From an optimization exercise on the open Yosys and OpenROAD flow, aimed at a short achievable clock period and few clock cycles; shortcuts taken in it are not production practice.
RTL that was checked went through simulation tests only; none was proved equivalent to the original.
The series may have gaps, and a smaller design here may also do less where the tests do not look.
The RTL of runs 2 and 3 was laid out without a check of its function.
Power and IR drop assume default switching activity.

==> design.v <==
module sign_extend(in, out);
  input [15:0] in;
  output [31:0] out;
  assign out = {{16{in[15]}}, in};
endmodule
module shl_2(in, out);
  input [31:0] in;
  output [31:0] out;
  assign out = {in[29:0], 2'b00};
endmodule
module adder(a, b, out);
  input [31:0] a, b;
  output [31:0] out;
  assign out = a + b;
endmodule
module mux2_32(d0, d1, a, out);
  input [31:0] d0, d1;
  input a;
  output [31:0] out;
  assign out = a ? d1 : d0;
endmodule
module mux2_5(d0, d1, a, out);
  input [4:0] d0, d1;
  input a;
  output [4:0] out;
  assign out = a ? d1 : d0;
endmodule
module register_file(clk, we3, a1, a2, a3, wd3, rd1, rd2);
  input clk, we3;
  input [4:0] a1, a2, a3;
  input [31:0] wd3;
  output [31:0] rd1, rd2;
  reg [31:0] mem[0:31];
  assign rd1 = mem[a1];
  assign rd2 = mem[a2];
  always @ (posedge clk) begin
    if (we3) mem[a3] <= wd3;
  end
endmodule
module d_flop(d, clk, rst, q);
  input [31:0] d;
  input clk;
  input rst;
  output reg [31:0] q;
  always @ (posedge clk)
    if (rst) q <= 32'b0;
    else q <= d;
endmodule
module control_unit(opc, fun, MRT, MWT, BNT, BET, AST, RDT, RWT, ACT, JPT, JLT, JRT);
input wire [5:0] opc, fun;
output wire MRT, MWT, BNT, BET, AST, RDT, RWT, JPT, JLT, JRT;
output reg [2:0] ACT;
reg mr, mw, bn, be, as, rd, rw, jp, jl, jr;
reg [1:0] ALUop;
reg a, c, d, e, f, na, nc, nd, ne, nf;
always @* begin
a = opc[5]; na = ~a;
c = opc[3]; nc = ~c;
d = opc[2]; nd = ~d;
e = opc[1]; ne = ~e;
f = opc[0]; nf = ~f;
rw = na & ne & nf & (nd | c & d) | e & f & nc & nd;
rd = na & nc & nd & ne & nf;
as = a & nd & e & f | na & c & ne & nf;
mr = a & nc & nd & e & f;
jl = na & nc & nd & e & f;
bn = na & nc & d & ne & f;
be = na & nc & d & ne & nf;
mw = a & c & nd & e & f;
jp = na & nc & nd & e;
ALUop[1] = na & nc & nd & e | na & ne & nf & (nc & nd | c & d);
ALUop[0] = na & d & ne & (nc | c & nf);
jr = 0;
ACT = 3'b010;
if (ALUop == 2'b10)
begin
  case (fun)
  6'b100000: begin ACT = 3'b010; end
  6'b100010: begin ACT = 3'b110; end
  6'b100100: begin ACT = 3'b000; end
  6'b100101: begin ACT = 3'b001; end
  6'b101010: begin ACT = 3'b111; end
  6'b001000: begin if (rd) begin jr = 1; rw = 0; end end
  endcase
end else begin
  ACT[2] = (~ALUop[1]) & ALUop[0];
  ACT[1] = ~ALUop[1];
  ACT[0] = 0;
end
end
assign MRT = mr; assign MWT = mw;
assign RDT = rd; assign RWT = rw;
assign BNT = bn; assign BET = be;
assign AST = as;
assign JPT = jp;
assign JLT = jl;
assign JRT = jr; 
endmodule
module mips_cpu(clk, pc, pc_new, instruction_memory_a, instruction_memory_rd, data_memory_a, data_memory_rd, data_memory_we, data_memory_wd,
                register_a1, register_a2, register_a3, register_we3, register_wd3, register_rd1, register_rd2);
  input clk;
  input [31:0] pc;
  output [31:0] pc_new;
  output data_memory_we;
  output [31:0] instruction_memory_a, data_memory_a, data_memory_wd;
  input [31:0] instruction_memory_rd, data_memory_rd;
  output register_we3;
  output [4:0] register_a1, register_a2, register_a3;
  output [31:0] register_wd3;
  input [31:0] register_rd1, register_rd2;
  wire [5:0] opcode = instruction_memory_rd[31:26], funct = instruction_memory_rd[5:0];
  wire [4:0] rs = instruction_memory_rd[25:21], rt = instruction_memory_rd[20:16], rd = instruction_memory_rd[15:11];
  wire [15:0] imm16 = instruction_memory_rd[15:0];
  wire [25:0] jumpAddr = instruction_memory_rd[25:0];
  wire MemtoReg, MemtoWrite, BN, BE, src, RegDst, Jump, Jal, Jr;
  wire [2:0] ctrl;
  wire [4:0] tempRegWrite;
  wire [31:0] imm32, reg2, res, value, pc0, pc1, tempPc1, tempPc2, tempJump, jmp, chetire;
  wire [31:0] reg1 = register_rd1;
  wire fobos, lol, kek, BranchChoose, notnol, rnol, PCSrc;
  control_unit CU(opcode, funct, MemtoReg, MemtoWrite, BN, BE, src, RegDst, register_we3, ctrl, Jump, Jal, Jr);
  mux2_5 mux243826342(rt, rd, RegDst, tempRegWrite);
  mux2_5 mux328423432(tempRegWrite, 5'b11111, Jal, register_a3);
  mux2_32 mux38273423(.d0(register_rd2), .d1(imm32), .a(src), .out(reg2));
  alu alu347242394322(reg1, reg2, ctrl, res, fobos);
  mux2_32 mux24382341(res, data_memory_rd, MemtoReg, value);
  mux2_32 mux38121921(value, pc0, Jal, register_wd3);
  shl_2 shl9474293231(imm32, chetire);
  alu alu929020002931(pc, 4, 3'b010, pc0, lol);
  alu alu192993476824(pc0, chetire, 3'b010, pc1, kek);
  mux2_1 mux923429213(BN, BE, fobos, BranchChoose);
  mux2_1 mux248919832(notnol, fobos, BE, rnol);
  and_gate and2382917(BranchChoose, rnol, PCSrc);
  mux2_32 mux92100646(pc0, pc1, PCSrc, tempPc1);
  shl_2 shl1287477777(tempJump, jmp);
  mux2_32 mux92347546(tempPc1, jmp, Jump, tempPc2);
  mux2_32 mux32742736(tempPc2, reg1, Jr, pc_new);
  assign tempJump = {6'b000000, jumpAddr};
  assign imm32 = {{16{imm16[15]}}, imm16};
  assign instruction_memory_a = pc;
  assign register_a1 = rs;
  assign register_a2 = rt;
  assign data_memory_a = res;
  assign data_memory_wd = register_rd2;
  assign data_memory_we = MemtoWrite;
  assign notnol = !fobos;
endmodule
module mux2_1(d0, d1, a, out);
  input d0, d1, a;
  output out;
  assign out = a ? d1 : d0;
endmodule
module and_gate(a, b, out);
  input a, b;
  output reg out;
  always @* begin
  out = a && b;
  end
endmodule
module alu(a, b, control, res, f);
  input signed [31:0] a, b;
  input [2:0] control;
  output reg [31:0] res;
  output reg f;
  reg [31:0] bb;
  always @* begin
    bb = (control[2] == 0) ? b : ~b;
    case (control[1:0])
      2'b00: res = a & bb;
      2'b01: res = a | bb;
      2'b10: res = a + bb + control[2];
      2'b11: begin
        if (control[2] == 1) begin
          if (a < b) res = 1;
          else res = 0;
        end else res = 0;
      end
    endcase
    f = (res == 0);
  end
endmodule
module mips_top(clk, rst, imem_addr, imem_rdata, dmem_addr, dmem_wdata, dmem_we, dmem_rdata);
  input clk;
  input rst;
  output [31:0] imem_addr;
  input [31:0] imem_rdata;
  output [31:0] dmem_addr, dmem_wdata;
  output dmem_we;
  input [31:0] dmem_rdata;
  wire [31:0] pc, pc_new;
  wire register_we3;
  wire [4:0] register_a1, register_a2, register_a3;
  wire [31:0] register_rd1, register_rd2, register_wd3;
  d_flop program_counter(.d(pc_new), .clk(clk), .rst(rst), .q(pc));
  register_file cpu_register(.clk(clk),
                             .we3(register_we3),
                             .a1(register_a1),
                             .a2(register_a2),
                             .a3(register_a3),
                             .wd3(register_wd3),
                             .rd1(register_rd1),
                             .rd2(register_rd2));
  mips_cpu cpu(.clk(clk),
               .pc(pc),
               .pc_new(pc_new),
               .instruction_memory_a(imem_addr),
               .instruction_memory_rd(imem_rdata),
               .data_memory_a(dmem_addr),
               .data_memory_rd(dmem_rdata),
               .data_memory_we(dmem_we),
               .data_memory_wd(dmem_wdata),
               .register_a1(register_a1),
               .register_a2(register_a2),
               .register_a3(register_a3),
               .register_we3(register_we3),
               .register_wd3(register_wd3),
               .register_rd1(register_rd1),
               .register_rd2(register_rd2));
endmodule
==> run.sh <==
#!/bin/bash
# synth_recipe.tcl (not shown) runs the flow's synth.tcl, then flattens the netlist and writes it again
# the make line also repeats each setting of config.mk as NAME=value (left out here)
make -C /OpenROAD-flow-scripts/flow DESIGN_CONFIG=/design/flow/config.mk WORK_HOME=/design/flow/orfs CLKGATE_MAP_FILE= SYNTH_SCRIPT=/design/flow/synth_recipe.tcl finish
==> config.mk <==
export PLATFORM = sky130hd
export DESIGN_NAME = mips_top
export DESIGN_NICKNAME = mips_top
export VERILOG_FILES = /design/flow/design.v
export SDC_FILE = /design/flow/constraint.sdc
export NUM_CORES = 4
export LEC_CHECK = 0
export CAP_MARGIN = 20
export CORE_MARGIN = 2
export CORE_UTILIZATION = 40
export SLEW_MARGIN = 20
==> constraint.sdc <==
create_clock -name core_clock -period 11.0 [get_ports {clk}]
set_input_delay 2.2000 -clock core_clock [delete_from_list [all_inputs] [get_ports {clk}]]
set_output_delay 2.2000 -clock core_clock [all_outputs]
set_load 0.01 [all_outputs]
Run 1, hierarchy map of the flops:
Drawn at 1 px/um. Other cells in gray.
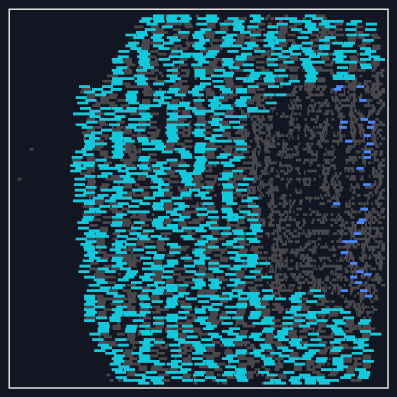
cyan -> cpu_register  # placed flops 1,024
blue -> program_counter  # placed flops 32

Run 1, local utilization:
Drawn at 1 px/um. 38 x 38 tiles, from dark blue (low) to red (high), 0 to 100% covered.
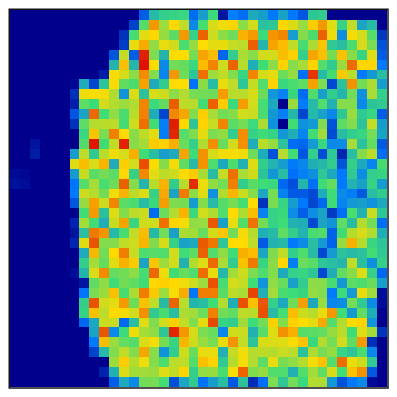
tiles over 75% full = 13%
fullest tile = 98%
nearly empty tiles = 21%

Run 1, placement view:
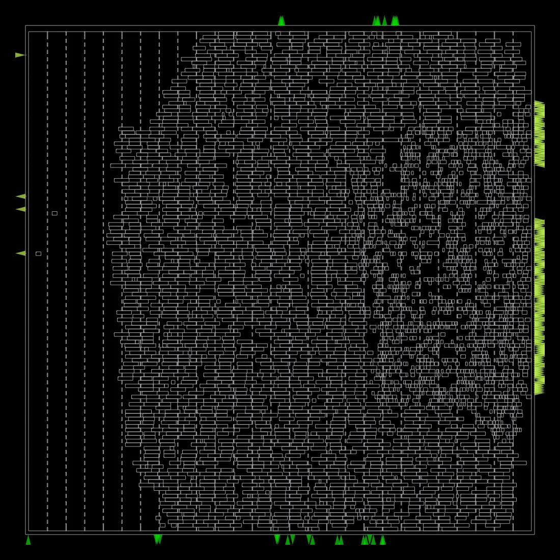
row count: 136
core area: 138,000 sq um
Tapcell Cnt: 1,794
Layout Utilization: 46.7%

==> run 1: worst max-delay path, cell delays in order <==
cell and delay [ps]:
buf_8 230, buf_12 280, mux4_2 550, mux4_2 470, mux2_2 400, mux2i_1 270
xnor2_1 180, inv_1 100, fa_1 430, nor2b_1 190, o31a_1 230, o31ai_1 130
a21o_1 250, a21o_1 230, o31a_1 320, o21a_1 240, a21oi_1 200, a21oi_1 110
xnor2_1 140, a21oi_1 80, buf_4 200, inv_1 130, clkdlybuf4s50_1 580
==> run 1: synth_stat cells, drive strengths merged (54+ instances only) <==
cell type | n | area share (%)
edfxtp | 1024 | 55
mux4 | 632 | 26
nor2 | 133 | 0.90
ha | 126 | 2.8
nand2 | 118 | 0.80
clkbuf | 117 | 0.79
inv | 116 | 0.78
buf | 104 | 0.79
a21oi | 101 | 0.92
o21ai | 87 | 0.78
xnor2 | 72 | 1.1
mux2 | 54 | 1.1
==> run 1: kinds of logic after synthesis <==
family                   count (synthesis)  synth area share [%]
multiplexers                           733                  27.5
AO/OA/AOI/OAI                          431                  5.22
XOR/XNOR                               103                  1.62
flip-flops                            1056                  56.3
AND/OR/NAND/NOR                        465                  4.09
adder cells (fa/ha/maj)                128                  2.90
buffers and inverters                  337                  2.36
==> run 1: per-stage QoR <==
| stage | hold slack [ps] | instances | setup slack, ps | area, sq um | utilization, % |
|---|---|---|---|---|---|
| 2_1_floorplan | 504 | 3253 | 1260 | 55700 | - |
| 3_3_place_gp | 509 | 5163 | 588 | 60600 | 44.0 |
| 3_5_place_dp | 512 | 5163 | 641 | 60600 | 44.0 |
| 4_1_cts | 522 | 5363 | 610 | 64400 | 46.7 |
| 5_1_grt | 556 | 5363 | 286 | 64400 | 46.7 |
| 6_report | 525 | 5363 | 561 | 64400 | 46.7 |
==> run 1: registers in the layout, indices dropped and copies added (netlist names) <==
signal,cells
cpu_register.mem,1024
program_counter.q,32
==> run 1: metal layers <==
metal / wire length [um] / global-route usage [%]
met1: 74800 / 36.2
met2: 85300 / 40.4
met3: 15800 / 4.06
met4: 5700 / 8.34
met5: 9 / 0
==> run 1: power groups by stage <==
stage | registers, mW | clock network (mW) | logic (mW)
finish | 5.15 | 3.93 | 2.73
floorplan | 5.25 | 0 | 1.47
global placement | 5.24 | 0 | 2.67
CTS | 5.15 | 3.98 | 2.70
detailed placement | 5.24 | 0 | 2.70
global route | 5.16 | 4.14 | 2.91
==> run 1: area by class of cell <==
| class | count | area [sq um] |
|---|---|---|
| clock buffer | 126 | 2820 |
| clock inverter | 74 | 957 |
| fill | 11694 | 73400 |
| inverter | 116 | 435 |
| multi-input combinational | 1860 | 23400 |
| sequential | 1056 | 31400 |
| tap | 1794 | 2240 |
| timing repair buffer | 337 | 3150 |
==> run 1: worst min path at each step <==
| stage | start | endpoint | slack (ps) | cells past startpoint |
|---|---|---|---|---|
| final | program_counter.q[0] | program_counter.q[0] | 520 | 2 |
| after global routing | program_counter.q[0] | program_counter.q[0] | 560 | 2 |
| after CTS | program_counter.q[0] | program_counter.q[0] | 520 | 2 |
| after detailed placement | program_counter.q[0] | program_counter.q[0] | 510 | 2 |
| after global placement | program_counter.q[0] | program_counter.q[0] | 510 | 2 |
| after floorplan | program_counter.q[0] | program_counter.q[0] | 500 | 2 |
==> results.cfg, run 1 <==
[sta]
timing.final.crit_period_ps = 10440
setup_viol = 0
worstMarginPinSlew_ps = 1130
hold_viol = 0
finClkSkew_ps = 33.0
fmax_ghz = 0.0958
max_slew_margin_pct = 24.7
rsz0062_at_grt = false
tns_ps = 0
final_max_slew_viol_count = 0
post-route-period-util_pct = 94.9

[route]
antenna_left = 0
drt-initial-drc-count = 4216
post-route-drc-count = 0
routed_wl_mm = 182
post_drt_wl_per_cell_um = 33.9
viasPerCell = 6.48
num_vias = 34751
firstDrtPassIters = 5

[power_and_ir_drop]
p_total_mw = 11.8
p_per_area_nw_per_um2 = 183
p_leak_nw = 21.2
irDropWorstVdd_mv = 0.121
p_sw_share_pct = 29.1
clockPowerShare_pct = 33.3
p_comb_share_pct = 23.1
p_int_mw = 8.37
seqPwrFrac_pct = 43.6
switchingPower_mw = 3.44

[worst_setup_path]
endpoint = dmem_addr[30]
worstPathRequired_ps = 8800
crit_fanout = 26
rr_startpoint = cpu_register.mem[16][15]
rr_endpoint = program_counter.q[19]
worstSetupStartpoint = imem_rdata[16]
cp.arrival_ps = 8240
crit_path_end_kind = output pin
reg2reg_depth = 22
path_class = in -> out
cp-start-kind = input port
r2r_slack_ps = 3830

[global_route]
grt_first_pass_wirelength_mm = 255
antenna_found_initial = 7
overflow = 0
grt_max_degree = 57
grt_usage_pct = 25.5
first_global_vias = 33996

[floorplanning]
die_area_sq_um = 142000
io_pins = 163
die_y_um = 377
initial_core_util_pct = 40.4
die_width_um = 377

[synthesis]
yosys_warnings = 5
synth_ff_type = edfxtp_1
synth_seq_cells = 1056
ys_seq_area_share_pct = 56.3
synth_area_sq_um = 55700
synth_enable_flop_cells = 1024
synthCells = 3253
async_reset_ff_share_pct = 0
syn_area_per_cell_sq_um = 17.1
ys_types = 85

[final_layout]
antennaDiodeCount = 0
area_growth_pct = 15.6
final_net_count = 3672
final_common_cell = edfxtp_1
drive_gt1_share_pct = 31.8
final_cell_mix = edfxtp_1, mux4_2, buf_4

[cts]
ctsHoldBuffers = 0
clock_path_buffers = 3
cts_tree = built
cts_made_buffers = 107
cts_max_level = 3
post-cts-setup-buffer-count = 0
clkTransAtPathRegs_ps = 70
cts-resized-gates = 0
root_buffer = clkbuf_16
clkSinkCount = 1056
clkLatencyLatePin_ps = 740

[place]
port_buffers = 161
place_hpwl_mm = 117
gp_congestion = 0.973

[hold_path]
hp-class = reg -> reg

[run]
drv_cap = 0

[status]
outcome = no timing/DRC/antenna violations
Testbench counts for the RTL of run 1, summed over its fixed seeds: cycles 40,654.
Run 1, top view of the die:
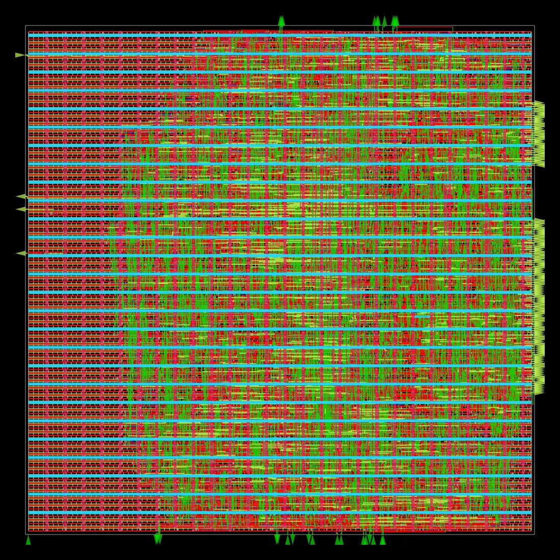

==> run 2: a larger rewrite; changed files in full <==
==> design.v <==
module en_reg(clk, rst, en, d, q);
  parameter W = 32;
  input clk, rst, en;
  input [W-1:0] d;
  output reg [W-1:0] q;
  always @(posedge clk)
    if (rst) q <= {W{1'b0}};
    else if (en) q <= d;
endmodule
module ks_add(a, b, cin, s);
  parameter W = 32;
  input [W-1:0] a, b;
  input cin;
  output [W-1:0] s;
  localparam L = $clog2(W);
  wire [W-1:0] g [0:L];
  wire [W-1:0] p [0:L];
  assign g[0] = (a & b) | {{(W-1){1'b0}}, cin & (a[0] ^ b[0])};
  assign p[0] = a ^ b;
  genvar i, k;
  generate
    for (k = 0; k < L; k = k + 1) begin : lvl
      for (i = 0; i < W; i = i + 1) begin : bitk
        if (i >= (1 << k)) begin : comb
          assign g[k+1][i] = g[k][i] | (p[k][i] & g[k][i - (1 << k)]);
          assign p[k+1][i] = p[k][i] & p[k][i - (1 << k)];
        end else begin : pass
          assign g[k+1][i] = g[k][i];
          assign p[k+1][i] = p[k][i];
        end
      end
    end
  endgenerate
  wire [W-1:0] c = {g[L][W-2:0], cin};
  assign s = p[0] ^ c;
endmodule
module register_file(clk, we3, a1, a2, a3, wd3, rd1, rd2);
  input clk, we3;
  input [4:0] a1, a2, a3;
  input [31:0] wd3;
  output [31:0] rd1, rd2;
  reg [31:0] mem[0:31];
  assign rd1 = mem[a1];
  assign rd2 = mem[a2];
  always @(posedge clk)
    if (we3) mem[a3] <= wd3;
endmodule
module d_flop(d, clk, rst, en, q);
  input [31:0] d;
  input clk;
  input rst;
  input en;
  output reg [31:0] q;
  always @(posedge clk)
    if (rst) q <= 32'b0;
    else if (en) q <= d;
endmodule
module mips_cpu(clk, rst, imem_addr, imem_rdata, dmem_addr, dmem_rdata, dmem_we, dmem_wdata,
                rf_ra1, rf_ra2, rf_rd1, rf_rd2, rf_we, rf_wa, rf_wd);
  input clk, rst;
  output [31:0] imem_addr;
  input [31:0] imem_rdata;
  output [31:0] dmem_addr, dmem_wdata;
  output dmem_we;
  input [31:0] dmem_rdata;
  output [4:0] rf_ra1, rf_ra2;
  input [31:0] rf_rd1, rf_rd2;
  output rf_we;
  output [4:0] rf_wa;
  output [31:0] rf_wd;
  wire [31:0] pc;
  wire [31:0] pc4;
  ks_add #(30) pc_inc(.a(pc[31:2]), .b(30'd1), .cin(1'b0), .s(pc4[31:2]));
  assign pc4[1:0] = pc[1:0];
  wire [31:0] ins = imem_rdata;
  wire [5:0] op = ins[31:26], fn = ins[5:0];
  wire [4:0] rs = ins[25:21], rt = ins[20:16], rd = ins[15:11];
  wire [15:0] imm = ins[15:0];
  wire [31:0] simm = {{16{imm[15]}}, imm};
  wire f_rtype = (op == 6'b000000);
  wire f_jr    = f_rtype & (fn == 6'b001000);
  wire f_addi  = (op == 6'b001000);
  wire f_andi  = (op == 6'b001100);
  wire f_lw    = (op == 6'b100011);
  wire f_sw    = (op == 6'b101011);
  wire f_beq   = (op == 6'b000100);
  wire f_bne   = (op == 6'b000101);
  wire f_j     = (op == 6'b000010);
  wire f_jal   = (op == 6'b000011);
  wire f_br    = f_beq | f_bne;
  wire f_wen   = (f_rtype & ~f_jr) | f_addi | f_andi | f_lw | f_jal;
  wire [4:0] f_dest = f_jal ? 5'd31 : (f_rtype ? rd : rt);
  wire f_use_rs = ~(f_j | f_jal);
  wire f_use_rt = f_rtype | f_sw | f_br;
  wire f_sub  = f_rtype & (fn == 6'b100010);
  wire f_and  = (f_rtype & (fn == 6'b100100)) | f_andi;
  wire f_or   = f_rtype & (fn == 6'b100101);
  wire f_slt  = f_rtype & (fn == 6'b101010);
  wire f_uimm = f_addi | f_andi | f_lw | f_sw;
  wire f_ptaken = f_br & (imm[15] | (f_beq & (rs == rt)) | (f_bne & (rs != rt)));
  wire [31:0] f_btarget;
  ks_add #(30) br_add(.a(pc4[31:2]), .b(simm[29:0]), .cin(1'b0), .s(f_btarget[31:2]));
  assign f_btarget[1:0] = pc4[1:0];
  wire [31:0] link;
  wire [31:0] f_pnpc = (f_j | f_jal) ? {4'b0000, ins[25:0], 2'b00} :
                       f_jr ? link :
                       f_ptaken ? f_btarget : pc4;
  reg e_valid, e_wen, e_lw, e_sw, e_beq, e_bne, e_jr, e_jal;
  reg e_sub, e_and, e_or, e_slt, e_uimm, e_fa, e_fb, e_ptaken, e_off0;
  reg [4:0] e_dest;
  reg [31:0] e_a, e_b, e_imm, e_pc4, e_btarget, e_pnpc;
  reg m_wen, m_lw, m_sw;
  reg [4:0] m_dest;
  reg [31:0] m_res, m_wdata;
  assign rf_ra1 = rs;
  assign rf_ra2 = rt;
  wire [31:0] f_a = (m_wen & (m_dest == rs)) ? rf_wd : rf_rd1;
  wire [31:0] f_b = (m_wen & (m_dest == rt)) ? rf_wd : rf_rd2;
  wire stall = e_valid & e_lw & ((f_use_rs & (rs == e_dest)) | (f_use_rt & (rt == e_dest)));
  wire [31:0] a = e_fa ? m_res : e_a;
  wire [31:0] b = e_fb ? m_res : e_b;
  wire [31:0] bi = e_uimm ? e_imm : b;
  wire [31:0] sum, diff;
  ks_add #(32) alu_add(.a(a), .b(bi), .cin(1'b0), .s(sum));
  ks_add #(32) alu_sub(.a(a), .b(~b), .cin(1'b1), .s(diff));
  wire lt = (a[31] != b[31]) ? a[31] : diff[31];
  wire [31:0] res = e_jal ? e_pc4 :
                    e_and ? (a & bi) :
                    e_or  ? (a | bi) :
                    e_slt ? {31'b0, lt} :
                    e_sub ? diff : sum;
  wire eq = (a == b);
  wire taken = e_beq ? eq : ~eq;
  wire br_miss = (e_beq | e_bne) & ~e_off0 & (taken != e_ptaken);
  wire jr_miss = e_jr & (a != e_pnpc);
  wire redirect = e_valid & (br_miss | jr_miss);
  wire [31:0] rtarget = e_jr ? a : (taken ? e_btarget : e_pc4);
  wire [31:0] npc = redirect ? rtarget : f_pnpc;
  d_flop program_counter(.d(npc), .clk(clk), .rst(rst), .en(redirect | ~stall), .q(pc));
  en_reg link_reg(.clk(clk), .rst(rst), .en(f_jal & ~redirect), .d(pc4), .q(link));
  assign imem_addr = pc;
  always @(posedge clk) begin
    if (rst) begin
      e_valid <= 1'b0;
      m_wen <= 1'b0;
      m_sw <= 1'b0;
    end else begin
      e_valid <= ~redirect & ~stall;
      m_wen <= e_valid & e_wen;
      m_sw <= e_valid & e_sw;
    end
    e_wen <= f_wen;
    e_lw <= f_lw;
    e_sw <= f_sw;
    e_beq <= f_beq;
    e_bne <= f_bne;
    e_jr <= f_jr;
    e_jal <= f_jal;
    e_sub <= f_sub;
    e_and <= f_and;
    e_or <= f_or;
    e_slt <= f_slt;
    e_uimm <= f_uimm;
    e_dest <= f_dest;
    e_fa <= e_valid & e_wen & (e_dest == rs);
    e_fb <= e_valid & e_wen & (e_dest == rt);
    e_a <= f_a;
    e_b <= f_b;
    e_imm <= simm;
    e_pc4 <= pc4;
    e_btarget <= f_btarget;
    e_pnpc <= link;
    e_ptaken <= f_ptaken;
    e_off0 <= (imm == 16'b0);
    m_lw <= e_lw;
    m_dest <= e_dest;
    m_res <= res;
    m_wdata <= b;
  end
  assign dmem_addr = m_res;
  assign dmem_wdata = m_wdata;
  assign dmem_we = m_sw;
  assign rf_we = m_wen;
  assign rf_wa = m_dest;
  assign rf_wd = m_lw ? dmem_rdata : m_res;
endmodule
module mips_top(clk, rst, imem_addr, imem_rdata, dmem_addr, dmem_wdata, dmem_we, dmem_rdata);
  input clk;
  input rst;
  output [31:0] imem_addr;
  input [31:0] imem_rdata;
  output [31:0] dmem_addr, dmem_wdata;
  output dmem_we;
  input [31:0] dmem_rdata;
  wire [4:0] ra1, ra2, wa;
  wire [31:0] rd1, rd2, wd;
  wire we;
  register_file cpu_register(.clk(clk), .we3(we), .a1(ra1), .a2(ra2), .a3(wa),
                             .wd3(wd), .rd1(rd1), .rd2(rd2));
  mips_cpu cpu(.clk(clk), .rst(rst),
               .imem_addr(imem_addr), .imem_rdata(imem_rdata),
               .dmem_addr(dmem_addr), .dmem_rdata(dmem_rdata),
               .dmem_we(dmem_we), .dmem_wdata(dmem_wdata),
               .rf_ra1(ra1), .rf_ra2(ra2), .rf_rd1(rd1), .rf_rd2(rd2),
               .rf_we(we), .rf_wa(wa), .rf_wd(wd));
endmodule
==> config.mk <==
export PLATFORM = sky130hd
export DESIGN_NAME = mips_top
export DESIGN_NICKNAME = mips_top
export VERILOG_FILES = /design/flow/design.v
export SDC_FILE = /design/flow/constraint.sdc
export NUM_CORES = 4
export LEC_CHECK = 0
export CAP_MARGIN = 20
export CORE_MARGIN = 2
export CORE_UTILIZATION = 40
export SETUP_SLACK_MARGIN = 5
export SLEW_MARGIN = 20
Run 2, top view of the die:
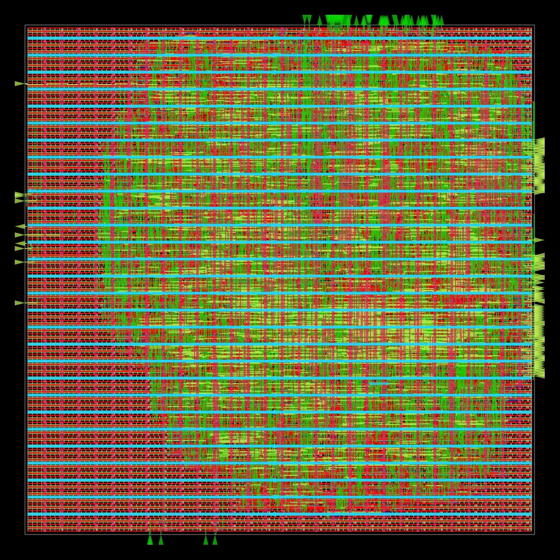
Layout Utilization: 48.2%
row count: 148
drt total wl: 250 mm

Run 2, hierarchy map of the flops:
Drawn at 1 px/um. Other sequential cells in the stronger gray, the rest of the logic in the fainter gray.
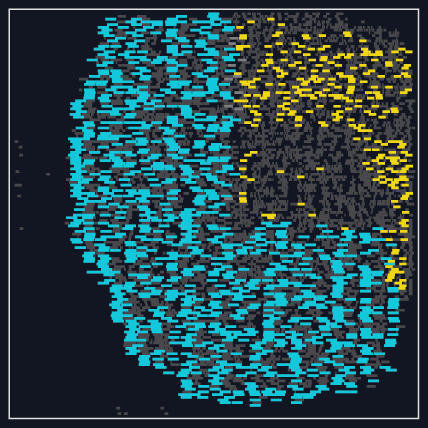
yellow -> cpu  # placed flops 268
cyan -> cpu_register  # placed flops 1,024
not colored = 10

==> results.cfg, run 2 <==
[global_route]
grt_first_pass_wirelength_mm = 345
first_global_vias = 44756
overflow = 0
grt_usage_pct = 29.2
grt_max_degree = 68
antenna_found_initial = 7

[synthesis]
yosys.area.top_type_share_pct = 47.2
syn_area_per_cell_sq_um = 14.4
synthCells = 4526
ys_seq_area_share_pct = 55.7
synthTopCellsByCount = edfxtp_1, mux4_2, mux2i_1
synth_seq_cells = 1302
synth_area_leaders = edfxtp_1, mux4_2, dfxtp_1
synth_area_sq_um = 65200
yosys.cell_count.top_type = edfxtp_1
async_reset_ff_share_pct = 0
synth_ff_type = edfxtp_1
synth_enable_flop_cells = 1024
yosys_warnings = 6
yosys.area.top_type = edfxtp_1
ys_types = 85

[power_and_ir_drop]
clockPowerShare_pct = 34.6
p_per_area_nw_per_um2 = 182
p_sw_share_pct = 29.8
seqPwrFrac_pct = 44.9
irDropWorstVdd_mv = 0.183
p_leak_nw = 27.2
switchingPower_mw = 4.24
p_int_mw = 9.97
p_comb_share_pct = 20.5

[sta]
max_slew_margin_pct = 20.8
finClkSkew_ps = 45.8
post-route-period-util_pct = 54.4
setup_viol = 0
timing.final.crit_period_ps = 5980
hold_viol = 0
tns_ps = 0
final_max_slew_viol_count = 0
rsz0062_at_grt = true
worstMarginPinSlew_ps = 1180
fmax_ghz = 0.167

[worst_setup_path]
max_stage_delay_ps = 580
cp-start-kind = flop
worstPathRequired_ps = 11700
reg2reg_depth = 21
crit_path_end_kind = flop
crit_chain = buf_4 > nor2b_4 > buf_4 > buf_4 > a22oi_1 > nand3_1 > nand4_1 > buf_4 > mux2_2 > ha_1 > nand4_1 > or4_4 > or3_4 > or4_1 > o2111a_2 > and2_4 > buf_4 > mux2_1 > nor2_1 > a2111oi_4 > a221o_1
cp_slowest_cell = or4_4
critPathBufInv = 5
r2r_slack_ps = 5020
crit_fanout = 8
rr_endpoint = cpu.program_counter.q[19]
cp.arrival_ps = 6680
path_delay_family = simple AND/OR/NAND/NOR gates
cpMostUsedCell = buf_4
path_class = reg -> reg

[hold_path]
hp-class = reg -> reg
holdPathStages = 0
min_from = cpu.e_lw
holdPathEnd = cpu.m_lw

[floorplanning]
die_y_um = 408
design.core.area_sq_um = 162000
initial_core_util_pct = 40.2
die_width_um = 408
die_area_sq_um = 166000
io_pins = 163

[cts]
ctsHoldBuffers = 0
clkLatencyLatePin_ps = 810
root_buffer = clkbuf_16
cts_max_level = 4
clock_path_buffers = 3
cts_made_buffers = 140
clkTransAtPathRegs_ps = 60
cts_tree = built
clkSinkCount = 1302

[place]
port_buffers = 162
place_area_sq_um = 69400
gp_congestion = 0.985
place_hpwl_mm = 151

[final_layout]
largest_reg_flops = 1024
drive_gt1_share_pct = 25.9
fin_area_sq_um = 78100
final_common_cell = edfxtp_1
final_cell_mix = edfxtp_1, mux4_2, dfxtp_1
nFillCells = 13798
area_growth_pct = 19.9
final_net_count = 5043
regMostFlops = cpu_register.mem

[status]
outcome = no timing/DRC/antenna violations

[route]
drt-initial-drc-count = 6690
firstDrtPassIters = 6
post-route-drc-count = 0
post_drt_wl_per_cell_um = 35.0
num_vias = 46486
viasPerCell = 6.51
antenna_left = 0

[run]
drv_cap = 0
Run 2, ports around the boundary:
Drawn at 1 px/um. Pins as bars across the die edge, other pins in gray.
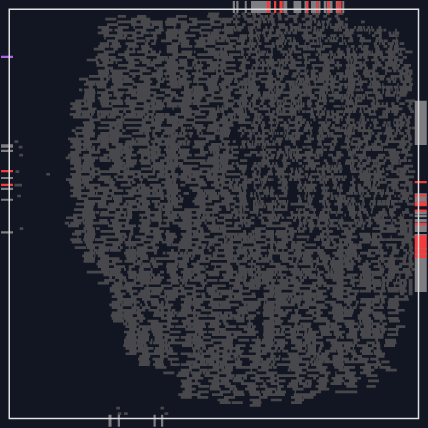
red -> dmem_addr  # pins 32, direction output, edge 20 right, 10 top, 2 left
purple -> clk  # pins 1, direction input, edge left
all pins by edge = 96 right, 52 top, 10 left, 5 bottom

-- run 2: cell type report --
type	instances	area, sq um	share of cell area, %
antenna	4	10.0	0.0128
tap	2175	2720	3.48
clock inverter	76	988	1.26
clock buffer	177	3780	4.84
multi-input combinational	2778	28400	36.4
sequential	1302	36400	46.5
timing repair buffer	463	5250	6.72
inverter	163	617	0.789
-- run 2: stage by stage --
stage | hold WS (ps) | setup slack, ps | instances | total power [mW]
6_report | 361 | 5020 | 7138 | 14.2
5_1_grt | 367 | 4940 | 7134 | 14.6
4_1_cts | 362 | 4970 | 7083 | 14.1
3_5_place_dp | 348 | 2640 | 6678 | 8.99
3_3_place_gp | 351 | 2700 | 6678 | 8.96
2_1_floorplan | 324 | 5180 | 4526 | 7.82
-- run 2: metal layers --
layer	track usage, %	share of wire [%]
met5	0	0.0052
met4	15.5	6.4
met3	7.10	11
met2	45.4	45
met1	37.9	37
-- run 2: worst max-delay path by stage --
| stage | from | to | depth (start not counted) | slack (ps) |
|---|---|---|---|---|
| detailed placement | flop | cpu.link_reg.q[5] | 21 | 2640 |
| floorplan | flop | cpu.program_counter.q[28] | 22 | 5180 |
| global placement | flop | cpu.link_reg.q[4] | 19 | 2700 |
| finish | flop | cpu.program_counter.q[19] | 21 | 5020 |
| global route | flop | cpu.m_res[30] | 21 | 4940 |
| CTS | flop | cpu.m_res[0] | 27 | 4970 |
-- run 2: cell families after synthesis --
family                   share of synthesized area (%)
AO/OA/AOI/OAI                                     8.57
flip-flops                                        55.7
multiplexers                                      22.0
AND/OR/NAND/NOR                                   5.88
buffers and inverters                             2.97
XOR/XNOR                                          2.36
adder cells (fa/ha/maj)                           2.52
-- run 2: what timing repair did --
action,4_1_cts,5_1_grt
gates resized for setup,230,84
cloned,25,9
setup endpoints to repair,90,73
pin swaps,29,15
buffers inserted,127,42
-- run 2: power groups by stage --
stage / combinational (mW) / sequential [mW] / clock (mW)
2_1_floorplan: 1.57 / 6.25 / 0
3_3_place_gp: 2.51 / 6.46 / 0
3_5_place_dp: 2.53 / 6.46 / 0
4_1_cts: 2.77 / 6.36 / 4.94
5_1_grt: 3.09 / 6.37 / 5.15
6_report: 2.91 / 6.38 / 4.91
Run 2, placement view:
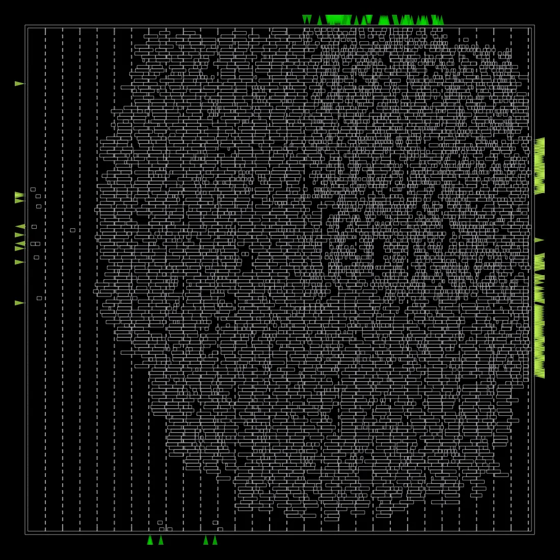

--- run 3 (diff from run 2) ---
==> flow/run.sh (new file) <==
#!/bin/bash
set -euo pipefail
bash standard.sh SETUP_SLACK_MARGIN=7.5 finish > make_finish.log 2>&1
==> standard.sh (new file) <==
#!/bin/bash
# synth_recipe.tcl (not shown) runs the flow's synth.tcl, then flattens the netlist and writes it again
# the make line also repeats each setting of config.mk as NAME=value (left out here)
make -C /OpenROAD-flow-scripts/flow DESIGN_CONFIG=/design/flow/config.mk WORK_HOME=/design/flow/orfs CLKGATE_MAP_FILE= SYNTH_SCRIPT=/design/flow/synth_recipe.tcl "${@:-finish}"
--- a/config.mk
+++ b/config.mk
@@ -8,5 +8,4 @@
 export CAP_MARGIN = 20
 export CORE_MARGIN = 2
 export CORE_UTILIZATION = 40
-export SETUP_SLACK_MARGIN = 5
 export SLEW_MARGIN = 20
removed: run.sh
Run 3, placement view:
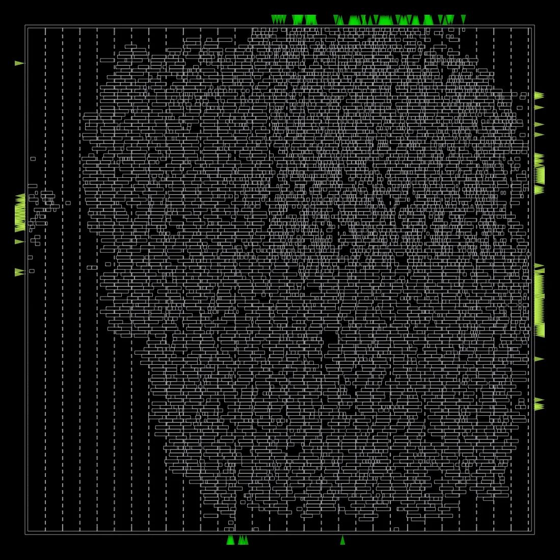
core area: 162,000 sq um
Final Non-Filler Cells: 7,338
filler instances: 13,613

Run 3, top view of the die:
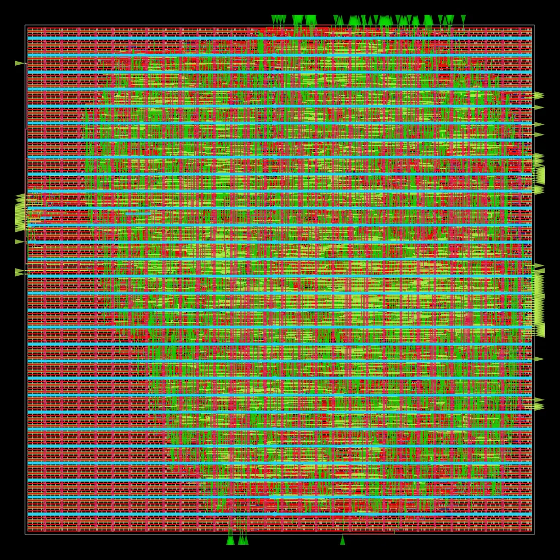
Layout Utilization: 50.6%
drt total wl: 254 mm
die height: 408 um
design area: 82,100 sq um

==> results.cfg, run 3 <==
[sta]
max_slew_margin_pct = 28.7
rsz0062_at_grt = true
setup_viol = 0
setup_slack_ps = 5110
finClkSkew_ps = 47.9
hold_viol = 0
fmax_ghz = 0.170
tns_ps = 0
post-route-period-util_pct = 53.5
worstMarginPinSlew_ps = 1070
hold_ws_ps = 352
timing.final.crit_period_ps = 5890
final_max_slew_viol_count = 0

[place]
gp_congestion = 0.965
place_ws_ps = 3380
port_buffers = 162
place_hpwl_mm = 146

[synthesis]
synth_seq_cells = 1302
synth_area_sq_um = 65200
yosys_warnings = 6
yosys.area.top_type_share_pct = 47.2
yosys.cell_count.top_type = edfxtp_1
synth_area_leaders = edfxtp_1, mux4_2, dfxtp_1
async_reset_ff_share_pct = 0
ys_types = 85
yosys.area.top_type = edfxtp_1
syn_area_per_cell_sq_um = 14.4
synth_enable_flop_cells = 1024
ys_seq_area_share_pct = 55.7
synthTopCellsByCount = edfxtp_1, mux4_2, mux2i_1
synthCells = 4526
synth_ff_type = edfxtp_1

[cts]
cts_made_buffers = 144
cts_tree = built
clkLatencyLatePin_ps = 810
cts_max_level = 4
clkTransAtPathRegs_ps = 60
root_buffer = clkbuf_16
ctsHoldBuffers = 0
clock_path_buffers = 3
clkSinkCount = 1302

[global_route]
grt_usage_pct = 29.7
grt_first_pass_wirelength_mm = 350
overflow = 0
grt_max_degree = 72
first_global_vias = 45745
antenna_found_initial = 8

[final_layout]
regMostFlops = cpu_register.mem
final_net_count = 5242
area_growth_pct = 26.0
drive_gt1_share_pct = 36.4
final_common_cell = edfxtp_1
largest_reg_flops = 1024
final_cell_mix = edfxtp_1, mux4_2, buf_4

[route]
drt-initial-drc-count = 6569
firstDrtPassIters = 8
post_drt_wl_per_cell_um = 34.7
num_vias = 47402
viasPerCell = 6.46
post-route-drc-count = 0
antenna_left = 0

[worst_setup_path]
cp.depth = 20
cp.arrival_ps = 6580
crit_chain = buf_12 > buf_4 > bufbuf_16 > mux4_2 > a22oi_1 > nand4_1 > mux2i_4 > inv_1 > ha_1 > and4_4 > nand4bb_4 > or3_4 > or4_1 > o2111a_2 > and2_4 > buf_12 > mux2_1 > nor2_1 > a2111oi_2 > a211o_1
cpMostUsedCell = buf_12
path_delay_family = simple AND/OR/NAND/NOR gates
rr_endpoint = cpu.program_counter.q[10]
crit_path_end_kind = flop
cp-start-kind = flop
max_stage_delay_ps = 440
cp_slowest_cell = or3_4
r2r_slack_ps = 5110
crit_fanout = 28
reg2reg_depth = 20
endpoint = cpu.program_counter.q[10]
path_class = reg -> reg
critPathBufInv = 5
worstPathRequired_ps = 11690

[status]
outcome = no timing/DRC/antenna violations

[power_and_ir_drop]
p_leak_nw = 29.0
switchingPower_mw = 4.53
p_comb_share_pct = 25.7
p_sw_share_pct = 30.4
p_int_mw = 10.4
clockPowerShare_pct = 32.4
irDropWorstVdd_mv = 0.184
p_per_area_nw_per_um2 = 181
seqPwrFrac_pct = 41.8

[run]
drv_cap = 0

[floorplanning]
io_pins = 163
die_area_sq_um = 166000
initial_core_util_pct = 40.2
fp-row-count = 148
die_width_um = 408

[hold_path]
hp-class = reg -> reg
Run 3, local utilization:
Drawn at 1 px/um. 20 x 20 tiles, from dark blue (low) to red (high), 0 to 100% covered.
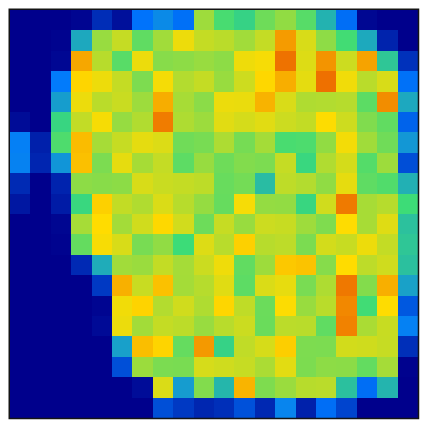
nearly empty tiles = 18%
tiles over 75% full = 9.0%
mean over tiles = 48%

-- run 3: layout make-up --
type	count	area, sq um
Antenna cell	6	15.0
Clock buffer	185	3900
Clock inverter	71	811
Fill cell	13613	80100
Inverter	163	634
Multi-Input combinational cell	2779	30000
Sequential cell	1302	36600
Tap cell	2175	2720
Timing Repair Buffer	657	7420
-- run 3: per-stage QoR --
step | total power, mW | cell area (sq um) | instances
final | 14.9 | 82100 | 7338
after global routing | 15.3 | 82100 | 7332
after CTS | 14.7 | 80300 | 7253
after detailed placement | 9.11 | 70100 | 6676
after global placement | 9.07 | 70100 | 6676
after floorplan | 7.92 | 66400 | 4526
-- run 3: kinds of logic (layout without fill, tap and decap cells) --
| family | after synthesis | after routing | synth area share (%) |
|---|---|---|---|
| flops | 1302 | 1302 | 55.7 |
| compound gates | 836 | 836 | 8.57 |
| mux | 835 | 835 | 22.0 |
| simple gates | 797 | 803 | 5.88 |
| buf+inv | 451 | 1076 | 2.97 |
| xor+xnor | 176 | 176 | 2.36 |
| fa+ha+maj | 129 | 129 | 2.52 |
| other cells | 0 | 6 | 0 |
-- run 3: timing repair --
item,in CTS,in global routing
hold endpoints to repair,0,0
gates cloned,35,9
endpoints found under the setup margin,248,183
pin swaps,105,112
gates resized for setup,1039,236
setup buffers,286,69
-- run 3: routing by layer --
| layer | GRT usage (%) | vias up | part of all wire, % |
|---|---|---|---|
| li1 | - | 19131 | - |
| met1 | 39.4 | 24286 | 38 |
| met2 | 45.3 | 3310 | 45 |
| met3 | 7.59 | 671 | 12 |
| met4 | 14.7 | 4 | 5.8 |
| met5 | 0 | - | 0.0098 |
-- run 3: how the worst min path moves through the flow --
stage / start / depth (start not counted) / end / slack [ps]
2_1_floorplan: cpu.e_lw / 0 / cpu.m_lw / 320
3_3_place_gp: cpu.e_lw / 0 / cpu.m_lw / 340
3_5_place_dp: cpu.e_lw / 0 / cpu.m_lw / 340
4_1_cts: cpu.e_lw / 0 / cpu.m_lw / 350
5_1_grt: cpu.e_lw / 0 / cpu.m_lw / 370
6_report: cpu.e_lw / 0 / cpu.m_lw / 350
-- run 3: power by group through the flow --
stage	Sequential, mW	Clock [mW]	Combinational (mW)
after floorplan	6.26	0	1.66
after global placement	6.43	0	2.64
after detailed placement	6.43	0	2.68
after CTS	6.21	4.87	3.58
after global routing	6.23	5.06	4.01
final	6.22	4.83	3.83
-- run 3: worst register-to-register path, stage by stage (launching register included) --
cell       delay [ps]
dfxtp_4           390
buf_12            180
buf_4             220
bufbuf_16         440
mux4_2            340
a22oi_1           150
nand4_1           410
mux2i_4           410
inv_1             120
ha_1              420
and4_4            280
nand4bb_4         170
or3_4             440
or4_1             410
o2111a_2          270
and2_4            180
buf_12            150
mux2_1            320
nor2_1            140
a2111oi_2          70
a211o_1           270
Run 3, M3 wires:
Drawn at 1 px/um. Cells faint in the background.
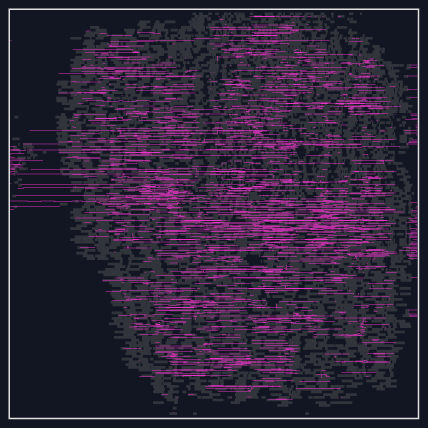

--- run 4 (diff from run 3) ---
--- a/design.v
+++ b/design.v
@@ -6,33 +6,6 @@
   always @(posedge clk)
     if (rst) q <= {W{1'b0}};
     else if (en) q <= d;
-endmodule
-module ks_add(a, b, cin, s);
-  parameter W = 32;
-  input [W-1:0] a, b;
-  input cin;
-  output [W-1:0] s;
-  localparam L = $clog2(W);
-  wire [W-1:0] g [0:L];
-  wire [W-1:0] p [0:L];
-  assign g[0] = (a & b) | {{(W-1){1'b0}}, cin & (a[0] ^ b[0])};
-  assign p[0] = a ^ b;
-  genvar i, k;
-  generate
-    for (k = 0; k < L; k = k + 1) begin : lvl
-      for (i = 0; i < W; i = i + 1) begin : bitk
-        if (i >= (1 << k)) begin : comb
-          assign g[k+1][i] = g[k][i] | (p[k][i] & g[k][i - (1 << k)]);
-          assign p[k+1][i] = p[k][i] & p[k][i - (1 << k)];
-        end else begin : pass
-          assign g[k+1][i] = g[k][i];
-          assign p[k+1][i] = p[k][i];
-        end
-      end
-    end
-  endgenerate
-  wire [W-1:0] c = {g[L][W-2:0], cin};
-  assign s = p[0] ^ c;
 endmodule
 module register_file(clk, we3, a1, a2, a3, wd3, rd1, rd2);
   input clk, we3;
@@ -69,9 +42,7 @@
   output [4:0] rf_wa;
   output [31:0] rf_wd;
   wire [31:0] pc;
-  wire [31:0] pc4;
-  ks_add #(30) pc_inc(.a(pc[31:2]), .b(30'd1), .cin(1'b0), .s(pc4[31:2]));
-  assign pc4[1:0] = pc[1:0];
+  wire [31:0] pc4 = pc + 32'd4;
   wire [31:0] ins = imem_rdata;
   wire [5:0] op = ins[31:26], fn = ins[5:0];
   wire [4:0] rs = ins[25:21], rt = ins[20:16], rd = ins[15:11];
@@ -98,9 +69,7 @@
   wire f_slt  = f_rtype & (fn == 6'b101010);
   wire f_uimm = f_addi | f_andi | f_lw | f_sw;
   wire f_ptaken = f_br & (imm[15] | (f_beq & (rs == rt)) | (f_bne & (rs != rt)));
-  wire [31:0] f_btarget;
-  ks_add #(30) br_add(.a(pc4[31:2]), .b(simm[29:0]), .cin(1'b0), .s(f_btarget[31:2]));
-  assign f_btarget[1:0] = pc4[1:0];
+  wire [31:0] f_btarget = pc4 + {simm[29:0], 2'b00};
   wire [31:0] link;
   wire [31:0] f_pnpc = (f_j | f_jal) ? {4'b0000, ins[25:0], 2'b00} :
                        f_jr ? link :
@@ -120,9 +89,8 @@
   wire [31:0] a = e_fa ? m_res : e_a;
   wire [31:0] b = e_fb ? m_res : e_b;
   wire [31:0] bi = e_uimm ? e_imm : b;
-  wire [31:0] sum, diff;
-  ks_add #(32) alu_add(.a(a), .b(bi), .cin(1'b0), .s(sum));
-  ks_add #(32) alu_sub(.a(a), .b(~b), .cin(1'b1), .s(diff));
+  wire [31:0] sum = a + bi;
+  wire [31:0] diff = a - b;
   wire lt = (a[31] != b[31]) ? a[31] : diff[31];
   wire [31:0] res = e_jal ? e_pc4 :
                     e_and ? (a & bi) :
==> run.sh (new file) <==
#!/bin/bash
# synth_recipe.tcl (not shown) runs the flow's synth.tcl, then flattens the netlist and writes it again
# the make line also repeats each setting of config.mk as NAME=value (left out here)
make -C /OpenROAD-flow-scripts/flow DESIGN_CONFIG=/design/flow/config.mk WORK_HOME=/design/flow/orfs CLKGATE_MAP_FILE= SYNTH_SCRIPT=/design/flow/synth_recipe.tcl finish
removed: flow/run.sh
removed: standard.sh
Run 4, M3 wires:
Drawn at 1 px/um. Cells faint in the background.
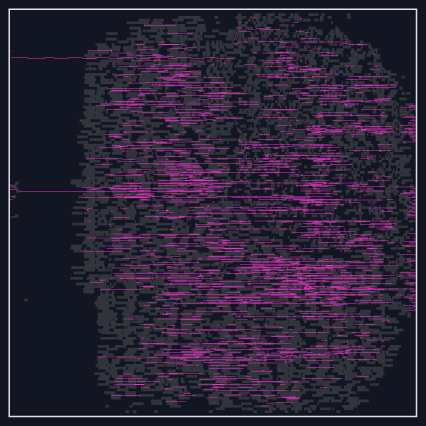
longest straight run = 235 um
wire length on this layer = 22.7 mm

Run 4, top view of the die:
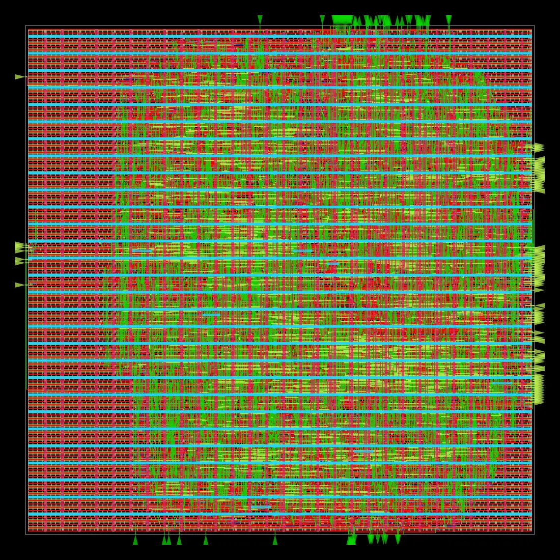
io pins: 163
Layout Utilization: 45.9%
Die ar.: 165,000 sq um

==> results.cfg, run 4 <==
[status]
outcome = no timing/DRC/antenna violations

[worst_setup_path]
max_stage_delay_ps = 990
path_class = reg -> reg
worstPathRequired_ps = 11720
critPathBufInv = 2
cp-start-kind = flop
crit_path_end_kind = flop
cp_slowest_cell = dfxtp_4

[floorplanning]
die_y_um = 406
fp-row-count = 147
initial_core_util_pct = 40.3
design.core.area_sq_um = 160000

[synthesis]
synthTopCellsByCount = edfxtp_1, mux4_2, mux2i_1
yosys.area.top_type_share_pct = 47.6
synthCells = 4405
async_reset_ff_share_pct = 0
ys_types = 80
synth_enable_flop_cells = 1024
yosys.cell_count.top_type = edfxtp_1
yosys_warnings = 4
yosys.area.top_type = edfxtp_1

[power_and_ir_drop]
p_per_area_nw_per_um2 = 182
p_leak_nw = 25.7
p_total_mw = 13.4

[sta]
setup_viol = 0
hold_viol = 0
hold_ws_ps = 363
worstMarginPinSlew_ps = 1140
tns_ps = 0
post-route-period-util_pct = 74.4
timing.final.crit_period_ps = 8180

[global_route]
grt_usage_pct = 28.4
grt_use_met3_pct = 6.10
grt_max_degree = 119
overflow = 0
met1_usage_pct = 36.9
use_met2_pct = 44.7
first_global_vias = 42487
busiest_layer = met2
grt_first_pass_wirelength_mm = 328

[final_layout]
final_cell_mix = edfxtp_1, mux4_2, mux2i_1
area_growth_pct = 13.9
final_common_cell = edfxtp_1
regMostFlops = cpu_register.mem
antennaDiodeCount = 0
largest_reg_flops = 1024
nFillCells = 13970

[run]
drv_cap = 0

[cts]
ctsHoldBuffers = 0
clkSinkCount = 1302
cts-resized-gates = 0
cts_tree = built
root_buffer = clkbuf_16
cts_max_level = 4

[route]
routed_wl_mm = 235
drt-initial-drc-count = 5637
firstDrtPassIters = 7
antenna_left = 0
viasPerCell = 6.38

[place]
gp_congestion = 1.03
port_buffers = 162
Testbench counts for the RTL of run 4, summed over its fixed seeds: cycles 42,763.
Run 4, hierarchy map of the flops:
Drawn at 1 px/um. Other sequential cells in the stronger gray, the rest of the logic in the fainter gray.
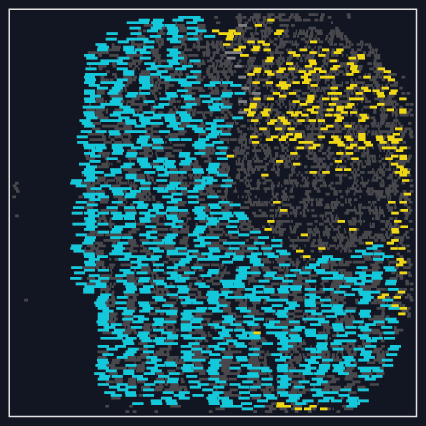
cyan -> cpu_register  # placed flops 1,024
yellow -> cpu  # placed flops 268

==> run 4: layout make-up <==
class	instances	area, sq um	area share [%]
Clock buffer	165	3700	5.03
Clock inverter	80	717	0.974
Timing Repair Buffer	287	2680	3.64
Tap cell	2160	2700	3.67
Inverter	160	601	0.816
Multi-Input combinational cell	2679	26800	36.5
Sequential cell	1302	36400	49.4
==> run 4: report_power, final <==
group | switching (mW) | internal, mW | leakage (nW)
registers | 0.279 | 5.98 | 11.5
logic | 1.63 | 0.881 | 12.1
clock network | 1.99 | 2.66 | 2.16
==> run 4: kinds of logic (layout without fill, tap and decap cells) <==
family	count (synthesis)	after routing	share of synthesized area, %
fa+ha+maj	129	129	2.55
xor+xnor	185	185	2.51
compound gates	743	743	7.54
buf+inv	424	692	2.69
flops	1302	1302	56.2
mux	871	871	23.0
simple gates	751	751	5.48
==> run 4: worst reg2reg max path, cell delays in order (launching register included) <==
cell	delay, ps
dfxtp_4	990
buf_12	620
mux4_2	550
nor2_1	130
nor2_1	70
o221ai_1	630
nor2_1	70
a21oi_1	590
inv_1	150
ha_1	330
nor2b_1	140
o21a_1	190
o21ai_0	540
a21oi_1	190
o211ai_1	250
a31oi_1	180
nand4b_1	410
a211o_1	380
a31oi_1	290
nor2_1	90
a211oi_1	340
fa_1	470
or3b_2	450
nand3_1	90
==> run 4: path summary, 6_finish.rpt <==
kind	startpoint	cells past startpoint	end	slack [ps]
min	cpu.link_reg.q[20]	0	cpu.e_pnpc[20]	360
min reg2reg	cpu.link_reg.q[20]	0	cpu.e_pnpc[20]	360
max reg2reg	flop	23	cpu.m_res[31]	2820
max	flop	23	cpu.m_res[31]	2820
==> run 4: metal layers <==
metal	vias to the layer above	share of wire, %
met3	598	9.6
met5	-	0.037
met1	22613	38
met2	2532	46
met4	14	6.1
li1	17807	-
==> run 4: per-stage QoR <==
step / area [sq um] / instances
finish: 73600 / 6833
global route: 73600 / 6833
CTS: 73600 / 6833
detailed placement: 69100 / 6588
global placement: 69100 / 6587
floorplan: 64600 / 4405
Run 4, placement view:
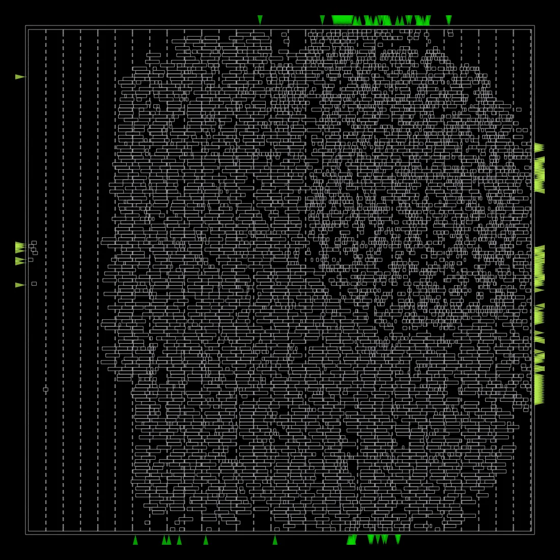

--- run 5 (changed files replaced; the others as in run 4) ---
removed: run.sh
==> design.v <==
module en_reg(clk, rst, en, d, q);
  parameter W = 32;
  input clk, rst, en;
  input [W-1:0] d;
  output reg [W-1:0] q;
  always @(posedge clk)
    if (rst) q <= {W{1'b0}};
    else if (en) q <= d;
endmodule
module ks_add(a, b, cin, s);
  parameter W = 32;
  input [W-1:0] a, b;
  input cin;
  output [W-1:0] s;
  localparam L = (W > 32) ? 6 : (W > 16) ? 5 : (W > 8) ? 4 : (W > 4) ? 3 : (W > 2) ? 2 : 1;
  wire [W-1:0] g [0:L];
  wire [W-1:0] p [0:L];
  assign g[0] = (a & b) | {{(W-1){1'b0}}, cin & (a[0] ^ b[0])};
  assign p[0] = a ^ b;
  genvar i, k;
  generate
    for (k = 0; k < L; k = k + 1) begin : lvl
      for (i = 0; i < W; i = i + 1) begin : bitk
        if (i >= (1 << k)) begin : comb
          assign g[k+1][i] = g[k][i] | (p[k][i] & g[k][i - (1 << k)]);
          assign p[k+1][i] = p[k][i] & p[k][i - (1 << k)];
        end else begin : pass
          assign g[k+1][i] = g[k][i];
          assign p[k+1][i] = p[k][i];
        end
      end
    end
  endgenerate
  wire [W-1:0] c = {g[L][W-2:0], cin};
  assign s = p[0] ^ c;
endmodule
module register_file(clk, we3, a1, a2, a3, wd3, rd1, rd2);
  input clk, we3;
  input [4:0] a1, a2, a3;
  input [31:0] wd3;
  output [31:0] rd1, rd2;
  reg [1023:0] regs;
  wire [31:0] sel1, sel2;
  genvar i;
  generate
    for (i = 0; i < 32; i = i + 1) begin : word
      always @(posedge clk)
        if (we3 & (a3 == i)) regs[i*32 +: 32] <= wd3;
      assign sel1[i] = (a1 == i);
      assign sel2[i] = (a2 == i);
    end
  endgenerate
  reg [31:0] r1, r2;
  integer k;
  always @* begin
    r1 = 32'b0;
    r2 = 32'b0;
    for (k = 0; k < 32; k = k + 1) begin
      r1 = r1 | (regs[k*32 +: 32] & {32{sel1[k]}});
      r2 = r2 | (regs[k*32 +: 32] & {32{sel2[k]}});
    end
  end
  assign rd1 = r1;
  assign rd2 = r2;
endmodule
module d_flop(d, clk, rst, en, q);
  input [31:0] d;
  input clk;
  input rst;
  input en;
  output reg [31:0] q;
  always @(posedge clk)
    if (rst) q <= 32'b0;
    else if (en) q <= d;
endmodule
module mips_cpu(clk, rst, imem_addr, imem_rdata, dmem_addr, dmem_rdata, dmem_we, dmem_wdata,
                rf_ra1, rf_ra2, rf_rd1, rf_rd2, rf_we, rf_wa, rf_wd);
  input clk, rst;
  output [31:0] imem_addr;
  input [31:0] imem_rdata;
  output [31:0] dmem_addr, dmem_wdata;
  output dmem_we;
  input [31:0] dmem_rdata;
  output [4:0] rf_ra1, rf_ra2;
  input [31:0] rf_rd1, rf_rd2;
  output rf_we;
  output [4:0] rf_wa;
  output [31:0] rf_wd;
  reg d_valid, d_ptaken, d_ptok;
  reg [31:0] d_ins, d_pc4, d_pnpc;
  reg e_valid, e_wen, e_lw, e_sw, e_beq, e_bne, e_jr, e_fl, e_ptaken, e_ptok, e_off0;
  reg e_s_sum, e_s_diff, e_s_and, e_s_or, e_s_slt, e_s_link;
  reg [4:0] e_dest;
  reg [31:0] e_a, e_b, e_bi, e_imm, e_pc4, e_pnpc;
  reg m_wen, m_lw, m_sw;
  reg [4:0] m_dest;
  reg [31:0] m_res, m_wdata;
  wire redirect, stall;
  wire [31:0] pc;
  wire [31:0] pc4;
  ks_add #(30) pc_inc(.a(pc[31:2]), .b(30'd1), .cin(1'b0), .s(pc4[31:2]));
  assign pc4[1:0] = pc[1:0];
  wire [31:0] ins = imem_rdata;
  wire [5:0] op = ins[31:26];
  wire [4:0] rs = ins[25:21], rt = ins[20:16];
  wire [15:0] imm = ins[15:0];
  wire f_jr    = (op == 6'b000000) & (ins[5:0] == 6'b001000);
  wire f_beq   = (op == 6'b000100);
  wire f_bne   = (op == 6'b000101);
  wire f_jal   = (op == 6'b000011);
  wire f_j     = (op == 6'b000010) | f_jal;
  wire f_ptaken = (f_beq | f_bne) & (imm[15] | (f_beq & (rs == rt)) | (f_bne & (rs != rt)));
  wire [10:0] bt_lo;
  ks_add #(11) lo_add(.a({1'b0, pc[11:2]}), .b({1'b0, imm[9:0]}), .cin(1'b1), .s(bt_lo));
  wire f_tgt_ok = ((imm[15:10] == 6'h00) & ~bt_lo[10]) | ((imm[15:10] == 6'h3f) & bt_lo[10]);
  wire [31:0] f_bpred = {pc[31:12], bt_lo[9:0], pc[1:0]};
  wire [31:0] link;
  wire [31:0] f_pnpc = f_j ? {4'b0000, ins[25:0], 2'b00} :
                       f_jr ? link :
                       f_ptaken ? f_bpred : pc4;
  wire [5:0] dop = d_ins[31:26], fn = d_ins[5:0];
  wire [4:0] drs = d_ins[25:21], drt = d_ins[20:16], drd = d_ins[15:11];
  wire [15:0] dimm = d_ins[15:0];
  wire [31:0] simm = {{16{dimm[15]}}, dimm};
  wire d_rtype = (dop == 6'b000000);
  wire d_jr    = d_rtype & (fn == 6'b001000);
  wire d_addi  = (dop == 6'b001000);
  wire d_andi  = (dop == 6'b001100);
  wire d_lw    = (dop == 6'b100011);
  wire d_sw    = (dop == 6'b101011);
  wire d_beq   = (dop == 6'b000100);
  wire d_bne   = (dop == 6'b000101);
  wire d_j     = (dop == 6'b000010);
  wire d_jal   = (dop == 6'b000011);
  wire d_br    = d_beq | d_bne;
  wire d_wen   = (d_rtype & ~d_jr) | d_addi | d_andi | d_lw | d_jal;
  wire [4:0] d_dest = d_jal ? 5'd31 : (d_rtype ? drd : drt);
  wire d_use_rs = ~(d_j | d_jal);
  wire d_use_rt = d_rtype | d_sw | d_br;
  wire d_s_diff = d_rtype & (fn == 6'b100010);
  wire d_s_and  = (d_rtype & (fn == 6'b100100)) | d_andi;
  wire d_s_or   = d_rtype & (fn == 6'b100101);
  wire d_s_slt  = d_rtype & (fn == 6'b101010);
  wire d_s_link = d_jal;
  wire d_s_sum  = ~(d_s_diff | d_s_and | d_s_or | d_s_slt | d_s_link);
  wire d_uimm   = d_addi | d_andi | d_lw | d_sw;
  assign rf_ra1 = drs;
  assign rf_ra2 = drt;
  wire e_fwd = e_valid & e_wen & ~e_lw;
  wire fa_e = e_fwd & (e_dest == drs);
  wire fb_e = e_fwd & (e_dest == drt);
  wire fa_m = m_wen & (m_dest == drs);
  wire fb_m = m_wen & (m_dest == drt);
  wire [31:0] res;
  wire [31:0] d_a_rf = fa_m ? rf_wd : rf_rd1;
  wire [31:0] d_b_rf = fb_m ? rf_wd : rf_rd2;
  wire [31:0] d_a = fa_e ? res : d_a_rf;
  wire [31:0] d_b = fb_e ? res : d_b_rf;
  wire [31:0] d_bi = (fb_e & ~d_uimm) ? res : (d_uimm ? simm : d_b_rf);
  wire d_sw_ld = d_sw & (drt == e_dest) & (drs != e_dest);
  assign stall = d_valid & e_valid & e_lw &
                 ((d_use_rs & (drs == e_dest)) | (d_use_rt & (drt == e_dest) & ~d_sw_ld));
  wire [31:0] sum, diff;
  ks_add #(32) alu_add(.a(e_a), .b(e_bi), .cin(1'b0), .s(sum));
  ks_add #(32) alu_sub(.a(e_a), .b(~e_b), .cin(1'b1), .s(diff));
  wire lt = (e_a[31] != e_b[31]) ? e_a[31] : diff[31];
  assign res = ({32{e_s_sum}} & sum) |
               ({32{e_s_diff}} & diff) |
               ({32{e_s_and}} & (e_a & e_bi)) |
               ({32{e_s_or}} & (e_a | e_bi)) |
               {31'b0, e_s_slt & lt} |
               ({32{e_s_link}} & e_pc4);
  wire [31:0] btarget;
  ks_add #(30) bt_add(.a(e_pc4[31:2]), .b(e_imm[29:0]), .cin(1'b0), .s(btarget[31:2]));
  assign btarget[1:0] = e_pc4[1:0];
  wire eq = (e_a == e_b);
  wire taken = e_beq ? eq : ~eq;
  wire br_miss = (e_beq | e_bne) & ~e_off0 & (taken ? ~e_ptok : e_ptaken);
  wire jr_miss = e_jr & (e_a != e_pnpc);
  assign redirect = e_valid & (br_miss | jr_miss);
  wire [31:0] rtarget = e_jr ? e_a : (taken ? btarget : e_pc4);
  wire [31:0] npc = redirect ? rtarget : f_pnpc;
  d_flop program_counter(.d(npc), .clk(clk), .rst(rst), .en(redirect | ~stall), .q(pc));
  en_reg link_reg(.clk(clk), .rst(rst), .en(f_jal & ~redirect & ~stall), .d(pc4), .q(link));
  assign imem_addr = pc;
  always @(posedge clk) begin
    if (rst) begin
      d_valid <= 1'b0;
      e_valid <= 1'b0;
      m_wen <= 1'b0;
      m_sw <= 1'b0;
    end else begin
      if (redirect | ~stall) d_valid <= ~redirect;
      e_valid <= d_valid & ~redirect & ~stall;
      m_wen <= e_valid & e_wen;
      m_sw <= e_valid & e_sw;
    end
    if (~stall) begin
      d_ins <= ins;
      d_pc4 <= pc4;
      d_pnpc <= link;
      d_ptaken <= f_ptaken;
      d_ptok <= f_ptaken & f_tgt_ok;
    end
    e_wen <= d_wen;
    e_lw <= d_lw;
    e_sw <= d_sw;
    e_beq <= d_beq;
    e_bne <= d_bne;
    e_jr <= d_jr;
    e_s_sum <= d_s_sum;
    e_s_diff <= d_s_diff;
    e_s_and <= d_s_and;
    e_s_or <= d_s_or;
    e_s_slt <= d_s_slt;
    e_s_link <= d_s_link;
    e_dest <= d_dest;
    e_fl <= e_valid & e_lw & d_sw_ld;
    e_a <= d_a;
    e_b <= d_b;
    e_bi <= d_bi;
    e_imm <= simm;
    e_pc4 <= d_pc4;
    e_pnpc <= d_pnpc;
    e_ptaken <= d_ptaken;
    e_ptok <= d_ptok;
    e_off0 <= (dimm == 16'b0);
    m_lw <= e_lw;
    m_dest <= e_dest;
    m_res <= res;
    m_wdata <= e_fl ? dmem_rdata : e_b;
  end
  assign dmem_addr = m_res;
  assign dmem_wdata = m_wdata;
  assign dmem_we = m_sw;
  assign rf_we = m_wen;
  assign rf_wa = m_dest;
  assign rf_wd = m_lw ? dmem_rdata : m_res;
endmodule
module mips_top(clk, rst, imem_addr, imem_rdata, dmem_addr, dmem_wdata, dmem_we, dmem_rdata);
  input clk;
  input rst;
  output [31:0] imem_addr;
  input [31:0] imem_rdata;
  output [31:0] dmem_addr, dmem_wdata;
  output dmem_we;
  input [31:0] dmem_rdata;
  wire [4:0] ra1, ra2, wa;
  wire [31:0] rd1, rd2, wd;
  wire we;
  register_file cpu_register(.clk(clk), .we3(we), .a1(ra1), .a2(ra2), .a3(wa),
                             .wd3(wd), .rd1(rd1), .rd2(rd2));
  mips_cpu cpu(.clk(clk), .rst(rst),
               .imem_addr(imem_addr), .imem_rdata(imem_rdata),
               .dmem_addr(dmem_addr), .dmem_rdata(dmem_rdata),
               .dmem_we(dmem_we), .dmem_wdata(dmem_wdata),
               .rf_ra1(ra1), .rf_ra2(ra2), .rf_rd1(rd1), .rf_rd2(rd2),
               .rf_we(we), .rf_wa(wa), .rf_wd(wd));
endmodule
==> flow/run.sh <==
#!/bin/bash
set -euo pipefail
bash standard.sh SETUP_SLACK_MARGIN=7.5 ADDER_MAP_FILE= finish > make_finish.log 2>&1
==> standard.sh <==
#!/bin/bash
# synth_recipe.tcl (not shown) runs the flow's synth.tcl, then flattens the netlist and writes it again
# the make line also repeats each setting of config.mk as NAME=value (left out here)
make -C /OpenROAD-flow-scripts/flow DESIGN_CONFIG=/design/flow/config.mk WORK_HOME=/design/flow/orfs CLKGATE_MAP_FILE= SYNTH_SCRIPT=/design/flow/synth_recipe.tcl "${@:-finish}"
==> config.mk <==
export PLATFORM = sky130hd
export DESIGN_NAME = mips_top
export DESIGN_NICKNAME = mips_top
export VERILOG_FILES = /design/flow/design.v
export SDC_FILE = /design/flow/constraint.sdc
export NUM_CORES = 4
export LEC_CHECK = 0
export CAP_MARGIN = 20
export CORE_MARGIN = 2
export CORE_UTILIZATION = 40
export SETUP_SLACK_MARGIN = 5
export SLEW_MARGIN = 20
export SYNTH_HIERARCHICAL = 1
export SYNTH_MINIMUM_KEEP_SIZE = 0
Run 5, placement view:
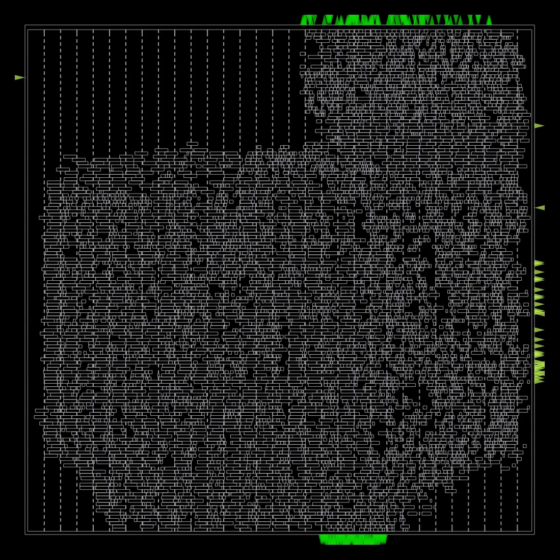
row count: 156
filler instances: 16,061
core area: 181,000 sq um
Layout Utilization: 48.3%
Tapcell Cnt: 2,370

Run 5, ports around the boundary:
Drawn at 1 px/um. Pins as bars across the die edge, other pins in gray.
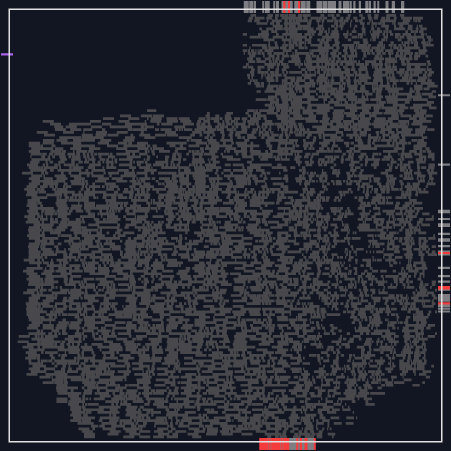
red -> dmem_addr  # pins 32, direction output, edge 25 bottom, 4 right, 3 top
purple -> clk  # pins 1, direction input, edge left

==> results.cfg, run 5 <==
[global_route]
first_global_vias = 58363
overflow = 0
antenna_found_initial = 22
grt_first_pass_wirelength_mm = 464
grt_max_degree = 99
grt_usage_pct = 35.7

[final_layout]
seq_area_sq_um = 40700
fin_cells = 9039
multi_input_area_sq_um = 32800
final_cell_mix = edfxtp_1, a22oi_1, nand2_1
regMostFlops = cpu_register.regs
area_growth_pct = 19.8
drive_gt1_share_pct = 22.0
final_common_cell = edfxtp_1
largest_reg_flops = 1024
final_net_count = 6580

[cts]
ctsHoldBuffers = 0
cts_tree = built
clkSinkCount = 1457
clock_path_buffers = 3
clkLatencyLatePin_ps = 860
root_buffer = clkbuf_16
cts_made_buffers = 158
cts_max_level = 4
clkTransAtPathRegs_ps = 70

[place]
place_hpwl_mm = 211
dp_cells = 8541
gp_congestion = 0.969
port_buffers = 162

[synthesis]
synth_enable_flop_cells = 1122
yosys_warnings = 13
synth_area_sq_um = 72900
synth_ff_type = edfxtp_1
syn_area_per_cell_sq_um = 11.8
synthTopCellsByCount = edfxtp_1, a22oi_1, dfxtp_1
synthCells = 6198
yosys.cell_count.top_type = edfxtp_1
ys_types = 109
synth_seq_cells = 1457
yosys.area.top_type_share_pct = 46.2
yosys.area.top_type = edfxtp_1
synth_area_leaders = edfxtp_1, dfxtp_1, a22oi_1
async_reset_ff_share_pct = 0
ys_seq_area_share_pct = 55.4

[run]
drv_cap = 0

[sta]
hold_viol = 0
finClkSkew_ps = 60.1
max_slew_margin_pct = 7.72
rsz0062_at_grt = true
final_max_slew_viol_count = 0
setup_viol = 0
timing.final.crit_period_ps = 3650
hold_ws_ps = 319
post-route-period-util_pct = 33.2
tns_ps = 0
fmax_ghz = 0.274
worstMarginPinSlew_ps = 1380

[route]
post_drt_wl_per_cell_um = 38.6
viasPerCell = 6.97
num_vias = 62969
firstDrtPassIters = 13
post-route-drc-count = 0
routed_wl_mm = 349
drt-initial-drc-count = 10863
antenna_left = 0

[power_and_ir_drop]
irDropWorstVdd_mv = 0.146
p_per_area_nw_per_um2 = 215
p_total_mw = 18.8
p_leak_nw = 30.7

[floorplanning]
die_area_sq_um = 186000
die_width_um = 431
die_y_um = 431
io_pins = 163

[hold_path]
holdPathStages = 0
hp-class = reg -> reg

[worst_setup_path]
crit_path_end_kind = flop
worstPathRequired_ps = 11720
crit_fanout = 26
cp.arrival_ps = 4370
path_class = reg -> reg
cp-start-kind = flop
reg2reg_depth = 10

[status]
outcome = no timing/DRC/antenna violations
Testbench counts for the RTL of run 5, summed over its fixed seeds: cycles 43,448.
Run 5, local utilization:
22 x 22 tiles, from dark blue (low) to red (high), 0 to 100% covered.
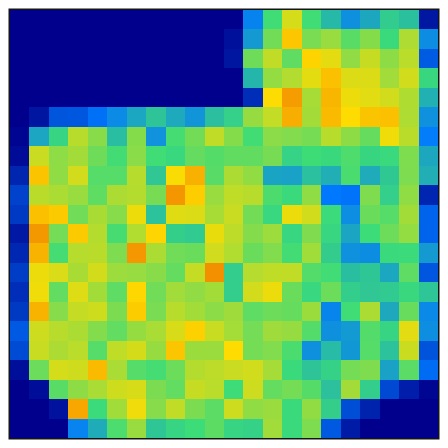
Initial Util: 40.3%

-- run 5: cell count changes in the layout (fill, tap and decap cells not counted), sizes merged, moves of 85 or more --
cell	delta
a2111oi	+89
a22oi	+584
and3	+256
buf	+310
clkdlybuf4s50	-123
conb	+105
edfxtp	+98
ha	-125
mux2	+104
mux2i	-156
mux4	-484
nand2	+114
nand4	+85
xnor2	+144
-- run 5: kinds of logic after synthesis --
family	share of synthesized area, %
DFF	55.4
adders and majority gates	0.774
and+or+nand+nor	12.2
xor gates and xnor gates	4.47
buffers and inverters	3.57
other	0.0103
AOI/OAI and AO/OA	18.6
muxes	5.01
-- run 5: cell type report --
cell class              instances  area share [%]
diodes                         24          0.0687
clock buffers                 214            4.99
clock inverters                77           0.919
inverters                      97           0.442
multi-input cells            4293            37.5
flip-flops and latches       1457            46.5
well taps                    2370            3.39
repair buffers                506            6.16
repair inverters                1         0.00859
-- run 5: metrics by stage --
| stage | area (sq um) | setup slack (ps) |
|---|---|---|
| final | 87400 | 7350 |
| after global routing | 87400 | 7270 |
| after CTS | 85500 | 7370 |
| after detailed placement | 77500 | 5210 |
| after global placement | 77500 | 5330 |
| after floorplan | 73400 | 6880 |
-- run 5: worst max-delay path: stages, from the launching register on --
cell and delay (ps):
edfxtp_1 450, buf_12 180, buf_16 160, nand2_4 240
nor2_4 70, buf_4 400, a2111oi_1 770, nand4_1 160
or4_1 690, o211ai_1 260, o21ai_0 100
-- run 5: repair_timing --
| item | in CTS | in global routing |
|---|---|---|
| setup endpoints to repair | 379 | 253 |
| gates resized for setup | 1087 | 256 |
| pin swaps | 36 | 68 |
| buffers inserted | 86 | 67 |
| cloned | 17 | 13 |
-- run 5: worst paths after layout --
check,to,startpoint,slack (ps)
worst max-delay path,cpu.e_a[29],cpu.d_ins[21],7350
worst min-delay path,cpu.e_pc4[24],cpu.d_pc4[24],320
worst max register to register,cpu.e_a[29],cpu.d_ins[21],7350
worst min register to register,cpu.e_pc4[24],cpu.d_pc4[24],320
-- run 5: modules after synthesis (local to each module, per instance), excerpt --
module | area, sq um | times used | cells
mips_cpu | 15900 | 1 | 1515
d_flop | 1160 | 1 | 103
en_reg | 1160 | 1 | 103
register_file | 45000 | 1 | 3038
-- run 5: power by group --
part           internal, mW  switching [mW]
Clock                  3.02            2.40
Sequential             6.93           0.586
Combinational          2.12            3.72
Total                  12.1            6.71
-- run 5: per-layer routing --
metal / global-route usage, % / routed length, um / up-vias / share of wire (%)
met5: 0 / 326 / - / 0.093
met4: 23.4 / 28800 / 14 / 8.3
met3: 13.0 / 48100 / 1561 / 14
met2: 54.5 / 152000 / 5498 / 44
met1: 42.4 / 120000 / 30865 / 34
li1: - / - / 25031 / -
Run 5, top view of the die:
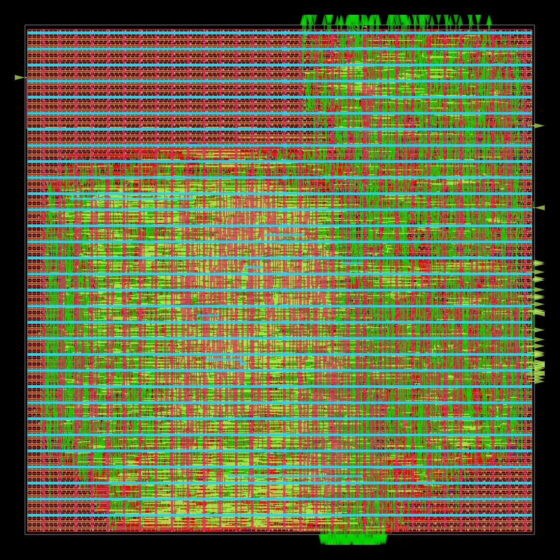

--- run 6 (diff from run 5) ---
--- a/design.v
+++ b/design.v
@@ -6,6 +6,12 @@
   always @(posedge clk)
     if (rst) q <= {W{1'b0}};
     else if (en) q <= d;
+endmodule
+module pg_dot(gh, ph, gl, pl, g, p);
+  input gh, ph, gl, pl;
+  output g, p;
+  assign g = gh | (ph & gl);
+  assign p = ph & pl;
 endmodule
 module ks_add(a, b, cin, s);
   parameter W = 32;
@@ -22,8 +28,8 @@
     for (k = 0; k < L; k = k + 1) begin : lvl
       for (i = 0; i < W; i = i + 1) begin : bitk
         if (i >= (1 << k)) begin : comb
-          assign g[k+1][i] = g[k][i] | (p[k][i] & g[k][i - (1 << k)]);
-          assign p[k+1][i] = p[k][i] & p[k][i - (1 << k)];
+          pg_dot dot(.gh(g[k][i]), .ph(p[k][i]), .gl(g[k][i - (1 << k)]), .pl(p[k][i - (1 << k)]),
+                     .g(g[k+1][i]), .p(p[k+1][i]));
         end else begin : pass
           assign g[k+1][i] = g[k][i];
           assign p[k+1][i] = p[k][i];
@@ -33,6 +39,41 @@
   endgenerate
   wire [W-1:0] c = {g[L][W-2:0], cin};
   assign s = p[0] ^ c;
+endmodule
+module next_pc(ins, pc_n, link, rst, redirect, rtarget, stall, pc_d, pc4, jal, ptaken, ptok);
+  input [31:0] ins, pc_n, link, rtarget;
+  input rst, redirect, stall;
+  output [31:0] pc_d, pc4;
+  output jal, ptaken, ptok;
+  wire [31:0] pc = ~pc_n;
+  ks_add #(30) pc_inc(.a(pc[31:2]), .b(30'd1), .cin(1'b0), .s(pc4[31:2]));
+  assign pc4[1:0] = pc[1:0];
+  wire [5:0] op = ins[31:26];
+  wire [4:0] rs = ins[25:21], rt = ins[20:16];
+  wire [15:0] imm = ins[15:0];
+  wire is_jr  = (op == 6'b000000) & (ins[5:0] == 6'b001000);
+  wire is_beq = (op == 6'b000100);
+  wire is_bne = (op == 6'b000101);
+  assign jal  = (op == 6'b000011);
+  wire is_j   = (op == 6'b000010) | jal;
+  assign ptaken = (is_beq | is_bne) & (imm[15] | (is_beq & (rs == rt)) | (is_bne & (rs != rt)));
+  wire [10:0] bt_lo;
+  ks_add #(11) lo_add(.a({1'b0, pc[11:2]}), .b({1'b0, imm[9:0]}), .cin(1'b1), .s(bt_lo));
+  assign ptok = ptaken & (((imm[15:10] == 6'h00) & ~bt_lo[10]) | ((imm[15:10] == 6'h3f) & bt_lo[10]));
+  wire [31:0] bpred = {pc[31:12], bt_lo[9:0], pc[1:0]};
+  wire go = ~rst & ~redirect & ~stall;
+  wire s_j  = go & is_j;
+  wire s_jr = go & ~is_j & is_jr;
+  wire s_bt = go & ~is_j & ~is_jr & ptaken;
+  wire s_p4 = go & ~is_j & ~is_jr & ~ptaken;
+  wire s_rd = ~rst & redirect;
+  wire s_hd = ~rst & ~redirect & stall;
+  assign pc_d = ({32{s_bt}} & bpred) |
+                ({32{s_j}}  & {4'b0000, ins[25:0], 2'b00}) |
+                ({32{s_jr}} & link) |
+                ({32{s_p4}} & pc4) |
+                ({32{s_rd}} & rtarget) |
+                ({32{s_hd}} & pc);
 endmodule
 module register_file(clk, we3, a1, a2, a3, wd3, rd1, rd2);
   input clk, we3;
@@ -63,15 +104,12 @@
   assign rd1 = r1;
   assign rd2 = r2;
 endmodule
-module d_flop(d, clk, rst, en, q);
+module d_flop(d, clk, q);
   input [31:0] d;
   input clk;
-  input rst;
-  input en;
   output reg [31:0] q;
   always @(posedge clk)
-    if (rst) q <= 32'b0;
-    else if (en) q <= d;
+    q <= d;
 endmodule
 module mips_cpu(clk, rst, imem_addr, imem_rdata, dmem_addr, dmem_rdata, dmem_we, dmem_wdata,
                 rf_ra1, rf_ra2, rf_rd1, rf_rd2, rf_we, rf_wa, rf_wd);
@@ -94,30 +132,32 @@
   reg [31:0] e_a, e_b, e_bi, e_imm, e_pc4, e_pnpc;
   reg m_wen, m_lw, m_sw;
   reg [4:0] m_dest;
-  reg [31:0] m_res, m_wdata;
+  reg [31:0] m_res, m_addr, m_wdata;
   wire redirect, stall;
-  wire [31:0] pc;
-  wire [31:0] pc4;
-  ks_add #(30) pc_inc(.a(pc[31:2]), .b(30'd1), .cin(1'b0), .s(pc4[31:2]));
-  assign pc4[1:0] = pc[1:0];
+  wire [31:0] pc, pc_n;
+  wire [31:0] pc_d, pc4, link;
   wire [31:0] ins = imem_rdata;
-  wire [5:0] op = ins[31:26];
-  wire [4:0] rs = ins[25:21], rt = ins[20:16];
-  wire [15:0] imm = ins[15:0];
-  wire f_jr    = (op == 6'b000000) & (ins[5:0] == 6'b001000);
-  wire f_beq   = (op == 6'b000100);
-  wire f_bne   = (op == 6'b000101);
-  wire f_jal   = (op == 6'b000011);
-  wire f_j     = (op == 6'b000010) | f_jal;
-  wire f_ptaken = (f_beq | f_bne) & (imm[15] | (f_beq & (rs == rt)) | (f_bne & (rs != rt)));
-  wire [10:0] bt_lo;
-  ks_add #(11) lo_add(.a({1'b0, pc[11:2]}), .b({1'b0, imm[9:0]}), .cin(1'b1), .s(bt_lo));
-  wire f_tgt_ok = ((imm[15:10] == 6'h00) & ~bt_lo[10]) | ((imm[15:10] == 6'h3f) & bt_lo[10]);
-  wire [31:0] f_bpred = {pc[31:12], bt_lo[9:0], pc[1:0]};
-  wire [31:0] link;
-  wire [31:0] f_pnpc = f_j ? {4'b0000, ins[25:0], 2'b00} :
-                       f_jr ? link :
-                       f_ptaken ? f_bpred : pc4;
+  wire f_jal, f_ptaken, f_ptok;
+  wire [31:0] rtarget;
+  wire [31:0] pc_d0, pc_d1, pc_d2, pc_d3, pc4_1, pc4_2, pc4_3;
+  wire jal_1, jal_2, jal_3, ptaken_1, ptaken_2, ptaken_3, ptok_1, ptok_2, ptok_3;
+  next_pc fetch0(.ins(ins), .pc_n(pc_n), .link(link), .rst(rst), .redirect(redirect),
+                 .rtarget(rtarget), .stall(stall), .pc_d(pc_d0), .pc4(pc4),
+                 .jal(f_jal), .ptaken(f_ptaken), .ptok(f_ptok));
+  next_pc fetch1(.ins(ins), .pc_n(pc_n), .link(link), .rst(rst), .redirect(redirect),
+                 .rtarget(rtarget), .stall(stall), .pc_d(pc_d1), .pc4(pc4_1),
+                 .jal(jal_1), .ptaken(ptaken_1), .ptok(ptok_1));
+  next_pc fetch2(.ins(ins), .pc_n(pc_n), .link(link), .rst(rst), .redirect(redirect),
+                 .rtarget(rtarget), .stall(stall), .pc_d(pc_d2), .pc4(pc4_2),
+                 .jal(jal_2), .ptaken(ptaken_2), .ptok(ptok_2));
+  next_pc fetch3(.ins(ins), .pc_n(pc_n), .link(link), .rst(rst), .redirect(redirect),
+                 .rtarget(rtarget), .stall(stall), .pc_d(pc_d3), .pc4(pc4_3),
+                 .jal(jal_3), .ptaken(ptaken_3), .ptok(ptok_3));
+  assign pc_d = {pc_d3[31:24], pc_d2[23:16], pc_d1[15:8], pc_d0[7:0]};
+  d_flop program_counter(.d(pc_d), .clk(clk), .q(pc));
+  d_flop program_counter_n(.d(~pc_d), .clk(clk), .q(pc_n));
+  en_reg link_reg(.clk(clk), .rst(rst), .en(f_jal & ~redirect & ~stall), .d(pc4), .q(link));
+  assign imem_addr = pc;
   wire [5:0] dop = d_ins[31:26], fn = d_ins[5:0];
   wire [4:0] drs = d_ins[25:21], drt = d_ins[20:16], drd = d_ins[15:11];
   wire [15:0] dimm = d_ins[15:0];
@@ -178,11 +218,7 @@
   wire br_miss = (e_beq | e_bne) & ~e_off0 & (taken ? ~e_ptok : e_ptaken);
   wire jr_miss = e_jr & (e_a != e_pnpc);
   assign redirect = e_valid & (br_miss | jr_miss);
-  wire [31:0] rtarget = e_jr ? e_a : (taken ? btarget : e_pc4);
-  wire [31:0] npc = redirect ? rtarget : f_pnpc;
-  d_flop program_counter(.d(npc), .clk(clk), .rst(rst), .en(redirect | ~stall), .q(pc));
-  en_reg link_reg(.clk(clk), .rst(rst), .en(f_jal & ~redirect & ~stall), .d(pc4), .q(link));
-  assign imem_addr = pc;
+  assign rtarget = e_jr ? e_a : (taken ? btarget : e_pc4);
   always @(posedge clk) begin
     if (rst) begin
       d_valid <= 1'b0;
@@ -200,7 +236,7 @@
       d_pc4 <= pc4;
       d_pnpc <= link;
       d_ptaken <= f_ptaken;
-      d_ptok <= f_ptaken & f_tgt_ok;
+      d_ptok <= f_ptok;
     end
     e_wen <= d_wen;
     e_lw <= d_lw;
@@ -227,10 +263,11 @@
     e_off0 <= (dimm == 16'b0);
     m_lw <= e_lw;
     m_dest <= e_dest;
-    m_res <= res;
+    if (e_valid & e_wen) m_res <= res;
+    m_addr <= res;
     m_wdata <= e_fl ? dmem_rdata : e_b;
   end
-  assign dmem_addr = m_res;
+  assign dmem_addr = m_addr;
   assign dmem_wdata = m_wdata;
   assign dmem_we = m_sw;
   assign rf_we = m_wen;
==> flow/run.sh (replaced) <==
#!/bin/bash
set -euo pipefail
bash standard.sh SETUP_SLACK_MARGIN=7.5 ADDER_MAP_FILE= MATCH_CELL_FOOTPRINT=0 finish > make_finish.log 2>&1
Run 6, top view of the die:
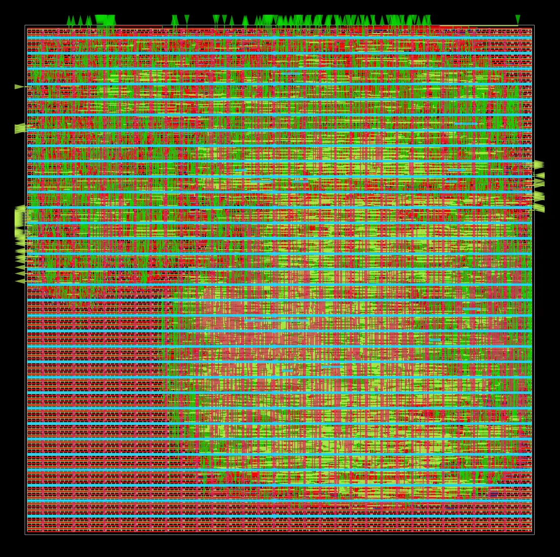
row count: 163
Layout Utilization: 47.2%
Die X-Extent: 449 um

Run 6, local utilization:
22 x 22 tiles, from dark blue (low) to red (high), 0 to 100% covered.
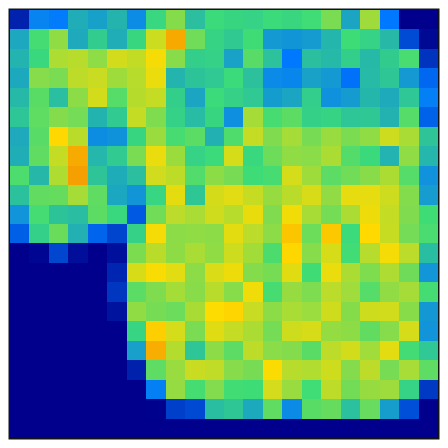
tiles over 75% full = 2.3%
emptiest ninth of the die = lower left
mean over tiles = 44%
fullest tile = 82%
nearly empty tiles = 16%

==> results.cfg, run 6 <==
[route]
viasPerCell = 6.62
drt-initial-drc-count = 12491
routed_wl_mm = 369
num_vias = 66239
post-route-drc-count = 0
firstDrtPassIters = 10

[sta]
max_slew_margin_pct = 18.1
hold_ws_ps = 334
rsz0062_at_grt = true
post-route-period-util_pct = 33.6
fmax_ghz = 0.271
tns_ps = 0
worstMarginPinSlew_ps = 1230
timing.final.crit_period_ps = 3690
final_max_slew_viol_count = 0
hold_viol = 0
finClkSkew_ps = 54.3
setup_slack_ps = 7310
setup_viol = 0

[final_layout]
fin_area_sq_um = 93000
drive_gt1_share_pct = 17.2
seq_area_sq_um = 42200
final_net_count = 7280
multi_input_area_sq_um = 37100
final_common_cell = edfxtp_1
largest_reg_flops = 1024
final_cell_mix = edfxtp_1, a21o_1, and2_1
regMostFlops = cpu_register.regs

[global_route]
antenna_found_initial = 27
grt_usage_pct = 35.0
grt_max_degree = 71
overflow = 0
grt_first_pass_wirelength_mm = 494
first_global_vias = 62138

[run]
drv_cap = 0

[cts]
clkTransAtPathRegs_ps = 70
clkSinkCount = 1521
cts_tree = built
clock_path_buffers = 3
clkLatencyLatePin_ps = 860
root_buffer = clkbuf_16
cts_made_buffers = 165

[place]
port_buffers = 162
gp_congestion = 1.00
place_hpwl_mm = 239
place_ws_ps = 5840
place_area_sq_um = 84600

[floorplanning]
die_area_sq_um = 202000
initial_core_util_pct = 40.2
io_pins = 163

[worst_setup_path]
crit_path_end_kind = flop
path_class = reg -> reg
worstPathRequired_ps = 11760
cp.arrival_ps = 4450
crit_fanout = 46
cp-start-kind = flop

[status]
outcome = no timing/DRC/antenna violations

[synthesis]
yosys_warnings = 13
synth_area_sq_um = 79200
syn_area_per_cell_sq_um = 11.5

[power_and_ir_drop]
p_per_area_nw_per_um2 = 198
p_leak_nw = 38.9

[hold_path]
hp-class = reg -> reg
Testbench counts for the RTL of run 6, summed over its fixed seeds: cycles 43,448.
Run 6, placement view:
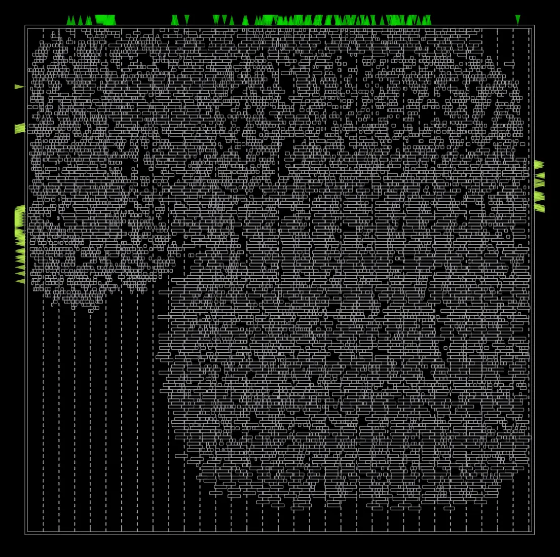
filler instances: 17,940
Final Non-Filler Cells: 10,005
core area: 197,000 sq um
Tapcell Cnt: 2,640

run 6: worst paths after layout:
check | startpoint | to | slack (ps) | cells past startpoint
max | cpu.d_ins[20] | cpu.e_bi[16] | 7310 | 10
max reg2reg | cpu.d_ins[20] | cpu.e_bi[16] | 7310 | 10
min | cpu.d_pc4[23] | cpu.e_pc4[23] | 330 | 0
min reg2reg | cpu.d_pc4[23] | cpu.e_pc4[23] | 330 | 0
run 6: stage by stage:
| stage | total power, mW | instances |
|---|---|---|
| floorplan | 10.1 | 7086 |
| global placement | 12.3 | 9592 |
| detailed placement | 12.3 | 9593 |
| CTS | 18.0 | 9945 |
| global route | 18.9 | 9988 |
| finish | 18.4 | 10005 |
run 6: critical path, stage by stage, from the launching register on:
cell and delay, ps:
edfxtp_1 400, buf_6 220, nor2b_4 160, buf_8 450, and2_4 950, a22oi_1 270, and4_1 210, nand4_1 190
mux2i_1 190, mux2i_1 350, o21ba_1 170
run 6: metal layers:
metal / vias up / wire length (um) / global-route usage (%) / part of all wire [%]
li1: 26705 / - / - / -
met4: 24 / 25600 / 19.2 / 6.9
met5: - / 190 / 0 / 0.051
met2: 5823 / 150000 / 49.4 / 41
met3: 1327 / 54600 / 12.0 / 15
met1: 32360 / 139000 / 46.9 / 38
run 6: power breakdown:
group | leakage, nW | switching [mW] | internal, mW
clock | 2.65 | 2.45 | 3.25
sequential | 13.7 | 0.677 | 6.59
combinational | 22.6 | 3.38 | 2.07
total | 38.9 | 6.50 | 11.9
run 6: what timing repair did:
item,in CTS,in global routing
setup endpoints to repair,402,254
resized for setup,754,175
hold buffers,0,0
buffers inserted,44,37
cloned,7,6
pin swaps,26,31
run 6: layout make-up:
type	count	area share, %
sequential	1521	45.4
multi-input combinational	4911	39.9
clock buffer	214	4.86
timing repair buffer	407	4.37
tap	2640	3.55
clock inverter	87	1.02
inverter	207	0.853
antenna	17	0.0457
timing repair inverter	1	0.00942
Run 6, ports around the boundary:
Drawn at 1 px/um. Pins as bars across the die edge, other pins in gray.
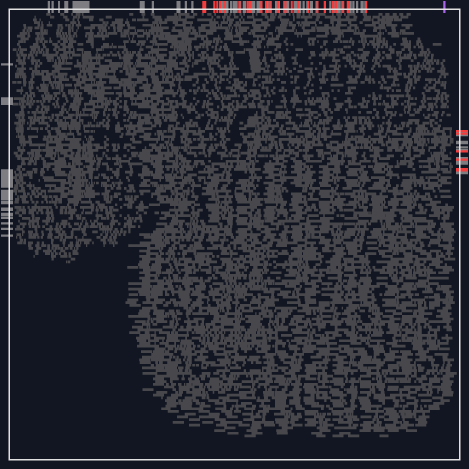

--- run 7 (diff from run 6) ---
--- a/design.v
+++ b/design.v
@@ -61,34 +61,31 @@
   ks_add #(11) lo_add(.a({1'b0, pc[11:2]}), .b({1'b0, imm[9:0]}), .cin(1'b1), .s(bt_lo));
   assign ptok = ptaken & (((imm[15:10] == 6'h00) & ~bt_lo[10]) | ((imm[15:10] == 6'h3f) & bt_lo[10]));
   wire [31:0] bpred = {pc[31:12], bt_lo[9:0], pc[1:0]};
-  wire go = ~rst & ~redirect & ~stall;
+  wire go = ~rst & ~stall;
   wire s_j  = go & is_j;
   wire s_jr = go & ~is_j & is_jr;
   wire s_bt = go & ~is_j & ~is_jr & ptaken;
   wire s_p4 = go & ~is_j & ~is_jr & ~ptaken;
-  wire s_rd = ~rst & redirect;
-  wire s_hd = ~rst & ~redirect & stall;
-  assign pc_d = ({32{s_bt}} & bpred) |
-                ({32{s_j}}  & {4'b0000, ins[25:0], 2'b00}) |
-                ({32{s_jr}} & link) |
-                ({32{s_p4}} & pc4) |
-                ({32{s_rd}} & rtarget) |
-                ({32{s_hd}} & pc);
-endmodule
-module register_file(clk, we3, a1, a2, a3, wd3, rd1, rd2);
+  wire s_hd = ~rst & stall;
+  wire [31:0] pred = ({32{s_bt}} & bpred) |
+                     ({32{s_j}}  & {4'b0000, ins[25:0], 2'b00}) |
+                     ({32{s_jr}} & link) |
+                     ({32{s_p4}} & pc4) |
+                     ({32{s_hd}} & pc);
+  assign pc_d = (redirect & ~rst) ? rtarget : pred;
+endmodule
+module register_file(clk, we3, s1, s2, a3, wd3, rd1, rd2);
   input clk, we3;
-  input [4:0] a1, a2, a3;
+  input [31:0] s1, s2;
+  input [4:0] a3;
   input [31:0] wd3;
   output [31:0] rd1, rd2;
   reg [1023:0] regs;
-  wire [31:0] sel1, sel2;
   genvar i;
   generate
     for (i = 0; i < 32; i = i + 1) begin : word
       always @(posedge clk)
         if (we3 & (a3 == i)) regs[i*32 +: 32] <= wd3;
-      assign sel1[i] = (a1 == i);
-      assign sel2[i] = (a2 == i);
     end
   endgenerate
   reg [31:0] r1, r2;
@@ -97,8 +94,8 @@
     r1 = 32'b0;
     r2 = 32'b0;
     for (k = 0; k < 32; k = k + 1) begin
-      r1 = r1 | (regs[k*32 +: 32] & {32{sel1[k]}});
-      r2 = r2 | (regs[k*32 +: 32] & {32{sel2[k]}});
+      r1 = r1 | (regs[k*32 +: 32] & {32{s1[k]}});
+      r2 = r2 | (regs[k*32 +: 32] & {32{s2[k]}});
     end
   end
   assign rd1 = r1;
@@ -112,20 +109,20 @@
     q <= d;
 endmodule
 module mips_cpu(clk, rst, imem_addr, imem_rdata, dmem_addr, dmem_rdata, dmem_we, dmem_wdata,
-                rf_ra1, rf_ra2, rf_rd1, rf_rd2, rf_we, rf_wa, rf_wd);
+                rf_rs1, rf_rs2, rf_rd1, rf_rd2, rf_we, rf_wa, rf_wd);
   input clk, rst;
   output [31:0] imem_addr;
   input [31:0] imem_rdata;
   output [31:0] dmem_addr, dmem_wdata;
   output dmem_we;
   input [31:0] dmem_rdata;
-  output [4:0] rf_ra1, rf_ra2;
+  output [31:0] rf_rs1, rf_rs2;
   input [31:0] rf_rd1, rf_rd2;
   output rf_we;
   output [4:0] rf_wa;
   output [31:0] rf_wd;
   reg d_valid, d_ptaken, d_ptok;
-  reg [31:0] d_ins, d_pc4, d_pnpc;
+  reg [31:0] d_ins, d_pc4, d_pnpc, d_sel1, d_sel2;
   reg e_valid, e_wen, e_lw, e_sw, e_beq, e_bne, e_jr, e_fl, e_ptaken, e_ptok, e_off0;
   reg e_s_sum, e_s_diff, e_s_and, e_s_or, e_s_slt, e_s_link;
   reg [4:0] e_dest;
@@ -184,8 +181,8 @@
   wire d_s_link = d_jal;
   wire d_s_sum  = ~(d_s_diff | d_s_and | d_s_or | d_s_slt | d_s_link);
   wire d_uimm   = d_addi | d_andi | d_lw | d_sw;
-  assign rf_ra1 = drs;
-  assign rf_ra2 = drt;
+  assign rf_rs1 = d_sel1;
+  assign rf_rs2 = d_sel2;
   wire e_fwd = e_valid & e_wen & ~e_lw;
   wire fa_e = e_fwd & (e_dest == drs);
   wire fb_e = e_fwd & (e_dest == drt);
@@ -233,6 +230,8 @@
     end
     if (~stall) begin
       d_ins <= ins;
+      d_sel1 <= 32'b1 << ins[25:21];
+      d_sel2 <= 32'b1 << ins[20:16];
       d_pc4 <= pc4;
       d_pnpc <= link;
       d_ptaken <= f_ptaken;
@@ -282,15 +281,16 @@
   output [31:0] dmem_addr, dmem_wdata;
   output dmem_we;
   input [31:0] dmem_rdata;
-  wire [4:0] ra1, ra2, wa;
+  wire [31:0] rs1, rs2;
+  wire [4:0] wa;
   wire [31:0] rd1, rd2, wd;
   wire we;
-  register_file cpu_register(.clk(clk), .we3(we), .a1(ra1), .a2(ra2), .a3(wa),
+  register_file cpu_register(.clk(clk), .we3(we), .s1(rs1), .s2(rs2), .a3(wa),
                              .wd3(wd), .rd1(rd1), .rd2(rd2));
   mips_cpu cpu(.clk(clk), .rst(rst),
                .imem_addr(imem_addr), .imem_rdata(imem_rdata),
                .dmem_addr(dmem_addr), .dmem_rdata(dmem_rdata),
                .dmem_we(dmem_we), .dmem_wdata(dmem_wdata),
-               .rf_ra1(ra1), .rf_ra2(ra2), .rf_rd1(rd1), .rf_rd2(rd2),
+               .rf_rs1(rs1), .rf_rs2(rs2), .rf_rd1(rd1), .rf_rd2(rd2),
                .rf_we(we), .rf_wa(wa), .rf_wd(wd));
 endmodule
Run 7, ports around the boundary:
Drawn at 1 px/um. Pins as bars across the die edge, other pins in gray.
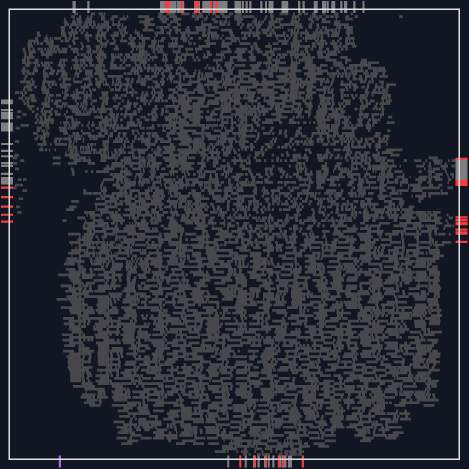
IO buf count: 162
die height: 449 um

Run 7, hierarchy map of the flops:
Drawn at 1 px/um. Other cells in gray.
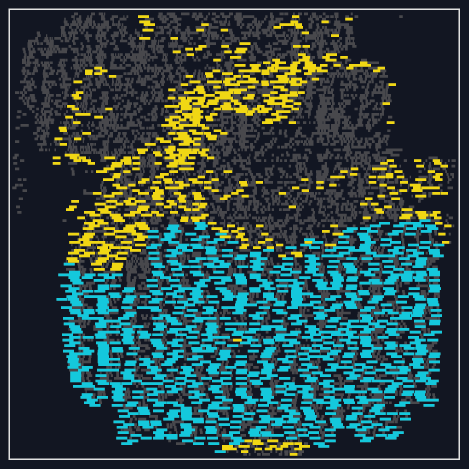
cyan -> cpu_register  # placed flops 1,024
yellow -> cpu  # placed flops 561

==> results.cfg, run 7 <==
[status]
outcome = no timing/DRC/antenna violations

[worst_setup_path]
reg2reg_depth = 13
cp.arrival_ps = 1370
critPathBufInv = 1
cp-start-kind = flop
max_stage_delay_ps = 420
crit_chain = buf_6
r2r_slack_ps = 7500
worstPathRequired_ps = 8800
rr_startpoint = cpu.e_pc4[18]
crit_path_end_kind = output pin
path_class = reg -> out
crit_fanout = 1
path_delay_family = flip-flops
cp_slowest_cell = dfxtp_4
rr_endpoint = cpu.program_counter_n.q[23]

[cts]
clkSinkCount = 1585
cts_made_buffers = 165
clkTransAtPathRegs_ps = 60
cts_tree = built
root_buffer = clkbuf_16
ctsHoldBuffers = 0
clock_path_buffers = 3
clkLatencyLatePin_ps = 850
cts_max_level = 4

[sta]
rsz0062_at_grt = true
tns_ps = 0
worstMarginPinSlew_ps = 1090
hold_viol = 0
finClkSkew_ps = 69.8
hold_ws_ps = 323
final_max_slew_viol_count = 0
post-route-period-util_pct = 32.4
timing.final.crit_period_ps = 3570
max_slew_margin_pct = 27.3
setup_viol = 0
fmax_ghz = 0.280

[synthesis]
synthCells = 6768
yosys_warnings = 13
syn_area_per_cell_sq_um = 11.7
synth_area_sq_um = 79000

[floorplanning]
io_pins = 163
initial_core_util_pct = 40.2
die_width_um = 449
design.core.area_sq_um = 197000
fp-row-count = 163

[global_route]
grt_first_pass_wirelength_mm = 440
first_global_vias = 59046
antenna_found_initial = 17
overflow = 0
grt_usage_pct = 30.5
grt_max_degree = 76

[power_and_ir_drop]
p_int_mw = 12.3
p_per_area_nw_per_um2 = 207
p_leak_nw = 36.8
clockPowerShare_pct = 30.3
seqPwrFrac_pct = 39.9
p_comb_share_pct = 29.8
irDropWorstVdd_mv = 0.160
p_sw_share_pct = 34.8
switchingPower_mw = 6.54

[place]
gp_congestion = 0.962
place_hpwl_mm = 207
dp_cells = 9464
place_area_sq_um = 83800

[hold_path]
min_from = cpu.d_pc4[3]
holdPathStages = 0
holdPathEnd = cpu.e_pc4[3]
hp-class = reg -> reg

[route]
antenna_left = 0
post-route-drc-count = 0
drt-initial-drc-count = 8839
viasPerCell = 6.30
firstDrtPassIters = 7
num_vias = 61820
post_drt_wl_per_cell_um = 32.4

[final_layout]
final_net_count = 7094
fin_area_sq_um = 91000
regMostFlops = cpu_register.regs
area_growth_pct = 15.2
drive_gt1_share_pct = 13.0
final_cell_mix = edfxtp_1, a22oi_1, a21o_1
final_common_cell = edfxtp_1
largest_reg_flops = 1024

[run]
drv_cap = 0
Testbench counts for the RTL of run 7, summed over its fixed seeds: cycles 43,448.
Run 7, top view of the die:
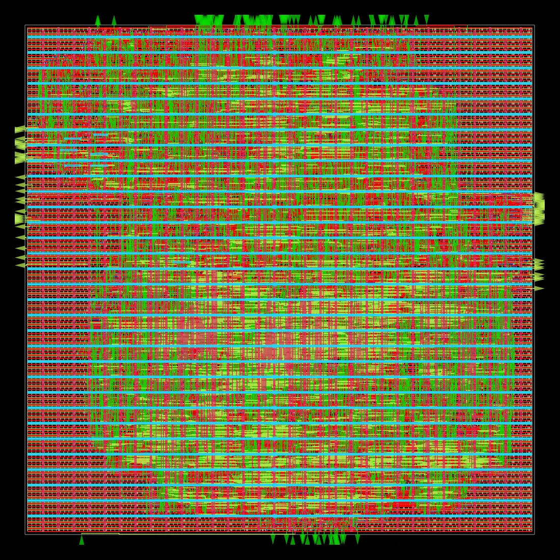
Final Non-Filler Cells: 9,811
Die ar.: 201,000 sq um
drt total wl: 318 mm
Layout Utilization: 46.3%

[run 7: worst max path at each step]
stage | cells past startpoint | slack [ps] | to | from
finish | 1 | 7430 | dmem_addr[20] | cpu.m_addr[20]
global route | 1 | 7420 | dmem_addr[20] | cpu.m_addr[20]
CTS | 1 | 7380 | dmem_addr[20] | cpu.m_addr[20]
detailed placement | 6 | 5770 | cpu.program_counter.q[30] | imem_rdata[26]
global placement | 6 | 5780 | cpu.program_counter.q[31] | imem_rdata[26]
floorplan | 13 | 6690 | cpu.program_counter_n.q[12] | cpu.d_ins[28]
[run 7: repair_timing]
item	4_1_cts	5_1_grt
resized for setup	566	197
setup endpoints to repair	245	135
endpoints found under the hold margin	0	0
pin swaps	11	36
buffers inserted	17	16
cloned	1	3
[run 7: stage by stage]
step	util, %	total power, mW	worst slack (ps)
after floorplan	-	10.3	6690
after global placement	42.6	12.5	5780
after detailed placement	42.6	12.5	5770
after CTS	45.7	18.3	7380
after global routing	46.3	19.4	7420
final	46.3	18.8	7430
[run 7: cell type report]
type | instances | area (sq um)
tap | 2640 | 3300
multi-input combinational | 4744 | 34500
timing repair buffer | 325 | 2850
clock inverter | 90 | 1000
inverter | 207 | 800
fill | 17923 | 106000
sequential | 1585 | 44100
antenna | 6 | 15.0
clock buffer | 214 | 4490
[run 7: layer usage]
| metal | part of all wire (%) | global-route usage (%) |
|---|---|---|
| met4 | 5.9 | 15.5 |
| met5 | 0.029 | 0 |
| met1 | 41 | 42.6 |
| met3 | 13 | 8.67 |
| met2 | 41 | 42.8 |
[run 7: power groups by stage]
stage	clock network, mW	registers, mW	logic (mW)
after floorplan	0	7.22	3.11
after global placement	0	7.52	4.97
after detailed placement	0	7.52	4.95
after CTS	5.74	7.45	5.13
after global routing	5.96	7.51	5.93
final	5.70	7.50	5.61
[run 7: worst register-to-register path, delay by kind of cell, from the launching register on]
kind            cells  cell delay, ps
compound gates      7            1480
xor+xnor            2             490
buf+inv             1              40
flops               1             660
simple gates        3             740
Run 7, M3 wires:
Drawn at 1 px/um. Cells faint in the background.
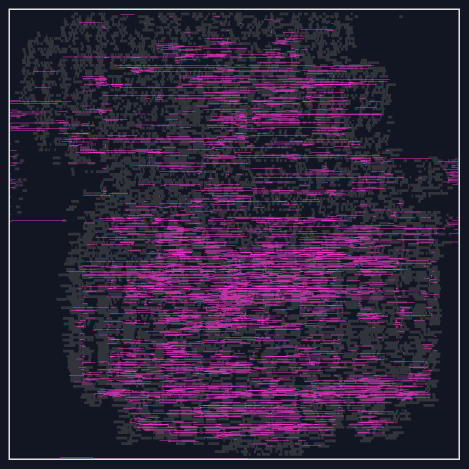

--- run 8 (diff from run 7) ---
--- a/design.v
+++ b/design.v
@@ -212,7 +212,8 @@
   assign btarget[1:0] = e_pc4[1:0];
   wire eq = (e_a == e_b);
   wire taken = e_beq ? eq : ~eq;
-  wire br_miss = (e_beq | e_bne) & ~e_off0 & (taken ? ~e_ptok : e_ptaken);
+  wire br_miss = (e_beq | e_bne) &
+                 ((e_ptaken & ~e_ptok) | (~e_off0 & (taken ? ~e_ptaken : e_ptaken)));
   wire jr_miss = e_jr & (e_a != e_pnpc);
   assign redirect = e_valid & (br_miss | jr_miss);
   assign rtarget = e_jr ? e_a : (taken ? btarget : e_pc4);
Run 8, M3 wires:
Drawn at 1 px/um. Cells faint in the background.
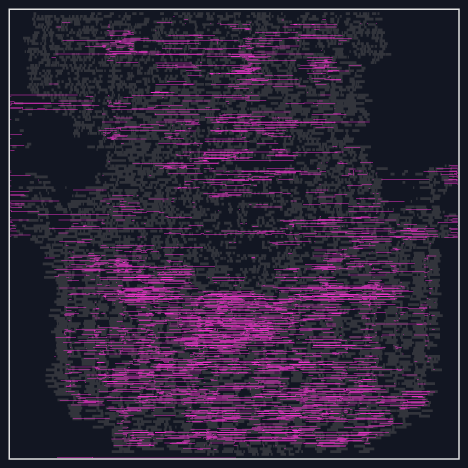
wire length on this layer = 36.4 mm
main direction = horizontal

Run 8, ports around the boundary:
Drawn at 1 px/um. Pins as bars across the die edge, other pins in gray.
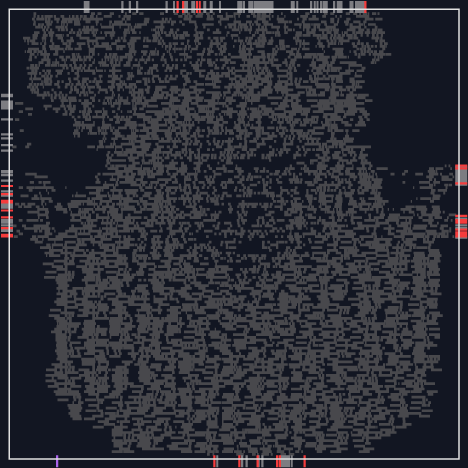
red -> dmem_addr  # pins 32, direction output, edge 12 right, 9 left, 6 bottom, 5 top
purple -> clk  # pins 1, direction input, edge bottom
all pins by edge = 79 top, 38 left, 28 right, 18 bottom

==> results.cfg, run 8 <==
[place]
gp_congestion = 0.960
place_area_sq_um = 83800
port_buffers = 162
place_hpwl_mm = 204

[final_layout]
final_cell_mix = edfxtp_1, a22oi_1, a21o_1
final_common_cell = edfxtp_1
drive_gt1_share_pct = 12.7
fin_area_sq_um = 90700
regMostFlops = cpu_register.regs
final_net_count = 7099
largest_reg_flops = 1024
area_growth_pct = 14.9

[synthesis]
yosys_warnings = 13
syn_area_per_cell_sq_um = 11.7
synth_area_sq_um = 79000
synthCells = 6779

[global_route]
grt_max_degree = 76
grt_usage_pct = 30.2
busiest_layer = met2
use_met2_pct = 44.6
first_global_vias = 58850
grt_first_pass_wirelength_mm = 434
grt_use_met3_pct = 7.75
overflow = 0
antenna_found_initial = 20
met1_usage_pct = 41.6

[cts]
clkTransAtPathRegs_ps = 60
ctsHoldBuffers = 0
clkSinkCount = 1585
clkLatencyLatePin_ps = 870
clock_path_buffers = 3
cts_max_level = 4
cts_tree = built
cts_made_buffers = 167
root_buffer = clkbuf_16

[worst_setup_path]
path_class = reg -> out
max_stage_delay_ps = 420
rr_startpoint = cpu.program_counter_n.q[2]
cp.arrival_ps = 1380
worstSetupStartpoint = cpu.m_addr[19]
crit_chain = buf_6
cp_slowest_cell = dfxtp_4
worstPathRequired_ps = 8800
crit_fanout = 1
cp-start-kind = flop
crit_path_end_kind = output pin
path_delay_family = flip-flops
critPathBufInv = 1

[power_and_ir_drop]
p_sw_share_pct = 34.4
p_comb_share_pct = 29.0
p_per_area_nw_per_um2 = 205
irDropWorstVdd_mv = 0.170
p_int_mw = 12.2
seqPwrFrac_pct = 39.9
clockPowerShare_pct = 31.2
p_leak_nw = 36.7
switchingPower_mw = 6.41

[route]
firstDrtPassIters = 6
antenna_left = 0
post_drt_wl_per_cell_um = 31.8
drt-initial-drc-count = 9440
num_vias = 61743
viasPerCell = 6.29
post-route-drc-count = 0
routed_wl_mm = 312

[floorplanning]
fp-row-count = 163
die_y_um = 448
io_pins = 163
die_width_um = 448
design.core.area_sq_um = 197000
die_area_sq_um = 201000
initial_core_util_pct = 40.1

[sta]
post-route-period-util_pct = 32.6
rsz0062_at_grt = true
tns_ps = 0
setup_viol = 0
timing.final.crit_period_ps = 3580
fmax_ghz = 0.279
hold_viol = 0
finClkSkew_ps = 69.6
final_max_slew_viol_count = 0
worstMarginPinSlew_ps = 1040
max_slew_margin_pct = 30.9

[status]
outcome = no timing/DRC/antenna violations

[hold_path]
hp-class = reg -> reg
min_from = cpu.d_pnpc[27]

[run]
drv_cap = 0
Testbench counts for the RTL of run 8, summed over its fixed seeds: cycles 43,448.
Run 8, placement view:
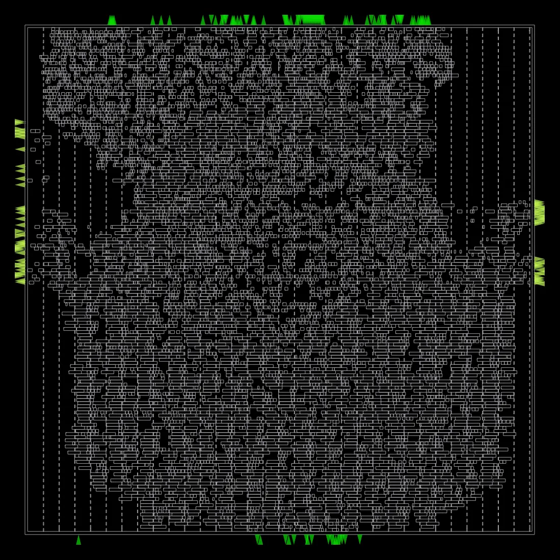
Layout Utilization: 46.1%
num sequential: 1,585
Final Non-Filler Cells: 9,817
fraction of standard cell area that is sequential: 48.6%

[run 8: per-stage QoR]
step / power (mW) / std cells / setup slack (ps) / hold slack (ps)
finish: 18.6 / 9817 / 7420 / 327
global route: 19.3 / 9815 / 7390 / 340
CTS: 18.4 / 9795 / 7370 / 325
detailed placement: 12.5 / 9470 / 5610 / 327
global placement: 12.5 / 9470 / 5680 / 324
floorplan: 10.4 / 6970 / 7160 / 323
[run 8: worst paths after layout]
kind / end / slack [ps] / cells past startpoint
worst max-delay path: dmem_addr[19] / 7420 / 1
worst min register to register: cpu.e_pnpc[27] / 330 / 0
worst max register to register: cpu.program_counter_n.q[6] / 7440 / 10
worst min-delay path: cpu.e_pnpc[27] / 330 / 0
[run 8: repair_timing]
| action | 4_1_cts | 5_1_grt |
|---|---|---|
| buffers inserted | 14 | 15 |
| pin swaps | 11 | 11 |
| endpoints found under the setup margin | 371 | 162 |
| cloned | 1 | 3 |
| resized for setup | 563 | 134 |
[run 8: power groups by stage]
stage,logic (mW),clock network (mW),registers [mW]
floorplan,3.16,0,7.26
global placement,4.97,0,7.48
detailed placement,4.97,0,7.48
CTS,5.10,5.85,7.40
global route,5.74,6.09,7.45
finish,5.39,5.80,7.43
[run 8: layer usage]
| metal | vias to the layer above | part of all wire, % |
|---|---|---|
| met2 | 4179 | 43 |
| met5 | - | 0.085 |
| met4 | 16 | 5.0 |
| li1 | 26198 | - |
| met1 | 30546 | 41 |
| met3 | 804 | 12 |
[run 8: area by class of cell]
cell class / count / area, sq um
fillers: 17817 / 106000
flip-flops and latches: 1585 / 44100
multi-input cells: 4754 / 34200
clock buffers: 206 / 4420
well taps: 2640 / 3300
repair buffers: 319 / 2680
clock inverters: 104 / 1190
inverters: 206 / 785
diodes: 3 / 7.51
[run 8: worst register-to-register path, cell delays in order (launching register included)]
cell and delay, ps:
dfxtp_1 860, inv_1 340, maj3_2 470, a21o_1 300, a21o_1 300, xor2_2 460, o21ai_0 190, a211oi_1 260
o21ai_0 130, nand3_1 110, inv_1 40
Run 8, local utilization:
22 x 22 tiles, from dark blue (low) to red (high), 0 to 100% covered.
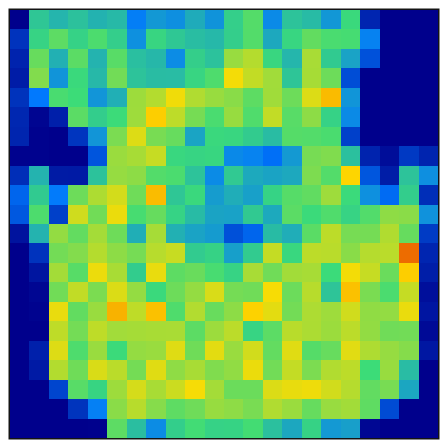

--- run 9 (diff from run 8) ---
--- a/design.v
+++ b/design.v
@@ -123,6 +123,7 @@
   output [31:0] rf_wd;
   reg d_valid, d_ptaken, d_ptok;
   reg [31:0] d_ins, d_pc4, d_pnpc, d_sel1, d_sel2;
+  reg [4:0] d_rs, d_rt;
   reg e_valid, e_wen, e_lw, e_sw, e_beq, e_bne, e_jr, e_fl, e_ptaken, e_ptok, e_off0;
   reg e_s_sum, e_s_diff, e_s_and, e_s_or, e_s_slt, e_s_link;
   reg [4:0] e_dest;
@@ -156,7 +157,7 @@
   en_reg link_reg(.clk(clk), .rst(rst), .en(f_jal & ~redirect & ~stall), .d(pc4), .q(link));
   assign imem_addr = pc;
   wire [5:0] dop = d_ins[31:26], fn = d_ins[5:0];
-  wire [4:0] drs = d_ins[25:21], drt = d_ins[20:16], drd = d_ins[15:11];
+  wire [4:0] drs = d_rs, drt = d_rt, drd = d_ins[15:11];
   wire [15:0] dimm = d_ins[15:0];
   wire [31:0] simm = {{16{dimm[15]}}, dimm};
   wire d_rtype = (dop == 6'b000000);
@@ -212,8 +213,7 @@
   assign btarget[1:0] = e_pc4[1:0];
   wire eq = (e_a == e_b);
   wire taken = e_beq ? eq : ~eq;
-  wire br_miss = (e_beq | e_bne) &
-                 ((e_ptaken & ~e_ptok) | (~e_off0 & (taken ? ~e_ptaken : e_ptaken)));
+  wire br_miss = (e_beq | e_bne) & ~e_off0 & (taken ? ~e_ptok : e_ptaken);
   wire jr_miss = e_jr & (e_a != e_pnpc);
   assign redirect = e_valid & (br_miss | jr_miss);
   assign rtarget = e_jr ? e_a : (taken ? btarget : e_pc4);
@@ -231,13 +231,15 @@
     end
     if (~stall) begin
       d_ins <= ins;
-      d_sel1 <= 32'b1 << ins[25:21];
-      d_sel2 <= 32'b1 << ins[20:16];
       d_pc4 <= pc4;
       d_pnpc <= link;
       d_ptaken <= f_ptaken;
       d_ptok <= f_ptok;
     end
+    d_rs <= stall ? d_ins[25:21] : ins[25:21];
+    d_rt <= stall ? d_ins[20:16] : ins[20:16];
+    d_sel1 <= 32'b1 << (stall ? d_ins[25:21] : ins[25:21]);
+    d_sel2 <= 32'b1 << (stall ? d_ins[20:16] : ins[20:16]);
     e_wen <= d_wen;
     e_lw <= d_lw;
     e_sw <= d_sw;
Run 9, local utilization:
22 x 22 tiles, from dark blue (low) to red (high), 0 to 100% covered.
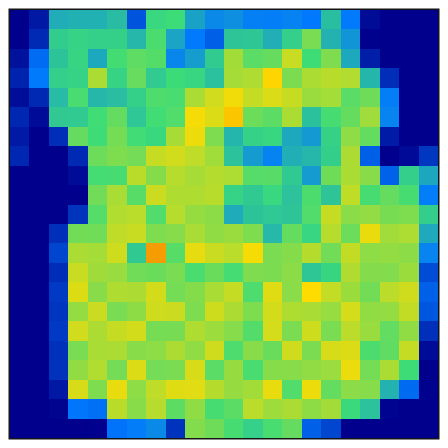
tiles over 75% full = 0.60%
emptiest ninth of the die = upper right
nearly empty tiles = 14%
mean over tiles = 44%
fullest tile = 82%

Run 9, M3 wires:
Drawn at 1 px/um. Cells faint in the background.
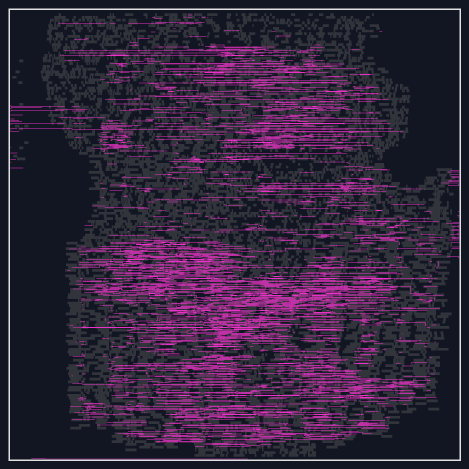
wire length on this layer = 44.4 mm
nets with wire on the layer = 915
longest straight run = 203 um
main direction = horizontal

==> results.cfg, run 9 <==
[sta]
rsz0062_at_grt = true
post-route-period-util_pct = 32.7
hold_ws_ps = 324
fmax_ghz = 0.278
tns_ps = 0
max_slew_margin_pct = 16.2
setup_viol = 0
timing.final.crit_period_ps = 3590
final_max_slew_viol_count = 0
worstMarginPinSlew_ps = 1240
finClkSkew_ps = 81.9
hold_viol = 0

[route]
viasPerCell = 6.34
post-route-drc-count = 0
firstDrtPassIters = 6
routed_wl_mm = 323
num_vias = 62897
drt-initial-drc-count = 9676
antenna_left = 0
post_drt_wl_per_cell_um = 32.6

[final_layout]
nFillCells = 17974
final_net_count = 7205
final_cell_mix = edfxtp_1, a22oi_1, a21o_1
seq_area_sq_um = 43700
multi_input_area_sq_um = 35300
area_growth_pct = 15.3
final_common_cell = edfxtp_1
regMostFlops = cpu_register.regs
drive_gt1_share_pct = 13.7
largest_reg_flops = 1024

[hold_path]
holdPathEnd = cpu.e_pc4[13]
min_from = cpu.d_pc4[13]
holdPathStages = 0
hp-class = reg -> reg

[worst_setup_path]
cp.arrival_ps = 4310
worstPathRequired_ps = 11720
r2r_slack_ps = 7410
crit_path_end_kind = flop
path_class = reg -> reg
cp-start-kind = flop
reg2reg_depth = 12
rr_startpoint = cpu.e_a[8]
crit_fanout = 30
rr_endpoint = cpu.program_counter_n.q[30]

[cts]
cts_tree = built
clkTransAtPathRegs_ps = 70
clock_path_buffers = 3
clkSinkCount = 1595
cts_made_buffers = 164
ctsHoldBuffers = 0
root_buffer = clkbuf_16
cts_max_level = 4
clkLatencyLatePin_ps = 860

[power_and_ir_drop]
p_leak_nw = 36.9
switchingPower_mw = 6.67
p_comb_share_pct = 30.0
p_sw_share_pct = 35.3
irDropWorstVdd_mv = 0.129
p_per_area_nw_per_um2 = 206
p_int_mw = 12.2
clockPowerShare_pct = 29.9
p_total_mw = 18.9
seqPwrFrac_pct = 40.1

[place]
gp_congestion = 0.999
port_buffers = 162
place_hpwl_mm = 208

[floorplanning]
die_width_um = 449
initial_core_util_pct = 40.2
fp-row-count = 163
io_pins = 163
die_y_um = 449
die_area_sq_um = 202000

[global_route]
grt_first_pass_wirelength_mm = 447
overflow = 0
first_global_vias = 60056
grt_usage_pct = 30.9
antenna_found_initial = 22
grt_max_degree = 69

[synthesis]
synthCells = 6889
yosys_warnings = 13
syn_area_per_cell_sq_um = 11.5
synth_area_sq_um = 79400

[run]
drv_cap = 0

[status]
outcome = no timing/DRC/antenna violations
Testbench counts for the RTL of run 9, summed over its fixed seeds: cycles 43,448.
Run 9, placement view:
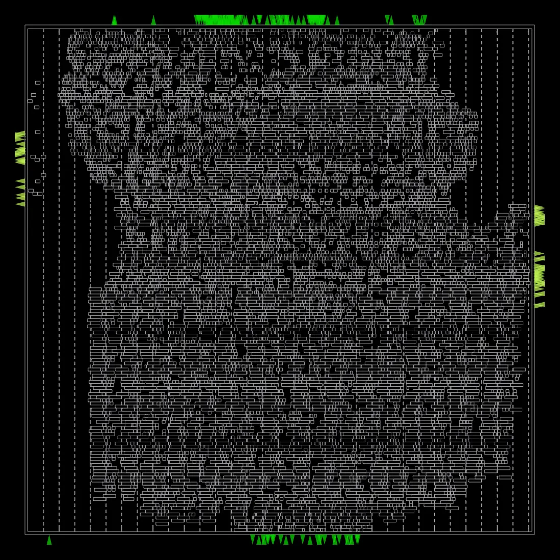
fraction of standard cell area that is sequential: 47.8%
core area: 197,000 sq um

-- run 9: area by class of cell --
class / count / share of cell area [%]
tap: 2640 / 3.61
inverter: 208 / 0.890
antenna: 10 / 0.0273
clock buffer: 210 / 4.90
sequential: 1595 / 47.8
clock inverter: 90 / 1.00
multi-input combinational: 4836 / 38.5
timing repair buffer: 334 / 3.25
-- run 9: what timing repair did --
| item | in CTS | in global routing |
|---|---|---|
| gates resized for setup | 617 | 162 |
| endpoints found under the setup margin | 249 | 153 |
| buffers inserted | 22 | 15 |
| cloned | 5 | 5 |
| pin swaps | 10 | 27 |
| hold endpoints to repair | 0 | 0 |
-- run 9: worst max-delay path by stage --
stage | from | to | slack [ps] | depth (start not counted)
CTS | cpu.m_addr[21] | dmem_addr[21] | 7380 | 1
detailed placement | imem_rdata[1] | cpu.program_counter.q[13] | 5940 | 6
finish | cpu.e_a[8] | cpu.program_counter_n.q[30] | 7410 | 12
global placement | imem_rdata[0] | cpu.program_counter_n.q[6] | 5970 | 9
floorplan | imem_rdata[19] | cpu.program_counter_n.q[27] | 7180 | 8
global route | cpu.m_addr[21] | dmem_addr[21] | 7410 | 1
-- run 9: metrics by stage --
| stage | utilization, % | worst slack (ps) | instances | instance area [sq um] |
|---|---|---|---|---|
| 6_report | 46.4 | 7410 | 9923 | 91500 |
| 3_3_place_gp | 42.6 | 5970 | 9564 | 84100 |
| 3_5_place_dp | 42.6 | 5940 | 9564 | 84100 |
| 5_1_grt | 46.4 | 7410 | 9913 | 91500 |
| 2_1_floorplan | - | 7180 | 7080 | 80200 |
| 4_1_cts | 46.0 | 7380 | 9891 | 90700 |
-- run 9: power by group through the flow --
stage	registers, mW	clock network, mW	logic (mW)
global placement	7.58	0	5.01
floorplan	7.25	0	3.14
detailed placement	7.57	0	5.01
CTS	7.51	5.67	5.24
global route	7.58	5.90	5.99
finish	7.57	5.64	5.66
-- run 9: layer usage --
metal,global-route usage (%),up-vias,part of all wire [%]
met5,0.616,-,0.071
met4,17.3,14,6.3
met3,10.5,942,14
met2,43.5,4577,41
met1,41.2,30776,39
li1,-,26588,-
-- run 9: critical path, stage by stage, from the launching register on --
cell,delay [ps]
dfxtp_2,530
xor2_1,610
nor4_1,120
and4_1,270
nand3_1,90
buf_4,400
nand3_1,380
a31oi_4,410
o21ai_0,160
a211oi_1,240
o21ai_1,100
nand3b_1,120
inv_1,50

## what the ideal ports hide
How much do the figures lean on ideal ports? The routed layouts below were timed once more, with nothing changed but the port constraints. Step 1, drivers: a clkbuf_16 drives clk and a buf_2 each remaining input, both assumed. Step 2, shift: input delay + t, output delay - t, t = (earliest + latest rising clock arrival at the registers) / 2. This alone moves slack from input paths to output paths. Three values: ideal, step 1, step 2; two values: the first two.
run	t (ns)	slack for setup (ns)	worst setup path at the end	clock arrival spread, ns	worst register clock-pin slew, ns
run 1	0.804	0.561 / 0.418 / 0.418	input to output	0.033 / 0.033	0.07 / 0.07
run 2	0.881	5.016 / 5.016 / 4.489	input to register	0.053 / 0.053	0.07 / 0.07
run 3	0.863	5.113 / 5.113 / 5.113	register to register	0.063 / 0.063	0.07 / 0.07
run 4	0.861	2.819 / 2.819 / 2.819	register to register	0.038 / 0.038	0.07 / 0.07
run 5	0.908	7.347 / 7.327 / 6.521	input to register	0.065 / 0.065	0.07 / 0.07
run 6	0.923	7.308 / 7.308 / 6.671	input to register	0.056 / 0.056	0.07 / 0.07
run 7	0.893	7.434 / 7.353 / 6.642	input to register	0.070 / 0.071	0.07 / 0.07
run 8	0.917	7.418 / 7.337 / 6.579	input to register	0.072 / 0.072	0.08 / 0.08
run 9	0.901	7.408 / 7.342 / 6.648	input to register	0.082 / 0.082	0.07 / 0.07
After both steps every run listed still meets setup and hold. The setup slack of run 8, which loses most, moves by -0.081 ns with the drivers and by -0.839 ns with both steps.
